Source: an optimization exercise on an open RTL-to-GDS flow (aim: small area, a short achievable clock period and few clock cycles). Production flows keep margins and buffers that such runs may drop.
The RTL was checked by simulation tests, not by an equivalence proof against the original design.
Some runs may be left out. An edit can pass the tests and still lose a function that they never use.

### Clock distribution, run 1

The bar under the picture is 200 µm long.
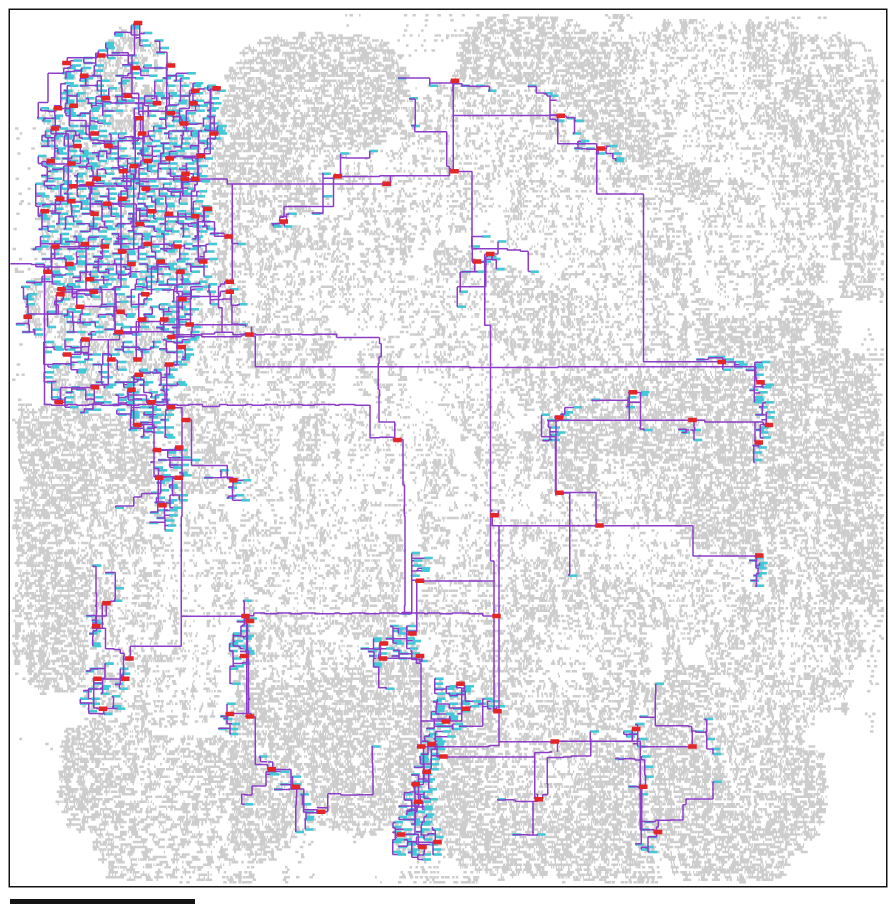
### Final layout, run 1

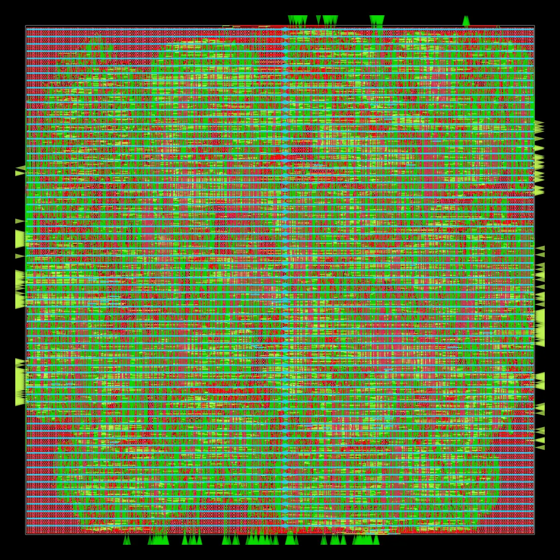
### Wiring by layer, run 1

Only two layers are drawn.
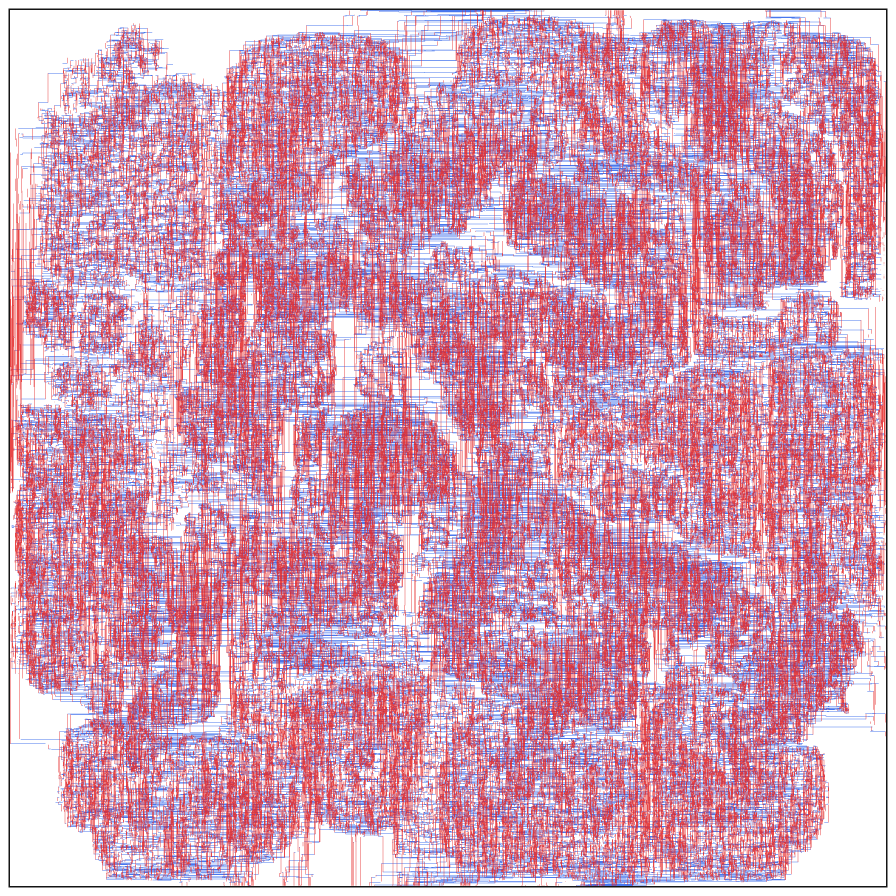
### The metal 2 layer, run 1

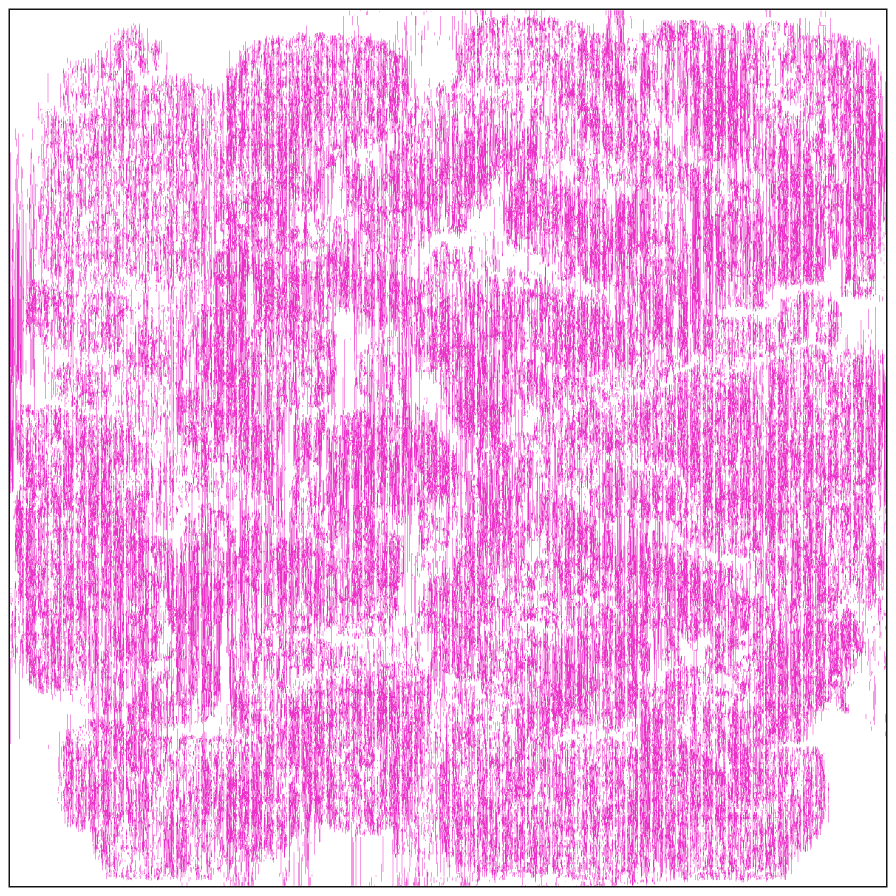
==> flow/design.v <==
module addition_fp (Sum, InA, InB, valid_in, valid_out);
	input [31:0] InA, InB;
	input valid_in;
	output [31:0] Sum;
	output valid_out;
	reg [7:0] Exponent, Exponent_A, Exponent_B, Exponent_A_Out, Exponent_B_Out;
	reg  Sign_A, Sign_B, Sign, S, Temp;
	reg [23:0] Fraction_A,  Fraction_B, Fraction, Fraction_A_Out, Fraction_B_Out;
	reg [24:0] Result_Fraction, Fraction_Temp;
	reg [7:0] Ex_Difference;
always @ (*) begin
	begin
		Sign_A = InA[31];
		Sign_B = InB[31];
		Exponent_A = InA[30:23];
		Exponent_B = InB[30:23];
		Fraction_A = {1'b1, InA[22:0]};
		Fraction_B = {1'b1, InB[22:0]};
		Ex_Difference = 8'd0;
		if (Exponent_A == Exponent_B)
		begin
			Exponent_A_Out = Exponent_A + 8'd1;
			Exponent_B_Out = Exponent_B + 8'd1;
			Fraction_A_Out = Fraction_A;
			Fraction_B_Out = Fraction_B;
			S = 1'b1;
		end
		else if (Exponent_A > Exponent_B)
		begin
			Ex_Difference = Exponent_A - Exponent_B; 
			Exponent_A_Out = Exponent_A + 8'd1;
			Exponent_B_Out = Exponent_A + 8'd1;
			Fraction_A_Out = Fraction_A;
			Fraction_B_Out = Fraction_B >> Ex_Difference;
			S = 1'b1;
		end
		else
		begin
			Ex_Difference = Exponent_B - Exponent_A;
			Exponent_A_Out = Exponent_B + 8'd1;
			Exponent_B_Out = Exponent_B + 8'd1;
			Fraction_A_Out = Fraction_B;
			Fraction_B_Out = Fraction_A >> Ex_Difference;
			S = 1'b0;
		end
		if (Sign_A ^ Sign_B)
			Result_Fraction = Fraction_A_Out - Fraction_B_Out;
		else
			Result_Fraction = Fraction_A_Out + Fraction_B_Out;
		Temp = Sign_A ^ Sign_B;
		Sign = S ? (Sign_A ^ (Result_Fraction[24] & Temp)) : (Sign_B ^ (Result_Fraction[24] & Temp));
		Fraction_Temp = (Result_Fraction[24] & Temp) ? (~Result_Fraction + 25'd1) : Result_Fraction;
	end
end
	wire [23:0] Norm_Fraction [0:24];
	wire [7:0] Norm_Exponent [0:24];
	assign Norm_Fraction[0] = Fraction_Temp[24:1];
	assign Norm_Exponent[0] = Exponent_A_Out;
	genvar n;
	generate
		for (n = 0; n < 24; n = n + 1) begin: norm_stage
			assign Norm_Fraction[n+1] = Norm_Fraction[n][23] ? Norm_Fraction[n] : (Norm_Fraction[n] << 1'b1);
			assign Norm_Exponent[n+1] = Norm_Fraction[n][23] ? Norm_Exponent[n] : (Norm_Exponent[n] - 8'd1);
		end
	endgenerate
	always @ (*) begin
		Fraction = Norm_Fraction[24];
		Exponent = Norm_Exponent[24];
	end
	assign valid_out = valid_in;
	assign Sum = ((InA == 32'd0 && InB == 32'd0 || InA == 32'h80000000 && InB == 32'd0 ||InB == 32'h80000000 && InA == 32'd80000000 ||InB == 32'h80000000 && InA == 32'd0 ) ? 32'd0 :{Sign, Exponent, Fraction[22:0]});
endmodule
module multiple_fp (Out, InA, InB, valid_in, valid_out);
	input [31:0] InA, InB;
	input valid_in;
	output [31:0] Out;
	output valid_out;
	wire Sign;
	wire [7:0] Exponent_A, Exponent_B, Exponent, Exponent_Temp;
	wire [23:0] Fraction_A, Fraction_B;
	wire [47:0] Fraction_Temp;
	wire [22:0] Fraction;
	assign Sign = InA[31] ^ InB[31];
	assign Exponent_A = InA[30:23];
	assign Exponent_B = InB[30:23];
	assign Fraction_A = {1'b1, InA[22:0]};
	assign Fraction_B = {1'b1, InB[22:0]};
	assign Exponent_Temp = (Exponent_A - 8'd127) + (Exponent_B - 8'd127) + 8'd127;
	assign Fraction_Temp = Fraction_A * Fraction_B;
	Normalize N(Fraction, Exponent, Fraction_Temp, Exponent_Temp, valid_in, valid_out);
	assign Out = (InA == 32'd0 || InB == 32'd0) ? 32'd0 : {Sign, Exponent, Fraction};
endmodule
module Normalize(Fraction, Exponent, Fraction_Temp, Exponent_Temp, valid_in, valid_out);
	input valid_in;
	input [47:0] Fraction_Temp;
	input [7:0] Exponent_Temp;
	output reg [22:0] Fraction;
	output reg [7:0] Exponent;
	output valid_out;
	always @ (*)
	begin
		begin
			if (Fraction_Temp[47])
			begin
				Exponent = Exponent_Temp + 8'd1;
				Fraction = Fraction_Temp[46:24];
			end
			else
			begin
				Exponent = Exponent_Temp;
				Fraction = Fraction_Temp[45:23];
			end
		end
	end
	assign valid_out = valid_in;
endmodule
module fifo_padding_image 
	#(	parameter DATA_WIDTH = 32,
		parameter IMAGE_WIDTH = 4)
	(	clk,
		rst_n,
		i_valid,
		i_data,
		o_data,
		o_valid
	);
localparam IMAGE_OUT_WIDTH = IMAGE_WIDTH + 2;
input 								clk;
input 								rst_n;
input 								i_valid;
input 		[DATA_WIDTH-1:0]	i_data;
output reg 	[DATA_WIDTH-1:0] 	o_data;
output reg 							o_valid;
reg 		[DATA_WIDTH-1:0] 	ram_in 	[0:IMAGE_WIDTH*3-1];
integer col;
integer row;
integer i;
integer pixel_count;
integer mem_count;
always @(posedge clk or negedge rst_n) begin
	if (!rst_n) begin
		for (i=0; i<IMAGE_WIDTH*3; i=i+1) begin
			ram_in[i] = 'd0;
		end
		col = 0;
		row = 0;
		pixel_count = -1;
		mem_count = 0;
		o_data <= 'd0;
		o_valid <= 1'b0;
	end
	else begin
		if (i_valid) begin
			ram_in[mem_count] = i_data;
			mem_count = mem_count + 1;
		end
		if (mem_count == 1) begin
			if (pixel_count < 0) begin
				pixel_count = 0;
			end
		end
		if (pixel_count < IMAGE_OUT_WIDTH**2 && pixel_count >= 0) begin
			if (row < IMAGE_OUT_WIDTH+1) begin
				if (col < IMAGE_OUT_WIDTH) begin
					col = col + 1;
				end
				else begin
					col = 1;
					row = row + 1;
				end
			end
			if (col == 1 || col == IMAGE_OUT_WIDTH || row == 0 || row == IMAGE_OUT_WIDTH) begin	
				o_data <= 'd0;
			end
			else begin
				if (mem_count > 0) begin
					o_data <= ram_in[0];
					for (i=0; i<IMAGE_WIDTH*3-1; i=i+1) begin
						ram_in[i] = ram_in[i+1];
					end
					mem_count = mem_count - 1;
				end
			end
			pixel_count = pixel_count + 1;
			o_valid <= 1'b1;
		end
		else begin
			row = 0;
			col = 0;
			pixel_count = -1;
			o_valid <= 0;
		end
	end
end
endmodule
module lines_buffer_conv 
	#(	parameter DATA_WIDTH = 32,
		parameter IMAGE_WIDTH = 4)
	(	clk,
		rst_n,
		i_valid,
		i_data,
		o_data_0,
		o_data_1,
		o_data_2,
		o_data_3,
		o_data_4,
		o_data_5,
		o_data_6,
		o_data_7,
		o_data_8,
		o_valid
	);
input 							clk;
input 							rst_n;
input 							i_valid;
input 	[DATA_WIDTH-1:0] 	i_data;
output 	[DATA_WIDTH-1:0] 	o_data_0;
output 	[DATA_WIDTH-1:0] 	o_data_1;
output 	[DATA_WIDTH-1:0] 	o_data_2;
output 	[DATA_WIDTH-1:0] 	o_data_3;
output  	[DATA_WIDTH-1:0] 	o_data_4;
output  	[DATA_WIDTH-1:0] 	o_data_5;
output  	[DATA_WIDTH-1:0] 	o_data_6;
output  	[DATA_WIDTH-1:0] 	o_data_7;
output  	[DATA_WIDTH-1:0] 	o_data_8;
output reg						o_valid;
reg [DATA_WIDTH-1:0] register [0:2*IMAGE_WIDTH+2];
integer row;  
integer col;  
integer count;
always @(posedge clk or negedge rst_n) begin
	if (!rst_n) begin	
		for (count=0; count<2*IMAGE_WIDTH+3; count=count+1) begin
			register[count] = 32'd0;
		end
		row = 1;
		col = 0;
		o_valid <= 1'b0;
	end
	else begin
		if (i_valid) begin
			if (col < IMAGE_WIDTH) begin
				col = col + 1;
			end
			else begin
				if (row < IMAGE_WIDTH) begin
					row = row + 1;
					col = 1;
				end
				else begin
					row = 1;
					col = 1;
				end
			end
			for (count=2*IMAGE_WIDTH+2; count>0; count=count-1) begin
				register[count] = register[count-1];
			end
			register[0] = i_data;
			if (col >= 3 && row >=3) begin
				if (col <= IMAGE_WIDTH) begin
					o_valid <= 1;
				end
			end
			else begin
				o_valid <= 0;
			end
		end
		else o_valid <= 0;
	end
end
assign o_data_0 = register[IMAGE_WIDTH*2+2];
assign o_data_1 = register[IMAGE_WIDTH*2+1];
assign o_data_2 = register[IMAGE_WIDTH*2+0];
assign o_data_3 = register[IMAGE_WIDTH+2];
assign o_data_4 = register[IMAGE_WIDTH+1];
assign o_data_5 = register[IMAGE_WIDTH+0];
assign o_data_6 = register[2];
assign o_data_7 = register[1];
assign o_data_8 = register[0];
endmodule
module conv3x3_2D
	#(	parameter DATA_WIDTH = 32,
		parameter IMAGE_WIDTH = 5)
	(	clk,
		rst_n,
		i_valid,
		i_data,
		i_kernel,
		o_data,
		o_valid
	);
input 								clk;
input 								rst_n;
input 								i_valid;
input 	[DATA_WIDTH-1:0] 		i_data;
input 	[DATA_WIDTH*9-1:0] 	i_kernel;
output 	[DATA_WIDTH-1:0] 		o_data;
output 								o_valid;	
wire 		[DATA_WIDTH-1:0]		data_fifo_out;
wire 		[DATA_WIDTH-1:0] 		kernel 	[0:8];
wire 		[DATA_WIDTH-1:0] 		data 	[0:8];
wire 		[DATA_WIDTH-1:0] 		data_out_temp;
wire 		[DATA_WIDTH-1:0] 		mul [0:8];
wire 		[DATA_WIDTH-1:0] 		sum [0:6];
wire valid_fifo_out, load_data_done;
wire mul_done[0:8];
wire add1_done [0:3];
wire add2_done [0:1];
wire add3_done, add4_done;
wire add1_valid, add2_valid, add3_valid, add4_valid;
assign kernel[0] = i_kernel[DATA_WIDTH*1-1:DATA_WIDTH*0];
assign kernel[1] = i_kernel[DATA_WIDTH*2-1:DATA_WIDTH*1];
assign kernel[2] = i_kernel[DATA_WIDTH*3-1:DATA_WIDTH*2];
assign kernel[3] = i_kernel[DATA_WIDTH*4-1:DATA_WIDTH*3];
assign kernel[4] = i_kernel[DATA_WIDTH*5-1:DATA_WIDTH*4];
assign kernel[5] = i_kernel[DATA_WIDTH*6-1:DATA_WIDTH*5];
assign kernel[6] = i_kernel[DATA_WIDTH*7-1:DATA_WIDTH*6];
assign kernel[7] = i_kernel[DATA_WIDTH*8-1:DATA_WIDTH*7];
assign kernel[8] = i_kernel[DATA_WIDTH*9-1:DATA_WIDTH*8];
fifo_padding_image 
	#(	.DATA_WIDTH(DATA_WIDTH),
		.IMAGE_WIDTH(IMAGE_WIDTH))
	fifo_padding
	(	.clk(clk),
		.rst_n(rst_n),
		.i_valid(i_valid),
		.i_data(i_data),
		.o_data(data_fifo_out),
		.o_valid(valid_fifo_out)
	);
lines_buffer_conv 
		#(	.DATA_WIDTH(DATA_WIDTH),
			.IMAGE_WIDTH(IMAGE_WIDTH+2))
	LinesBuffer
		(	.clk(clk), 
			.rst_n(rst_n), 
			.i_valid(valid_fifo_out), 
			.i_data(data_fifo_out), 
			.o_data_0(data[0]),
			.o_data_1(data[1]),
			.o_data_2(data[2]),
			.o_data_3(data[3]),
			.o_data_4(data[4]),
			.o_data_5(data[5]),
			.o_data_6(data[6]),
			.o_data_7(data[7]),
			.o_data_8(data[8]),
			.o_valid(load_data_done)
		);
assign add1_valid = mul_done[0] & mul_done[1] & mul_done[2] & mul_done[3] & mul_done[4] & mul_done[5] & mul_done[6] & mul_done[7] & mul_done[8];
assign add2_valid = add1_done[0] & add1_done[1] & add1_done[2] & add1_done[3];
assign add3_valid = add2_done[0] & add2_done[1];
assign add4_valid = add3_done;
genvar i;
generate 
	for (i=0; i<9; i=i+1) begin: mul_generate
		multiple_fp muls (mul[i], kernel[i], data[i], load_data_done, mul_done[i]);
	end 
endgenerate
generate 
	for (i=0; i<4; i=i+1) begin: add1_generate
		addition_fp adds1 (sum[i], mul[7-i], mul[i], add1_valid, add1_done[i]);
	end
endgenerate
generate 
	for (i=0; i<2; i=i+1) begin: add2_generate
		addition_fp adds2 (sum[i+4], sum[3-i], sum[i], add2_valid, add2_done[i]);
	end
endgenerate
addition_fp adds3 (sum[6], sum[5], sum[4], add3_valid, add3_done);
addition_fp adds4 (data_out_temp, sum[6], mul[8], add4_valid, add4_done);
assign o_valid = add4_done;
assign o_data = data_out_temp;
endmodule 
==> flow/run.sh <==
#!/bin/bash
# synth_recipe.tcl (not shown) runs the flow's synth.tcl, then flattens the netlist and writes it again
# the make line also repeats each setting of config.mk as NAME=value (left out here)
make -C /OpenROAD-flow-scripts/flow DESIGN_CONFIG=/design/flow/config.mk WORK_HOME=/design/flow/orfs CLKGATE_MAP_FILE= SYNTH_SCRIPT=/design/flow/synth_recipe.tcl finish
==> flow/config.mk <==
export PLATFORM = sky130hd
export DESIGN_NAME = conv3x3_2D
export DESIGN_NICKNAME = conv3x3_2D
export VERILOG_FILES = /design/flow/design.v
export SDC_FILE = /design/flow/constraint.sdc
export NUM_CORES = 8
export LEC_CHECK = 0
export CAP_MARGIN = 20
export CORE_MARGIN = 2
export CORE_UTILIZATION = 40
export SLEW_MARGIN = 20
==> flow/constraint.sdc <==
create_clock -name core_clock -period 180.0 [get_ports {clk}]
set_input_delay 36.0000 -clock core_clock [delete_from_list [all_inputs] [get_ports {clk}]]
set_output_delay 36.0000 -clock core_clock [all_outputs]
set_load 0.01 [all_outputs]
==> flow_summary.toml, run 1 <==
[run_status]
status = "complete, no violations"

[timing]
fin_tns_setup_ns = 0
max_clock_freq_ghz = 0.00578
min_period_over_period = 0.962
drv_slew = 0
rsz0062_at_grt = "false"
worstMarginPinSlew_ns = 1.29
setup_viol = 0
period_needed_ns = 173.14
hold_viol = 0
slew_headroom = 0.129

[setup_path]
r2r_end = "fifo_padding.mem_count[26]$_DFF_PN0_"
cp.required_ns = 144.00
start_kind = "primary input"
worstPathMaxFanout = 50
worst-setup-path-type = "in2out"
max_stage_delay_ns = 0.77
endpoint = "o_data[30]"
crit_path_start = "i_kernel[72]"
cp_num_cells = 436
critical_path_arrival_ns = 137.14
cpMaxStageDelayCell = "xor2_1"
endpoint_kind = "primary output"
cpLargestDelayFamily = "simple AND/OR/NAND/NOR gates"
path_common_cell = "ha_1"
reg2reg_depth = 37
rrSetupSlack_ns = 170.21
path_buf_inv = 36
rr_startpoint = "fifo_padding.mem_count[0]$_DFF_PN0_"

[synth]
yosysMostFrequentCell = "inv_1"
synth-edff-count = 0
yosysTopAreaCell = "fa_1"
yosys_most_used_dff = "dfrtp_1"
synth_area_mm2 = 0.357
yosys_register_bits = 1250
syn_area_per_cell_um2 = 8.03
synthTopCellsByCount = "5,992 x inv_1, 5,581 x nand2_1, 4,362 x fa_1"
ys_seq_area_frac = 0.0878
yosys_warnings = 7
synthArstFlopShare = 1.00
syn_nets = 51239
syn_inst = 44406
synth.distinct_cells = 229
synth_top_area_frac = 0.245
synthTopCellsByArea = "fa_1 24%, dfrtp_1 8.5%, ha_1 7.5%"

[global_route]
overflow = 0
grt_antenna_before_repair = 158
grt_pass1_vias = 341650
grt_pass1_wl_um = 2280000
grt_max_degree = 157

[flow_run]
maxCapViolCount = 0

[floorplan]
core_mm2 = 0.888
rows = 346
io_pins = 356
start_util = 0.401

[route]
drt-initial-drc-count = 35264
ant_nets = 0
viasPerCell = 6.08
drcViolationCount = 0
dr.pass1.iters = 12

[hold_path]
holdCritPathClass = "reg2reg"
min_from = "fifo_padding.ram_in[4][19]$_DFF_PN0_"
min_to = "fifo_padding.ram_in[3][19]$_DFF_PN0_"
hold_path_depth = 2

[finish]
nets = 50386
areaGrowthSynthToFinish_pct = 6.02
layout_common_cells = "5,992 x inv_1, 5,580 x nand2_1, 4,362 x fa_1"
mostFrequentLayoutCell = "inv_1"
final_layout_size_suffix_gt1_frac = 0.0830

[clock_network]
cts_sinks = 1250
h-tree-depth = 4
cts.clk_slew.worst_paths_ns = 0.06
post_cts_buffers = 0
cts-hold-fix-buffers = 0
cts_tree = "yes"
post_cts_resized = 0
root_buffer = "clkbuf_16"
max-clock-path-buffers = 4
cts_buffers = 158

[placement]
portBuffers = 355
dpl_cell_area_mm2 = 0.372
hpwl_um = 1210000
gp_congestion = 1.02
Testbench counts for the RTL of run 1, summed over its fixed seeds: cycles 40,800.
## Picture notes: 'Clock distribution'
[red] cells driving clock nets | count: 158
[purple] clock wires | length: 24.7 mm
[cyan] flip-flops | count: 1,250
routed clock nets: 159
Fin Clk Skew: 0.157 ns
Skew-Pair Late Insertion Delay: 1.06 ns

## Picture notes: 'Final layout'
Die ar.: 0.899 mm²
Routed WL: 1,530,000 µm
Die Width: 948 µm
Finished Cell Area: 0.378 mm²
fin util: 0.426

## Picture notes: 'Wiring by layer'
[blue] met1 | wire length: 631 mm
[red] met2 | wire length: 684 mm
drt wl/cell: 27.5 µm
Vias: 338,466
GRT Util Overall: 0.330

## Picture notes: 'The metal 2 layer'
longest straight run: 232 µm
share of all routed wire: 45%
main direction: vertical
met2 Use GR: 0.526

-- run 1: state kept, by name, indices dropped and copies added (netlist names) --
register	cells
fifo_padding.o_valid	1
fifo_padding.pixel_count	32
LinesBuffer.col	32
LinesBuffer.row	32
fifo_padding.col	32
fifo_padding.mem_count	32
LinesBuffer.o_valid	1
fifo_padding.o_data	32
fifo_padding.ram_in	480
LinesBuffer.register	544
fifo_padding.row	32
-- run 1: metal layers --
| metal | vias up | track usage | wire length [µm] |
|---|---|---|---|
| met2 | 15573 | 0.526 | 684000 |
| met3 | 3237 | 0.0545 | 122000 |
| met1 | 170678 | 0.436 | 631000 |
| met4 | 69 | 0.162 | 91900 |
| met5 | - | 0 | 471 |
| li1 | 148909 | - | - |
-- run 1: kinds of logic after synthesis --
family,Yosys count,synth area share
buffers and inverters,8474,0.0960
AND/OR/NAND/NOR,15872,0.220
adder cells (fa/ha/maj),6535,0.321
multiplexers,1484,0.0464
AO/OA/AOI/OAI,8663,0.172
flip-flops,1250,0.0878
XOR/XNOR,2128,0.0562
-- run 1: stage by stage --
step / hold WS (ns) / instances / setup slack, ns
floorplan: 0.444 / 44406 / 21.95
global placement: 0.465 / 55222 / 7.58
detailed placement: 0.474 / 55224 / 7.51
CTS: 0.414 / 55512 / 6.93
global route: 0.440 / 55598 / 0.252
finish: 0.427 / 55642 / 6.86
-- run 1: final cells by class --
class	count	area, µm²
diodes	129	323
clock buffers	213	4490
clock inverters	75	986
fillers	90161	510000
inverters	6051	22700
multi-input cells	34682	292000
flip-flops and latches	1250	31300
well taps	11832	14800
repair buffers	1410	11400
-- run 1: worst reg2reg max path, delay by kind of cell, from the launching register on --
kind | cells | cell delay, ns
xor+xnor | 1 | 0.15
buf+inv | 4 | 0.86
compound gates | 5 | 0.80
simple gates | 25 | 6.99
flops | 1 | 0.49
fa+ha+maj | 2 | 0.45
--- run 2: outline of the changes from run 1 ---
flow/design.v: 375 -> 1227 lines; modules unchanged: 0
  addition_fp: edited, 72 -> 35 lines
  multiple_fp: edited, 20 -> 12 lines
  mul_mant: new, 1027 lines
  fa_bit: new, 6 lines
  ha_bit: new, 6 lines
  fifo_padding_image: edited, 79 -> 44 lines
  lines_buffer_conv: edited, 86 -> 21 lines
  conv3x3_2D: edited, 94 -> 76 lines
  removed: Normalize
==> module fifo_padding_image as of run 2 <==
module fifo_padding_image
	#(	parameter IMAGE_WIDTH = 5)
	(	input 				clk,
		input 				rst_n,
		input 				i_valid,
		output reg 			o_valid,
		output 		[3:0]	pad_s2,		 
		output 		[3:0]	pad_s1,		 
		output 		[3:0]	pad_s0		 
	);
localparam NPIX  = IMAGE_WIDTH * IMAGE_WIDTH;
localparam LAST  = NPIX + 7;				 
reg [5:0] cnt;								 
function [3:0] edges;
	input [5:0] c;
	input [5:0] off;
	integer k;
	begin
		edges = 4'd0;
		for (k = 0; k < NPIX; k = k + 1)
			if (c == k + off)
				edges = {(k % IMAGE_WIDTH) == IMAGE_WIDTH-1, (k % IMAGE_WIDTH) == 0,
				         (k / IMAGE_WIDTH) == IMAGE_WIDTH-1, (k / IMAGE_WIDTH) == 0};
	end
endfunction
assign pad_s2 = edges(cnt, 6'd5);
assign pad_s1 = edges(cnt, 6'd6);
assign pad_s0 = edges(cnt, 6'd7);
always @(posedge clk or negedge rst_n) begin
	if (!rst_n) begin
		cnt <= 6'd0;
		o_valid <= 1'b0;
	end
	else begin
		if (cnt == 6'd0)
			cnt <= i_valid ? 6'd1 : 6'd0;
		else if (cnt == LAST)
			cnt <= 6'd0;
		else
			cnt <= cnt + 6'd1;
		o_valid <= (cnt >= 6'd7) && (cnt < LAST);
	end
end
endmodule
==> module ha_bit as of run 2 <==
module ha_bit (x, y, s, c);
	input  x, y;
	output s, c;
	assign s = x ^ y;
	assign c = x & y;
endmodule
==> module addition_fp as of run 2 <==
module addition_fp (Sum, InA, InB);
	input  [31:0] InA, InB;
	output [31:0] Sum;
	wire        sA = InA[31], sB = InB[31];
	wire [7:0]  eA = InA[30:23], eB = InB[30:23];
	wire [8:0]  dAB = {1'b0, eA} - {1'b0, eB};
	wire        agb = ~dAB[8];                       
	wire [7:0]  d   = agb ? dAB[7:0] : (8'd0 - dAB[7:0]);
	wire [23:0] high   = agb ? {1'b1, InA[22:0]} : {1'b1, InB[22:0]};
	wire [23:0] low = agb ? {1'b1, InB[22:0]} : {1'b1, InA[22:0]};
	wire [7:0]  E1 = (agb ? eA : eB) + 8'd1;
	wire [23:0] low_sh = (d > 8'd23) ? 24'd0 : (low >> d[4:0]);
	wire        sub = sA ^ sB;
	wire [24:0] R = sub ? ({1'b0, high} - {1'b0, low_sh}) : ({1'b0, high} + {1'b0, low_sh});
	wire        neg = R[24] & sub;
	wire        Sign = (agb ? sA : sB) ^ neg;
	wire [24:0] FT = neg ? (~R + 25'd1) : R;
	wire [23:0] F0 = FT[24:1];
	wire        z16 = ~|F0[23:8];
	wire [23:0] F1 = z16 ? {F0[7:0], 16'd0} : F0;
	wire        z8  = ~|F1[23:16];
	wire [23:0] F2 = z8 ? {F1[15:0], 8'd0} : F1;
	wire        z4  = ~|F2[23:20];
	wire [23:0] F3 = z4 ? {F2[19:0], 4'd0} : F2;
	wire        z2  = ~|F3[23:22];
	wire [23:0] F4 = z2 ? {F3[21:0], 2'd0} : F3;
	wire        z1  = ~F4[23];
	wire [23:0] F5 = z1 ? {F4[22:0], 1'b0} : F4;
	wire        fz  = ~|F0;
	wire [4:0]  n   = fz ? 5'd24 : {z16, z8, z4, z2, z1};
	wire [7:0]  E   = E1 - {3'd0, n};
	wire zero = (InA == 32'd0 && InB == 32'd0) || (InA == 32'h80000000 && InB == 32'd0) ||
	            (InB == 32'h80000000 && InA == 32'd80000000) || (InB == 32'h80000000 && InA == 32'd0);
	assign Sum = zero ? 32'd0 : {Sign, E, F5[22:0]};
endmodule
==> module conv3x3_2D as of run 2 <==
module conv3x3_2D
	#(	parameter DATA_WIDTH = 32,
		parameter IMAGE_WIDTH = 5)
	(	clk,
		rst_n,
		i_valid,
		i_data,
		i_kernel,
		o_data,
		o_valid
	);
input 								clk;
input 								rst_n;
input 								i_valid;
input 	[DATA_WIDTH-1:0] 		i_data;
input 	[DATA_WIDTH*9-1:0] 	i_kernel;
output 	[DATA_WIDTH-1:0] 		o_data;
output 								o_valid;
reg [DATA_WIDTH*9-1:0] kernel_r;
always @(posedge clk) kernel_r <= i_kernel;
wire [DATA_WIDTH-1:0] K [0:8];
genvar g;
generate
	for (g = 0; g < 9; g = g + 1) begin: kw
		assign K[g] = kernel_r[DATA_WIDTH*g +: DATA_WIDTH];
	end
endgenerate
localparam DEPTH = 2*IMAGE_WIDTH + 2;
wire [DATA_WIDTH*DEPTH-1:0] taps;
lines_buffer_conv #(.DATA_WIDTH(DATA_WIDTH), .DEPTH(DEPTH)) LinesBuffer (
	.clk(clk), .i_data(i_data), .o_taps(taps));
wire [DATA_WIDTH-1:0] P [0:DEPTH-1];
generate
	for (g = 0; g < DEPTH; g = g + 1) begin: px
		assign P[g] = taps[DATA_WIDTH*g +: DATA_WIDTH];
	end
endgenerate
wire [3:0] pad2, pad1, pad0;			 
fifo_padding_image #(.IMAGE_WIDTH(IMAGE_WIDTH)) fifo_padding (
	.clk(clk), .rst_n(rst_n), .i_valid(i_valid), .o_valid(o_valid),
	.pad_s2(pad2), .pad_s1(pad1), .pad_s0(pad0));
wire [DATA_WIDTH-1:0] m6, m1, m5, m2, s1, s2;
multiple_fp mul6 (m6, K[6], P[0], pad2[1] | pad2[2]);
multiple_fp mul1 (m1, K[1], P[9], pad2[0]);
multiple_fp mul5 (m5, K[5], P[3], pad2[3]);
multiple_fp mul2 (m2, K[2], P[8], pad2[0] | pad2[3]);
addition_fp add1 (s1, m6, m1);
addition_fp add2 (s2, m5, m2);
reg [DATA_WIDTH-1:0] s1_r, s2_r;
always @(posedge clk) begin
	s1_r <= s1;
	s2_r <= s2;
end
wire [DATA_WIDTH-1:0] m7, m0, m4, m3, s0, s3, s5;
multiple_fp mul7 (m7, K[7], P[0], pad1[1]);
multiple_fp mul0 (m0, K[0], P[11], pad1[0] | pad1[2]);
multiple_fp mul4 (m4, K[4], P[5], 1'b0);
multiple_fp mul3 (m3, K[3], P[6], pad1[2]);
addition_fp add0 (s0, m7, m0);
addition_fp add3 (s3, m4, m3);
addition_fp add5 (s5, s2_r, s1_r);
reg [DATA_WIDTH-1:0] s0_r, s3_r, s5_r;
always @(posedge clk) begin
	s0_r <= s0;
	s3_r <= s3;
	s5_r <= s5;
end
wire [DATA_WIDTH-1:0] m8, s4, s6, result;
multiple_fp mul8 (m8, K[8], P[0], pad0[1] | pad0[3]);
addition_fp add4 (s4, s3_r, s0_r);
addition_fp add6 (s6, s5_r, s4);
addition_fp add7 (result, s6, m8);
reg [DATA_WIDTH-1:0] result_r;
always @(posedge clk) result_r <= result;
assign o_data = result_r;
endmodule
==> module fa_bit as of run 2 <==
module fa_bit (x, y, z, s, c);
	input  x, y, z;
	output s, c;
	assign s = x ^ y ^ z;
	assign c = (x & y) | (x & z) | (y & z);
endmodule
==> module multiple_fp as of run 2 <==
module multiple_fp (Out, InA, InB, pad);
	input  [31:0] InA, InB;
	input         pad;           
	output [31:0] Out;
	wire [24:0] p;               
	mul_mant mm (InA[22:0], InB[22:0], p);
	wire [7:0] e0 = InA[30:23] + InB[30:23] + 8'd129;
	wire [7:0] e1 = InA[30:23] + InB[30:23] + 8'd130;
	wire [7:0] Exponent = p[24] ? e1 : e0;
	wire [22:0] Fraction = p[24] ? p[23:1] : p[22:0];
	assign Out = (pad || InA == 32'd0 || InB == 32'd0) ? 32'd0 : {InA[31] ^ InB[31], Exponent, Fraction};
endmodule
==> module lines_buffer_conv as of run 2 <==
module lines_buffer_conv
	#(	parameter DATA_WIDTH = 32,
		parameter DEPTH = 12)
	(	input 							clk,
		input 	[DATA_WIDTH-1:0] 		i_data,
		output 	[DATA_WIDTH*DEPTH-1:0] 	o_taps
	);
reg [DATA_WIDTH-1:0] register [0:DEPTH-1];
integer j;
always @(posedge clk) begin
	register[0] <= i_data;
	for (j = 1; j < DEPTH; j = j + 1)
		register[j] <= register[j-1];
end
genvar g;
generate
	for (g = 0; g < DEPTH; g = g + 1) begin: taps
		assign o_taps[DATA_WIDTH*g +: DATA_WIDTH] = register[g];
	end
endgenerate
endmodule
--- a/flow/config.mk
+++ b/flow/config.mk
@@ -8,4 +8,5 @@
 export CAP_MARGIN = 20
 export CORE_MARGIN = 2
-export CORE_UTILIZATION = 40
+export CORE_UTILIZATION = 60
 export SLEW_MARGIN = 20
+export SYNTH_HIERARCHICAL = 1
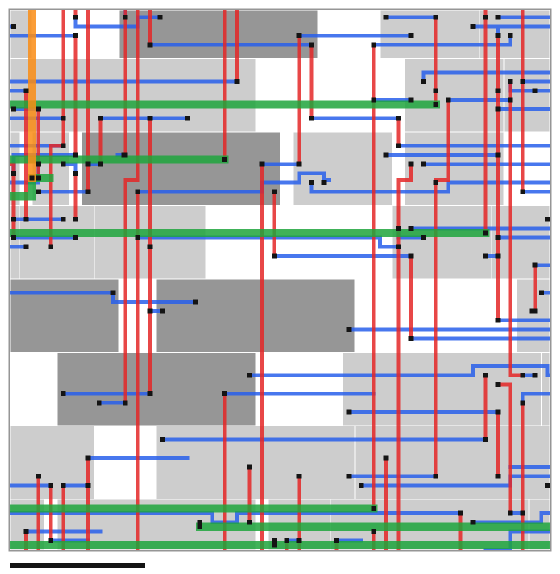
*Zoomed window, run 2*
The bar under the picture is 5 µm long. Region (145, 145) to (165, 165) µm. Cells in gray, sequential cells in the stronger gray; small squares are vias.
[orange] met4
[red] met2
[green] met3
[blue] met1
most frequent: mux2i_1 (6), dfxtp_1 (5), fa_1 (5)
cells with their middle in the window: 22
sequential cells in the window: 5
netlist names of flops here include: `LinesBuffer.register` (5)

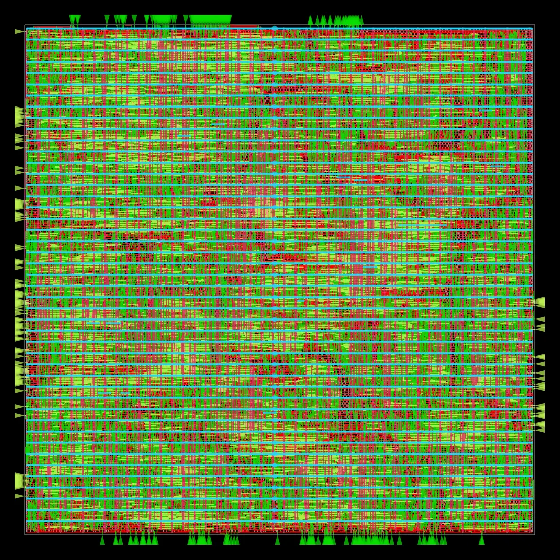
*Final layout, run 2*
Site Rows: 225
Die ar.: 0.383 mm²

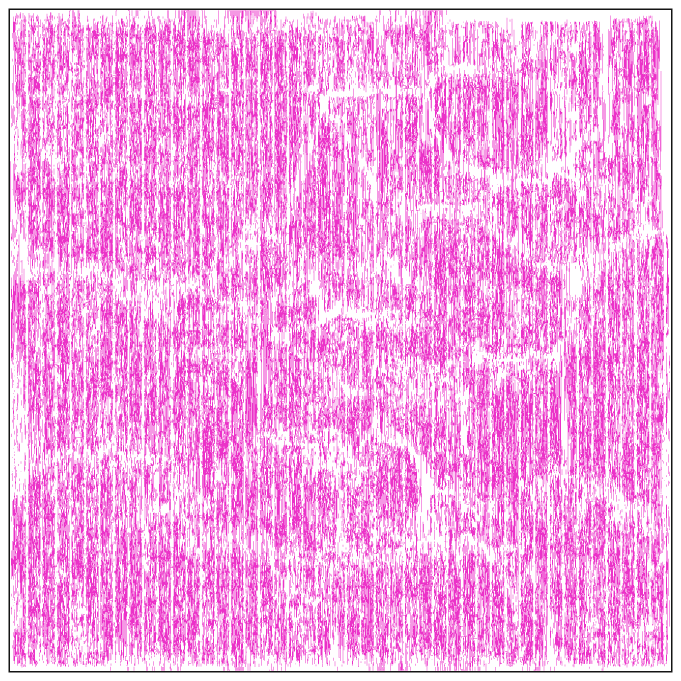
*The metal 2 layer, run 2*
nets with wire on the layer: 25,012
wire length on this layer: 353 mm
Vias: 190,543
Routed WL: 812,000 µm
met2 Use GR: 0.637

==> run 2 against run 1 <==
  * Synthesized cell count is 47% lower
  * Wire length is 47% lower
  * Cell count shrank 49%
  * Flip-flop and latch count decreased by 379
  * Non-clock buffer count fell by 471
  * Register-to-register slack worse by 32 ns
  * Critical path depth shrank 302
  * Clock skew down 0.031 ns
  * Synthesized area is 36% lower
==> flow_summary.toml, run 2 <==
[timing]
max_clock_freq_ghz = 0.0238
slew_headroom = 0.162
fin_tns_setup_ns = 0
min_period_over_period = 0.233
worstMarginPinSlew_ns = 1.26
drv_slew = 0
rsz0062_at_grt = "false"
hold_viol = 0
setup_ws_ns = 138.06
period_needed_ns = 41.94
clock_skew_ns = 0.126
setup_viol = 0

[clock_network]
clock_latency_ns = 0.94
post_cts_buffers = 0
cts_buffers = 109
root_buffer = "clkbuf_16"
cts_tree = "yes"
max-clock-path-buffers = 4
post_cts_resized = 0
cts_sinks = 871
cts-hold-fix-buffers = 0
h-tree-depth = 3
cts.clk_slew.worst_paths_ns = 0.06

[synth]
synth_area_mm2 = 0.227
syn_inst = 23439
yosys_warnings = 10
syn_area_per_cell_um2 = 9.67
syn_nets = 29010

[route]
viasPerCell = 6.77
ant_nets = 0
wire_per_inst_um = 28.8
drt-initial-drc-count = 20679
dr.pass1.iters = 7
drcViolationCount = 0

[placement]
dpl_cell_area_mm2 = 0.235
portBuffers = 355
dp_cells = 27896
gp_congestion = 1.07
place_ws_ns = 138.92
hpwl_um = 600000

[global_route]
grt_usage = 0.426
grt_pass1_vias = 198329
grt_pass1_wl_um = 1240000
grt_max_degree = 77
grt_antenna_before_repair = 40
overflow = 0

[finish]
fill_cells = 31239
instances_no_fill = 28135
layout_common_cells = "4,830 x and2_1, 4,587 x fa_1, 1,487 x nand2_1"
fin_util = 0.635
fin_area_mm2 = 0.239
final_layout_size_suffix_gt1_frac = 0.0741
areaGrowthSynthToFinish_pct = 5.26
mostFrequentLayoutCell = "and2_1"
nets = 28587
largest_register_ffs = 384

[floorplan]
core_mm2 = 0.376
start_util = 0.603
io_pins = 356
die_h_um = 619
die_w_um = 619

[flow_run]
maxCapViolCount = 0

[setup_path]
worstPathMaxFanout = 43
cpMaxStageDelayCell = "a221oi_2"
max_stage_delay_ns = 0.79
cp.required_ns = 180.71
endpoint_kind = "register"
worst-setup-path-type = "reg2reg"
path_common_cell = "ha_1"
start_kind = "register"
critical_path_arrival_ns = 42.65

[hold_path]
holdCritPathClass = "reg2reg"

[run_status]
status = "complete, no violations"
Testbench counts for the RTL of run 2, summed over its fixed seeds: cycles 26,400.
run 2: area by class of cell:
class                      count  area (µm²)  share of cell area
timing repair buffer         939        8010              0.0336
antenna                       38        95.1            0.000398
clock inverter                66         739             0.00310
inverter                     347        1310             0.00550
multi-input combinational  20748      202000               0.846
sequential                   871       17500              0.0734
tap                         4994        6250              0.0262
clock buffer                 132        2930              0.0123
run 2: per-stage QoR:
stage                     hold WS (ns)
after floorplan                  0.310
after global placement           0.310
after detailed placement         0.312
after CTS                        0.309
after global routing             0.323
final                            0.298
run 2: routing by layer:
metal  vias to the layer above  part of all wire  GRT usage
met2                     12369              0.44      0.637
met5                         -           0.00028    0.00114
met3                      2484              0.12      0.120
met1                     96392              0.38      0.572
met4                        28             0.057      0.208
li1                      79270                 -          -
run 2: critical path: cells and delay by family, from the launching register on:
| kind | cells | cell delay, ns |
|---|---|---|
| AOI/OAI and AO/OA | 70 | 21.83 |
| and+or+nand+nor | 26 | 9.01 |
| adders and majority gates | 18 | 6.32 |
| muxes | 6 | 1.97 |
| buffers and inverters | 8 | 1.23 |
| xor gates and xnor gates | 6 | 0.90 |
| DFF | 1 | 0.37 |
run 2: path summary, 6_finish.rpt:
path | start | endpoint | slack, ns | cells after the start
worst max-delay path | s0_r[23]$_DFF_P_ | result_r[30]$_DFF_P_ | 138.06 | 134
worst min-delay path | LinesBuffer.register[2][19]$_DFF_P_ | LinesBuffer.register[3][19]$_DFF_P_ | 0.30 | 0
worst max register to register | s0_r[23]$_DFF_P_ | result_r[30]$_DFF_P_ | 138.06 | 134
worst min register to register | LinesBuffer.register[2][19]$_DFF_P_ | LinesBuffer.register[3][19]$_DFF_P_ | 0.30 | 0
max in group asynchronous | rst_n | fifo_padding.cnt[0]$_DFF_PN0_ | 144.34 | 1
min in group asynchronous | rst_n | fifo_padding.o_valid$_DFF_PN0_ | 35.36 | 1
### Wiring by layer, run 2

Only two layers are drawn.
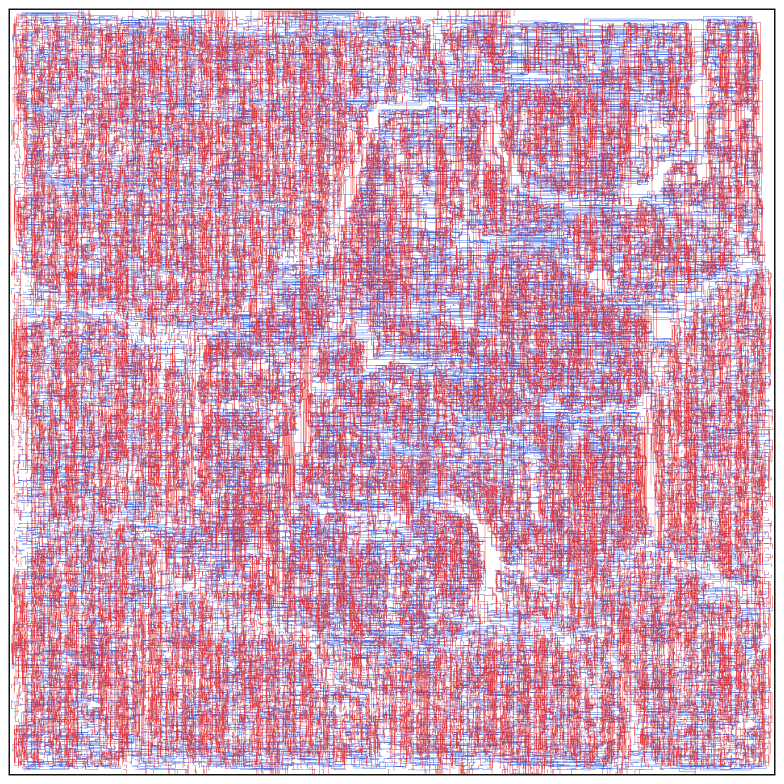

--- run 3 (diff from run 2) ---
--- a/flow/config.mk
+++ b/flow/config.mk
@@ -7,6 +7,6 @@
 export LEC_CHECK = 0
 export CAP_MARGIN = 20
 export CORE_MARGIN = 2
-export CORE_UTILIZATION = 60
+export CORE_UTILIZATION = 40
 export SLEW_MARGIN = 20
 export SYNTH_HIERARCHICAL = 1
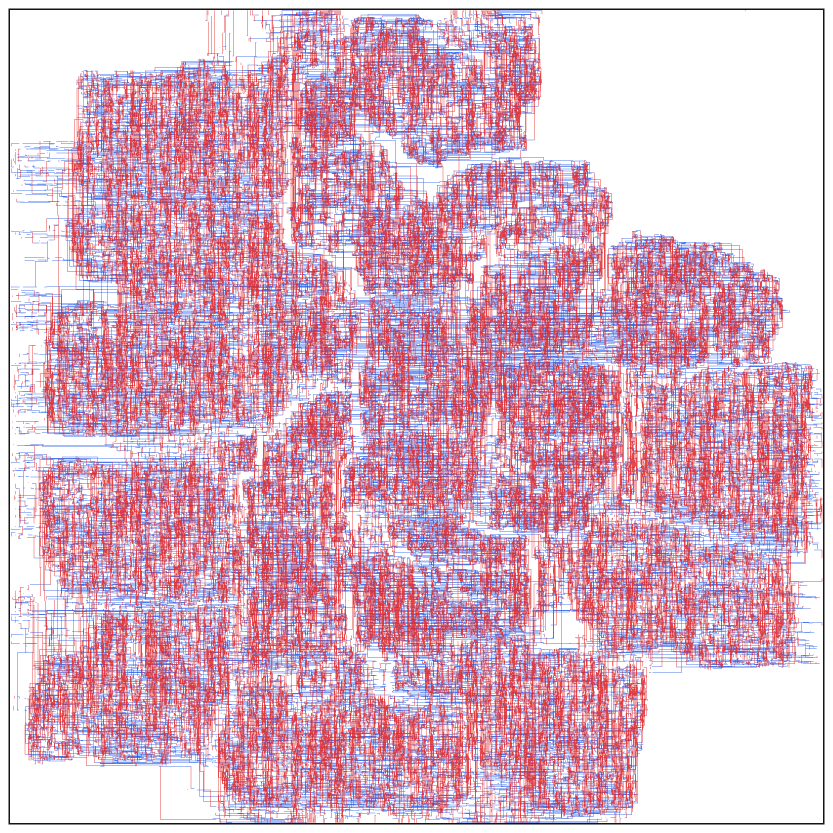
*Wiring by layer, run 3*
Only two layers are drawn.
[blue] met1 | wire length: 346 mm
[red] met2 | wire length: 365 mm
Routed WL: 828,000 µm
Vias: 186,412
GRT Util Overall: 0.287
drt wl/cell: 27.0 µm

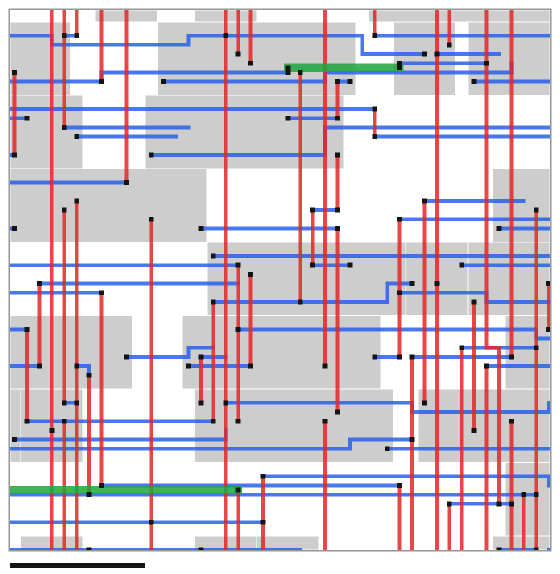
*Zoomed window, run 3*
The bar under the picture is 5 µm long. Region (179, 179) to (199, 199) µm. Cells in gray, sequential cells in the stronger gray; small squares are vias.
[green] met3
[blue] met1
[red] met2
sequential cells in the window: 0
most frequent: fa_1 (8), and2_1 (5)
cells with their middle in the window: 13

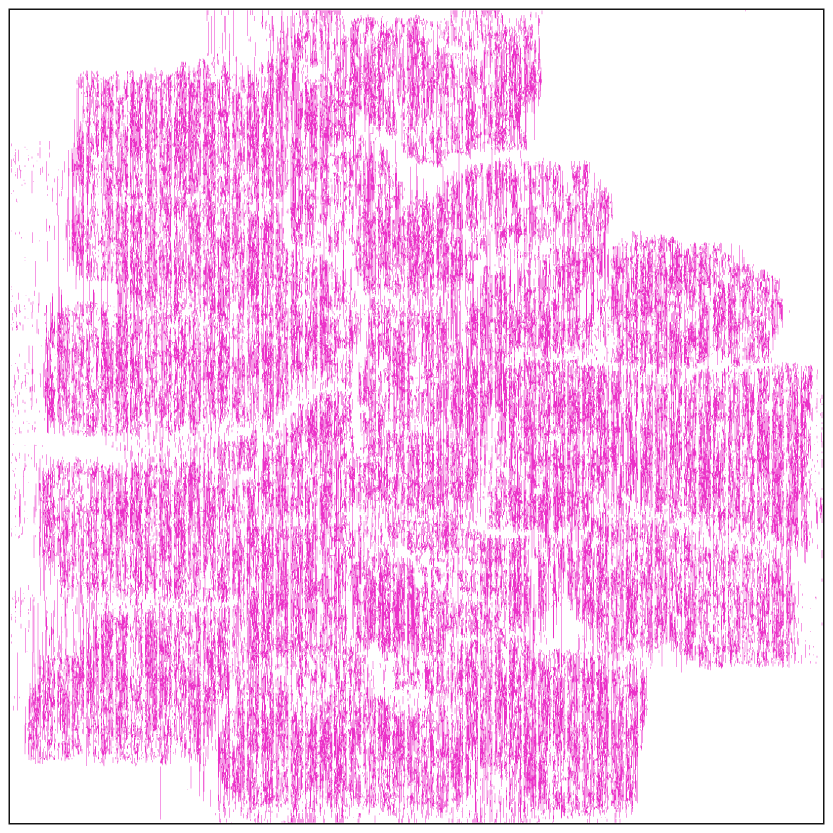
*The metal 2 layer, run 3*
met2 Use GR: 0.442

==> run 3 against run 2 <==
  * Still clean
  * Synthesized cell count is the same
  * Worst hold slack lost 0.042 ns
  * Wire length grew 2.0%
  * Die area grew 50%
  * Register-to-register slack gained 0.60 ns
  * Critical path type unchanged
  * Critical endpoint unchanged
  * Largest cell class unchanged
  * Highest routed layer unchanged
==> flow_summary.toml, run 3 <==
[global_route]
grt_antenna_before_repair = 45
grt_pass1_vias = 196478
grt_busiest_layer = "met2"
overflow = 0
use_met3 = 0.0675
grt_pass1_wl_um = 1260000
grt_max_degree = 62
use_met1 = 0.394

[setup_path]
path_buf_inv = 12
endpoint_kind = "register"
start_kind = "register"
max_stage_delay_ns = 0.82
cpLargestDelayFamily = "compound AO/OA/AOI/OAI gates"
worst-setup-path-type = "reg2reg"
cp.required_ns = 180.77
cpMaxStageDelayCell = "a221oi_2"
worstPathMaxFanout = 43
critical_path_arrival_ns = 42.11

[finish]
nets = 28565
areaGrowthSynthToFinish_pct = 6.62
final_layout_size_suffix_gt1_frac = 0.0735
fill_cells = 55028
layout_common_cells = "4,830 x and2_1, 4,587 x fa_1, 1,487 x nand2_1"
mostFrequentLayoutCell = "and2_1"
largest_register_ffs = 384
instances_no_fill = 30651

[hold_path]
holdCritPathClass = "reg2reg"

[timing]
slew_headroom = 0.126
max_clock_freq_ghz = 0.0242
rsz0062_at_grt = "false"
setup_viol = 0
fin_tns_setup_ns = 0
hold_viol = 0
worstMarginPinSlew_ns = 1.29
clock_skew_ns = 0.0729
period_needed_ns = 41.34
drv_slew = 0
min_period_over_period = 0.230

[flow_run]
maxCapViolCount = 0

[synth]
syn_area_per_cell_um2 = 9.67
synth_area_mm2 = 0.227
syn_inst = 23439
syn_nets = 29010
yosys_warnings = 10

[clock_network]
cts_buffers = 113
max-clock-path-buffers = 4
post_cts_resized = 0
root_buffer = "clkbuf_16"
cts_tree = "yes"
post_cts_buffers = 0
cts.clk_slew.worst_paths_ns = 0.06
cts_sinks = 871
cts-hold-fix-buffers = 0
clock_latency_ns = 0.95
h-tree-depth = 3

[floorplan]
die_h_um = 757
rows = 276
dieArea_mm2 = 0.573
start_util = 0.401
io_pins = 356
core_mm2 = 0.565
die_w_um = 757

[placement]
gp_congestion = 0.985
hpwl_um = 606000
portBuffers = 355
dp_cells = 30383

[route]
drt-initial-drc-count = 18049
ant_nets = 0
dr.pass1.iters = 9
viasPerCell = 6.08
drcViolationCount = 0

[run_status]
status = "complete, no violations"
[run 3: path summary, 6_finish.rpt]
check                                                          from                             endpoint  slack [ns]  depth (start not counted)
worst min register to register  LinesBuffer.register[2][14]$_DFF_P_  LinesBuffer.register[3][14]$_DFF_P_        0.26                          0
worst min-delay path            LinesBuffer.register[2][14]$_DFF_P_  LinesBuffer.register[3][14]$_DFF_P_        0.26                          0
worst max register to register                     s3_r[23]$_DFF_P_                 result_r[30]$_DFF_P_      138.66                        135
worst max-delay path                               s3_r[23]$_DFF_P_                 result_r[30]$_DFF_P_      138.66                        135
min in group asynchronous                                     rst_n        fifo_padding.cnt[3]$_DFF_PN0_       35.45                          1
max in group asynchronous                                     rst_n       fifo_padding.o_valid$_DFF_PN0_      144.11                          1
[run 3: layout make-up]
class | instances | area (µm²) | share of cell area
well taps | 7506 | 9390 | 0.0388
multi-input cells | 20748 | 202000 | 0.835
repair buffers | 913 | 7750 | 0.0320
inverters | 347 | 1310 | 0.00543
diodes | 60 | 150 | 0.000621
flip-flops and latches | 871 | 17600 | 0.0726
clock inverters | 71 | 817 | 0.00338
clock buffers | 135 | 3020 | 0.0125
[run 3: metal layers]
metal / vias up / routed length (µm)
met5: - / 331
met4: 16 / 35600
met3: 1549 / 81000
met2: 9295 / 365000
met1: 96338 / 346000
li1: 79214 / -
[run 3: metrics by stage]
step                utilization  cell area (µm²)  hold slack, ns  setup WS [ns]
detailed placement        0.421           238000           0.312         139.43
global route              0.428           242000           0.269         135.71
finish                    0.428           242000           0.257         138.66
CTS                       0.428           242000           0.256         139.29
floorplan                     -           227000           0.310         143.62
global placement          0.421           238000           0.310         139.53
### Final layout, run 3

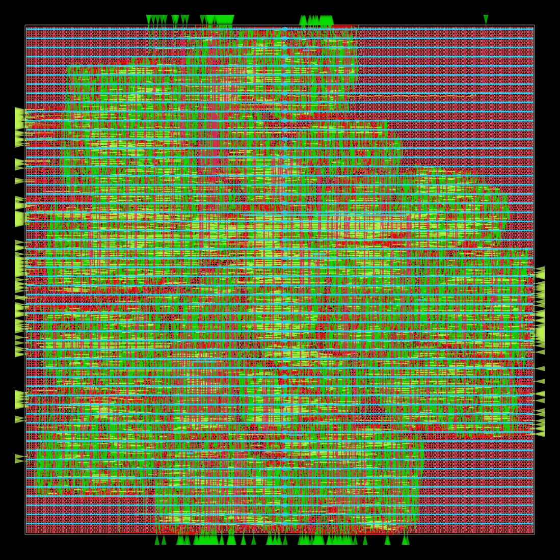

==> run 4: too many edits to list; what changed since run 3 <==
flow/design.v: 1227 -> 1456 lines; modules unchanged: 3
  addition_fp: edited, 35 -> 39 lines
  addition_fp_s: new, 58 lines
  multiple_fp: edited, 12 -> 12 lines
  mul_mant: edited, 1027 -> 1173 lines
  booth_sel: new, 5 lines
  fifo_padding_image: edited, 44 -> 46 lines
  conv3x3_2D: edited, 76 -> 90 lines
==> module addition_fp as of run 4 <==
module addition_fp (Sum, InA, InB);
	input  [31:0] InA, InB;
	output [31:0] Sum;
	wire        sA = InA[31], sB = InB[31];
	wire [7:0]  eA = InA[30:23], eB = InB[30:23];
	wire [8:0]  dAB = {1'b0, eA} - {1'b0, eB};
	wire [7:0]  dBA = eB - eA;
	wire        swe = dAB[8];                        
	wire        eq  = dAB[7:0] == 8'd0;
	wire        mgt = InB[22:0] > InA[22:0];
	wire [7:0]  d   = swe ? dBA : dAB[7:0];
	wire [23:0] hi0 = swe ? {1'b1, InB[22:0]} : {1'b1, InA[22:0]};
	wire [23:0] lo0 = swe ? {1'b1, InA[22:0]} : {1'b1, InB[22:0]};
	wire [7:0]  E1  = (swe ? eB : eA) + 8'd1;
	wire [23:0] lo_sh = (d > 8'd23) ? 24'd0 : (lo0 >> d[4:0]);
	wire        sw2 = eq & mgt;                      
	wire [23:0] high   = sw2 ? lo_sh : hi0;
	wire [23:0] low_sh = sw2 ? hi0 : lo_sh;
	wire        Sign = (swe | sw2) ? sB : sA;
	wire        sub = sA ^ sB;
	wire [25:0] Rx = {1'b0, high, 1'b1} + {1'b0, low_sh ^ {24{sub}}, sub};
	wire [23:0] F0 = {Rx[25] & ~sub, Rx[24:2]};      
	wire        z16 = ~|F0[23:8];
	wire [23:0] F1 = z16 ? {F0[7:0], 16'd0} : F0;
	wire        z8  = ~|F1[23:16];
	wire [23:0] F2 = z8 ? {F1[15:0], 8'd0} : F1;
	wire        z4  = ~|F2[23:20];
	wire [23:0] F3 = z4 ? {F2[19:0], 4'd0} : F2;
	wire        z2  = ~|F3[23:22];
	wire [23:0] F4 = z2 ? {F3[21:0], 2'd0} : F3;
	wire        z1  = ~F4[23];
	wire [23:0] F5 = z1 ? {F4[22:0], 1'b0} : F4;
	wire        fz  = ~|F0;
	wire [4:0]  n   = fz ? 5'd24 : {z16, z8, z4, z2, z1};
	wire [7:0]  E   = E1 - {3'd0, n};
	wire zero = (InA == 32'd0 && InB == 32'd0) || (InA == 32'h80000000 && InB == 32'd0) ||
	            (InB == 32'h80000000 && InA == 32'd80000000) || (InB == 32'h80000000 && InA == 32'd0);
	assign Sum = zero ? 32'd0 : {Sign, E, F5[22:0]};
endmodule
==> module multiple_fp as of run 4 <==
module multiple_fp (Out, InA, InB, pad);
	input  [31:0] InA, InB;
	input         pad;           
	output [31:0] Out;
	wire [24:0] p;               
	mul_mant mm (InB[22:0], InA[22:0], p);
	wire [7:0] e0 = InA[30:23] + InB[30:23] + 8'd129;
	wire [7:0] e1 = InA[30:23] + InB[30:23] + 8'd130;
	wire [7:0] Exponent = p[24] ? e1 : e0;
	wire [22:0] Fraction = p[24] ? p[23:1] : p[22:0];
	assign Out = (pad || InA == 32'd0 || InB == 32'd0) ? 32'd0 : {InA[31] ^ InB[31], Exponent, Fraction};
endmodule
==> module addition_fp_s as of run 4 <==
module addition_fp_s (Sum, InA, InB);
	input  [31:0] InA, InB;
	output [31:0] Sum;
	wire        sA = InA[31], sB = InB[31];
	wire [31:0] gt;
	assign gt[0] = 1'b0;
	genvar k;
	generate for (k = 0; k < 31; k = k + 1) begin: cmp
		assign gt[k+1] = (InB[k] & ~InA[k]) | (~(InB[k] ^ InA[k]) & gt[k]);
	end endgenerate
	wire        swap = gt[31];
	wire [7:0]  eH = swap ? InB[30:23] : InA[30:23];
	wire [7:0]  eL = swap ? InA[30:23] : InB[30:23];
	wire [8:0]  bw;
	wire [7:0]  d;
	assign bw[0] = 1'b0;
	generate for (k = 0; k < 8; k = k + 1) begin: dsub
		assign d[k] = eH[k] ^ eL[k] ^ bw[k];
		assign bw[k+1] = (~eH[k] & eL[k]) | (~(eH[k] ^ eL[k]) & bw[k]);
	end endgenerate
	wire [23:0] high = swap ? {1'b1, InB[22:0]} : {1'b1, InA[22:0]};
	wire [23:0] low  = swap ? {1'b1, InA[22:0]} : {1'b1, InB[22:0]};
	wire        Sign = swap ? sB : sA;
	wire [23:0] low_sh = (d[7:5] != 3'd0 || d[4:3] == 2'b11) ? 24'd0 : (low >> d[4:0]);
	wire        sub = sA ^ sB;
	wire [23:0] op = low_sh ^ {24{sub}};
	wire [24:0] cy;
	wire [23:0] R;
	assign cy[0] = sub;
	generate for (k = 0; k < 24; k = k + 1) begin: radd
		assign R[k] = high[k] ^ op[k] ^ cy[k];
		assign cy[k+1] = (high[k] & op[k]) | (high[k] & cy[k]) | (op[k] & cy[k]);
	end endgenerate
	wire [23:0] F0 = {cy[24] & ~sub, R[23:1]};       
	wire        z16 = ~|F0[23:8];
	wire [23:0] F1 = z16 ? {F0[7:0], 16'd0} : F0;
	wire        z8  = ~|F1[23:16];
	wire [23:0] F2 = z8 ? {F1[15:0], 8'd0} : F1;
	wire        z4  = ~|F2[23:20];
	wire [23:0] F3 = z4 ? {F2[19:0], 4'd0} : F2;
	wire        z2  = ~|F3[23:22];
	wire [23:0] F4 = z2 ? {F3[21:0], 2'd0} : F3;
	wire        z1  = ~F4[23];
	wire [23:0] F5 = z1 ? {F4[22:0], 1'b0} : F4;
	wire        fz  = ~|F0;
	wire [4:0]  n   = fz ? 5'd24 : {z16, z8, z4, z2, z1};
	wire [7:0]  nm1 = {3'd0, n} - 8'd1;
	wire [8:0]  eb;
	wire [7:0]  E;
	assign eb[0] = 1'b0;
	generate for (k = 0; k < 8; k = k + 1) begin: esub
		assign E[k] = eH[k] ^ nm1[k] ^ eb[k];
		assign eb[k+1] = (~eH[k] & nm1[k]) | (~(eH[k] ^ nm1[k]) & eb[k]);
	end endgenerate
	wire zero = (InA == 32'd0 && InB == 32'd0) || (InA == 32'h80000000 && InB == 32'd0) ||
	            (InB == 32'h80000000 && InA == 32'd80000000) || (InB == 32'h80000000 && InA == 32'd0);
	assign Sum = zero ? 32'd0 : {Sign, E, F5[22:0]};
endmodule
==> module booth_sel as of run 4 <==
module booth_sel (x1, x0, one, two, pp);
	input  x1, x0, one, two;
	output pp;
	assign pp = (one & x1) | (two & x0);
endmodule
==> module conv3x3_2D as of run 4 <==
module conv3x3_2D
	#(	parameter DATA_WIDTH = 32,
		parameter IMAGE_WIDTH = 5)
	(	clk,
		rst_n,
		i_valid,
		i_data,
		i_kernel,
		o_data,
		o_valid
	);
input 								clk;
input 								rst_n;
input 								i_valid;
input 	[DATA_WIDTH-1:0] 		i_data;
input 	[DATA_WIDTH*9-1:0] 	i_kernel;
output 	[DATA_WIDTH-1:0] 		o_data;
output 								o_valid;
reg [DATA_WIDTH*9-1:0] kernel_r;
always @(posedge clk) kernel_r <= i_kernel;
wire [DATA_WIDTH-1:0] K [0:8];
genvar g;
generate
	for (g = 0; g < 9; g = g + 1) begin: kw
		assign K[g] = kernel_r[DATA_WIDTH*g +: DATA_WIDTH];
	end
endgenerate
localparam DEPTH = 2*IMAGE_WIDTH + 2;
wire [DATA_WIDTH*DEPTH-1:0] taps;
lines_buffer_conv #(.DATA_WIDTH(DATA_WIDTH), .DEPTH(DEPTH)) LinesBuffer (
	.clk(clk), .i_data(i_data), .o_taps(taps));
wire [DATA_WIDTH-1:0] P [0:DEPTH-1];
generate
	for (g = 0; g < DEPTH; g = g + 1) begin: px
		assign P[g] = taps[DATA_WIDTH*g +: DATA_WIDTH];
	end
endgenerate
wire [3:0] pad4, pad5, pad6, pad7;		 
fifo_padding_image #(.IMAGE_WIDTH(IMAGE_WIDTH)) fifo_padding (
	.clk(clk), .rst_n(rst_n), .i_valid(i_valid), .o_valid(o_valid),
	.pad_4(pad4), .pad_5(pad5), .pad_6(pad6), .pad_7(pad7));
wire [DATA_WIDTH-1:0] m5, m2;
multiple_fp mul5 (m5, K[5], P[2], pad4[3]);
multiple_fp mul2 (m2, K[2], P[7], pad4[0] | pad4[3]);
reg [DATA_WIDTH-1:0] m5_r, m2_r;
always @(posedge clk) begin
	m5_r <= m5;
	m2_r <= m2;
end
wire [DATA_WIDTH-1:0] m6, m1, m4, m3, s1, s2;
multiple_fp mul6 (m6, K[6], P[0], pad5[1] | pad5[2]);
multiple_fp mul1 (m1, K[1], P[9], pad5[0]);
multiple_fp mul4 (m4, K[4], P[4], 1'b0);
multiple_fp mul3 (m3, K[3], P[5], pad5[2]);
addition_fp   add1 (s1, m6, m1);
addition_fp_s add2 (s2, m5_r, m2_r);
reg [DATA_WIDTH-1:0] s1_r, s2_r, m4_r, m3_r;
always @(posedge clk) begin
	s1_r <= s1;
	s2_r <= s2;
	m4_r <= m4;
	m3_r <= m3;
end
wire [DATA_WIDTH-1:0] m7, m0, s0, s3, s5;
multiple_fp mul7 (m7, K[7], P[0], pad6[1]);
multiple_fp mul0 (m0, K[0], P[11], pad6[0] | pad6[2]);
addition_fp   add0 (s0, m7, m0);
addition_fp_s add3 (s3, m4_r, m3_r);
addition_fp_s add5 (s5, s2_r, s1_r);
reg [DATA_WIDTH-1:0] s0_r, s3_r, s5_r;
always @(posedge clk) begin
	s0_r <= s0;
	s3_r <= s3;
	s5_r <= s5;
end
wire [DATA_WIDTH-1:0] m8, s4, s6;
multiple_fp mul8 (m8, K[8], P[0], pad7[1] | pad7[3]);
addition_fp add4 (s4, s3_r, s0_r);
addition_fp add6 (s6, s5_r, s4);
reg [DATA_WIDTH-1:0] m8_r, s6_r;
always @(posedge clk) begin
	m8_r <= m8;
	s6_r <= s6;
end
wire [DATA_WIDTH-1:0] result;
addition_fp_s add7 (result, s6_r, m8_r);
reg [DATA_WIDTH-1:0] result_r;
always @(posedge clk) result_r <= result;
assign o_data = result_r;
endmodule
==> module fifo_padding_image as of run 4 <==
module fifo_padding_image
	#(	parameter IMAGE_WIDTH = 5)
	(	input 				clk,
		input 				rst_n,
		input 				i_valid,
		output reg 			o_valid,
		output 		[3:0]	pad_4,
		output 		[3:0]	pad_5,
		output 		[3:0]	pad_6,
		output 		[3:0]	pad_7
	);
localparam NPIX  = IMAGE_WIDTH * IMAGE_WIDTH;
localparam LAST  = NPIX + 8;				 
reg [5:0] cnt;								 
function [3:0] edges;
	input [5:0] c;
	input [5:0] off;
	integer k;
	begin
		edges = 4'd0;
		for (k = 0; k < NPIX; k = k + 1)
			if (c == k + off)
				edges = {(k % IMAGE_WIDTH) == IMAGE_WIDTH-1, (k % IMAGE_WIDTH) == 0,
				         (k / IMAGE_WIDTH) == IMAGE_WIDTH-1, (k / IMAGE_WIDTH) == 0};
	end
endfunction
assign pad_4 = edges(cnt, 6'd4);
assign pad_5 = edges(cnt, 6'd5);
assign pad_6 = edges(cnt, 6'd6);
assign pad_7 = edges(cnt, 6'd7);
always @(posedge clk or negedge rst_n) begin
	if (!rst_n) begin
		cnt <= 6'd0;
		o_valid <= 1'b0;
	end
	else begin
		if (cnt == 6'd0)
			cnt <= i_valid ? 6'd1 : 6'd0;
		else if (cnt == LAST)
			cnt <= 6'd0;
		else
			cnt <= cnt + 6'd1;
		o_valid <= (cnt >= 6'd8) && (cnt < LAST);
	end
end
endmodule
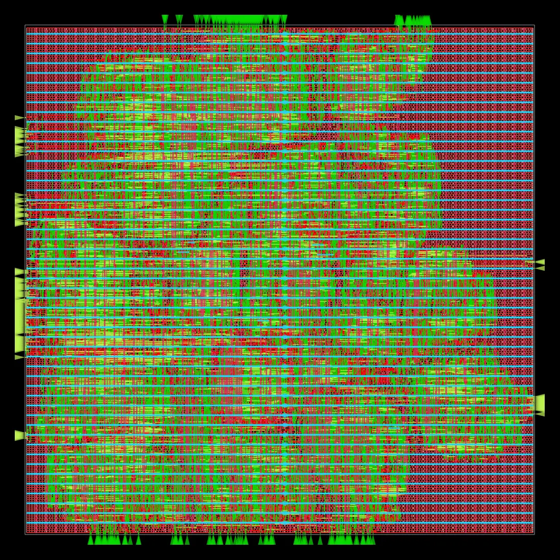
*Final layout, run 4*
fin util: 0.436
non-filler cells in the finished layout: 27,395
Die Y: 709 µm

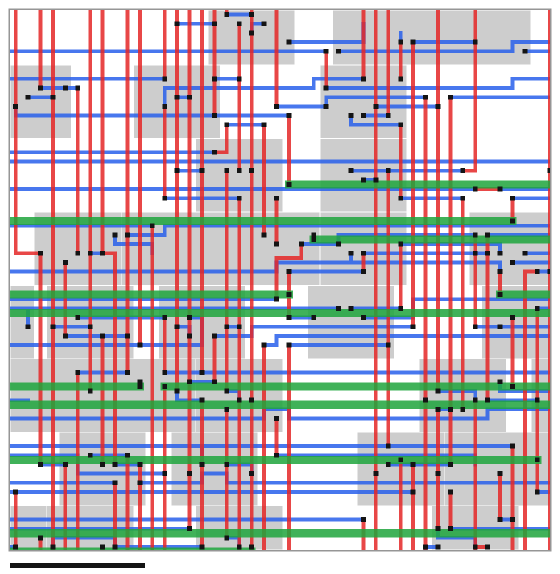
*Zoomed window, run 4*
The bar under the picture is 5 µm long. Region (167, 167) to (187, 187) µm. Cells in gray, sequential cells in the stronger gray; small squares are vias.

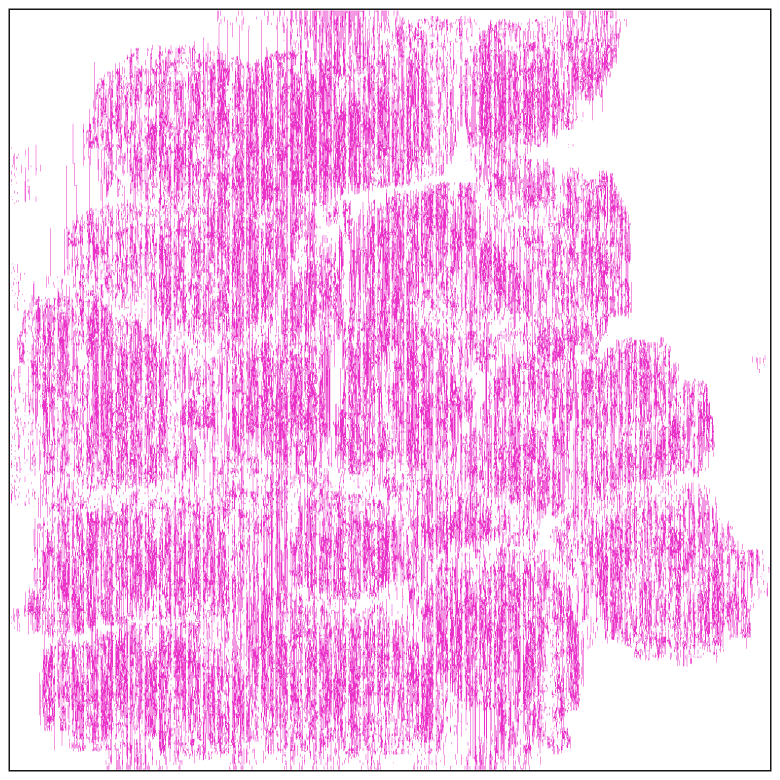
*The metal 2 layer, run 4*
main direction: vertical
wire length on this layer: 325 mm
met2 Use GR: 0.443
Routed WL: 741,000 µm

==> run 4 against run 3 <==
  * Via count is 8.3% lower
  * Non-clock buffer count grew 104
  * Core utilization increased by 0.77 points
  * Flip-flop and latch count grew 192
  * Cell count decreased by 11%
  * Die area decreased by 12%
  * Synthesized area decreased by 12%
  * Sequential share of layout area rose by 2.7 points
  * Final area decreased by 11%
  * Critical endpoint is now o_valid
==> flow_summary.toml, run 4 <==
[finish]
layout_common_cells = "2,716 x fa_1, 2,463 x a22o_1, 2,023 x xor2_1"
fin_area_mm2 = 0.215
nets = 24451
largest_register_ffs = 384
mostFrequentLayoutCell = "fa_1"
final_layout_size_suffix_gt1_frac = 0.0760
areaGrowthSynthToFinish_pct = 8.40

[floorplan]
rows = 258
dieArea_mm2 = 0.502
die_w_um = 709
io_pins = 356
core_mm2 = 0.494
start_util = 0.402

[timing]
hold_viol = 0
fin_tns_setup_ns = 0
drv_slew = 0
worstMarginPinSlew_ns = 1.27
min_period_over_period = 0.210
rsz0062_at_grt = "false"
setup_ws_ns = 142.24
clock_skew_ns = 0.115
slew_headroom = 0.133
period_needed_ns = 37.76
max_clock_freq_ghz = 0.0265
setup_viol = 0

[setup_path]
start_kind = "register"
max_stage_delay_ns = 0.53
cpMaxStageDelayCell = "clkdlybuf4s50_1"
rr_startpoint = "kernel_r[197]$_DFF_P_"
path_buf_inv = 1
cp.required_ns = 144.00
worstPathMaxFanout = 1
endpoint_kind = "primary output"
worst-setup-path-type = "reg2out"
critical_path_arrival_ns = 1.76
crit_chain = "clkdlybuf4s50_1"
cpLargestDelayFamily = "buffers and inverters"
crit_path_start = "fifo_padding.o_valid$_DFF_PN0_"

[run_status]
status = "complete, no violations"

[route]
dr.pass1.iters = 9
drcViolationCount = 0
wire_per_inst_um = 27.1
viasPerCell = 6.24
vias = 170890
ant_nets = 0
drt-initial-drc-count = 16957

[clock_network]
cts_buffers = 139
cts-hold-fix-buffers = 0
cts_sinks = 1063
h-tree-depth = 4
clock_latency_ns = 0.93
cts.clk_slew.worst_paths_ns = 0.06
max-clock-path-buffers = 4
root_buffer = "clkbuf_16"
cts_tree = "yes"
post_cts_buffers = 0
post_cts_resized = 0

[placement]
hpwl_um = 579000
place_ws_ns = 143.15
portBuffers = 355
dpl_cell_area_mm2 = 0.210
gp_congestion = 0.987
dp_cells = 27137

[synth]
syn_inst = 20846
synth_area_mm2 = 0.199
syn_area_per_cell_um2 = 9.53
yosys_warnings = 10
syn_nets = 24648

[global_route]
grt_max_degree = 78
grt_pass1_wl_um = 1110000
overflow = 0
grt_antenna_before_repair = 21
grt_pass1_vias = 171957
grt_usage = 0.288

[flow_run]
maxCapViolCount = 0

[hold_path]
holdCritPathClass = "reg2reg"
min_from = "LinesBuffer.register[1][10]$_DFF_P_"
Testbench counts for the RTL of run 4, summed over its fixed seeds: cycles 27,200.
==> run 4: metrics by stage <==
step / hold WS [ns] / utilization
finish: 0.308 / 0.436
CTS: 0.312 / 0.436
detailed placement: 0.312 / 0.426
global route: 0.308 / 0.436
floorplan: 0.310 / -
global placement: 0.310 / 0.426
==> run 4: final timing paths <==
| kind | end | slack [ns] | cells past startpoint |
|---|---|---|---|
| hold / removal | LinesBuffer.register[2][10]$_DFF_P_ | 0.31 | 0 |
| setup / recovery | o_valid | 142.24 | 1 |
| setup reg to reg | s1_r[30]$_DFF_P_ | 150.86 | 84 |
| min in group asynchronous | fifo_padding.o_valid$_DFF_PN0_ | 35.37 | 1 |
| hold reg to reg | LinesBuffer.register[2][10]$_DFF_P_ | 0.31 | 0 |
| max in group asynchronous | fifo_padding.cnt[2]$_DFF_PN0_ | 144.37 | 1 |
==> run 4: layer usage <==
layer  vias up  wire length, µm  part of all wire  GRT usage
met3      1588            66200             0.089     0.0584
met4        14            37700             0.051      0.126
met5         -               96           0.00013          0
met2      8049           325000              0.44      0.443
li1      75278                -                 -          -
met1     85961           313000              0.42      0.391
==> run 4: area by class of cell <==
cell class                 count  area [µm²]
sequential                  1063       21400
timing repair buffer        1017        8530
tap                         6630        8300
fill                       48143      279000
clock inverter                75         963
antenna                       10        25.0
inverter                     732        2750
multi-input combinational  17696      169000
clock buffer                 172        3870

==> port drivers added, routing unchanged <==
In the flow no input, the clock included, has a driving cell. The finished layouts below were timed again as built, in two steps.
Step 1 assumes that a clkbuf_16 drives the clock port and a buf_2 every other input.
Step 2 also shifts input and output timing later by t, the mid clock arrival at the registers, as if the neighbouring blocks saw the same clock.
Slacks: no drivers / after step 1 / after step 2; pairs: no drivers / after step 1.
run | t (ns) | setup slack, ns | hold slack, ns | clock arrival spread, ns | worst data-port slew with drivers (ns)
run 1 | 1.081 | 6.862 / 6.785 / 6.785 | 0.427 / 0.427 / 0.427 | 0.208 / 0.208 | 0.30
run 2 | 1.002 | 138.057 / 138.057 / 138.057 | 0.298 / 0.298 / 0.298 | 0.128 / 0.128 | 0.23
run 3 | 1.029 | 138.661 / 138.661 / 138.661 | 0.257 / 0.257 / 0.257 | 0.090 / 0.090 | 0.14
run 4 | 0.992 | 142.238 / 142.117 / 143.109 | 0.308 / 0.308 / 0.308 | 0.130 / 0.130 | 0.06
After both steps every run listed still meets setup and hold. For run 1, which loses most, drivers alone change the setup slack by -0.077 ns; drivers and shift together by -0.077 ns.
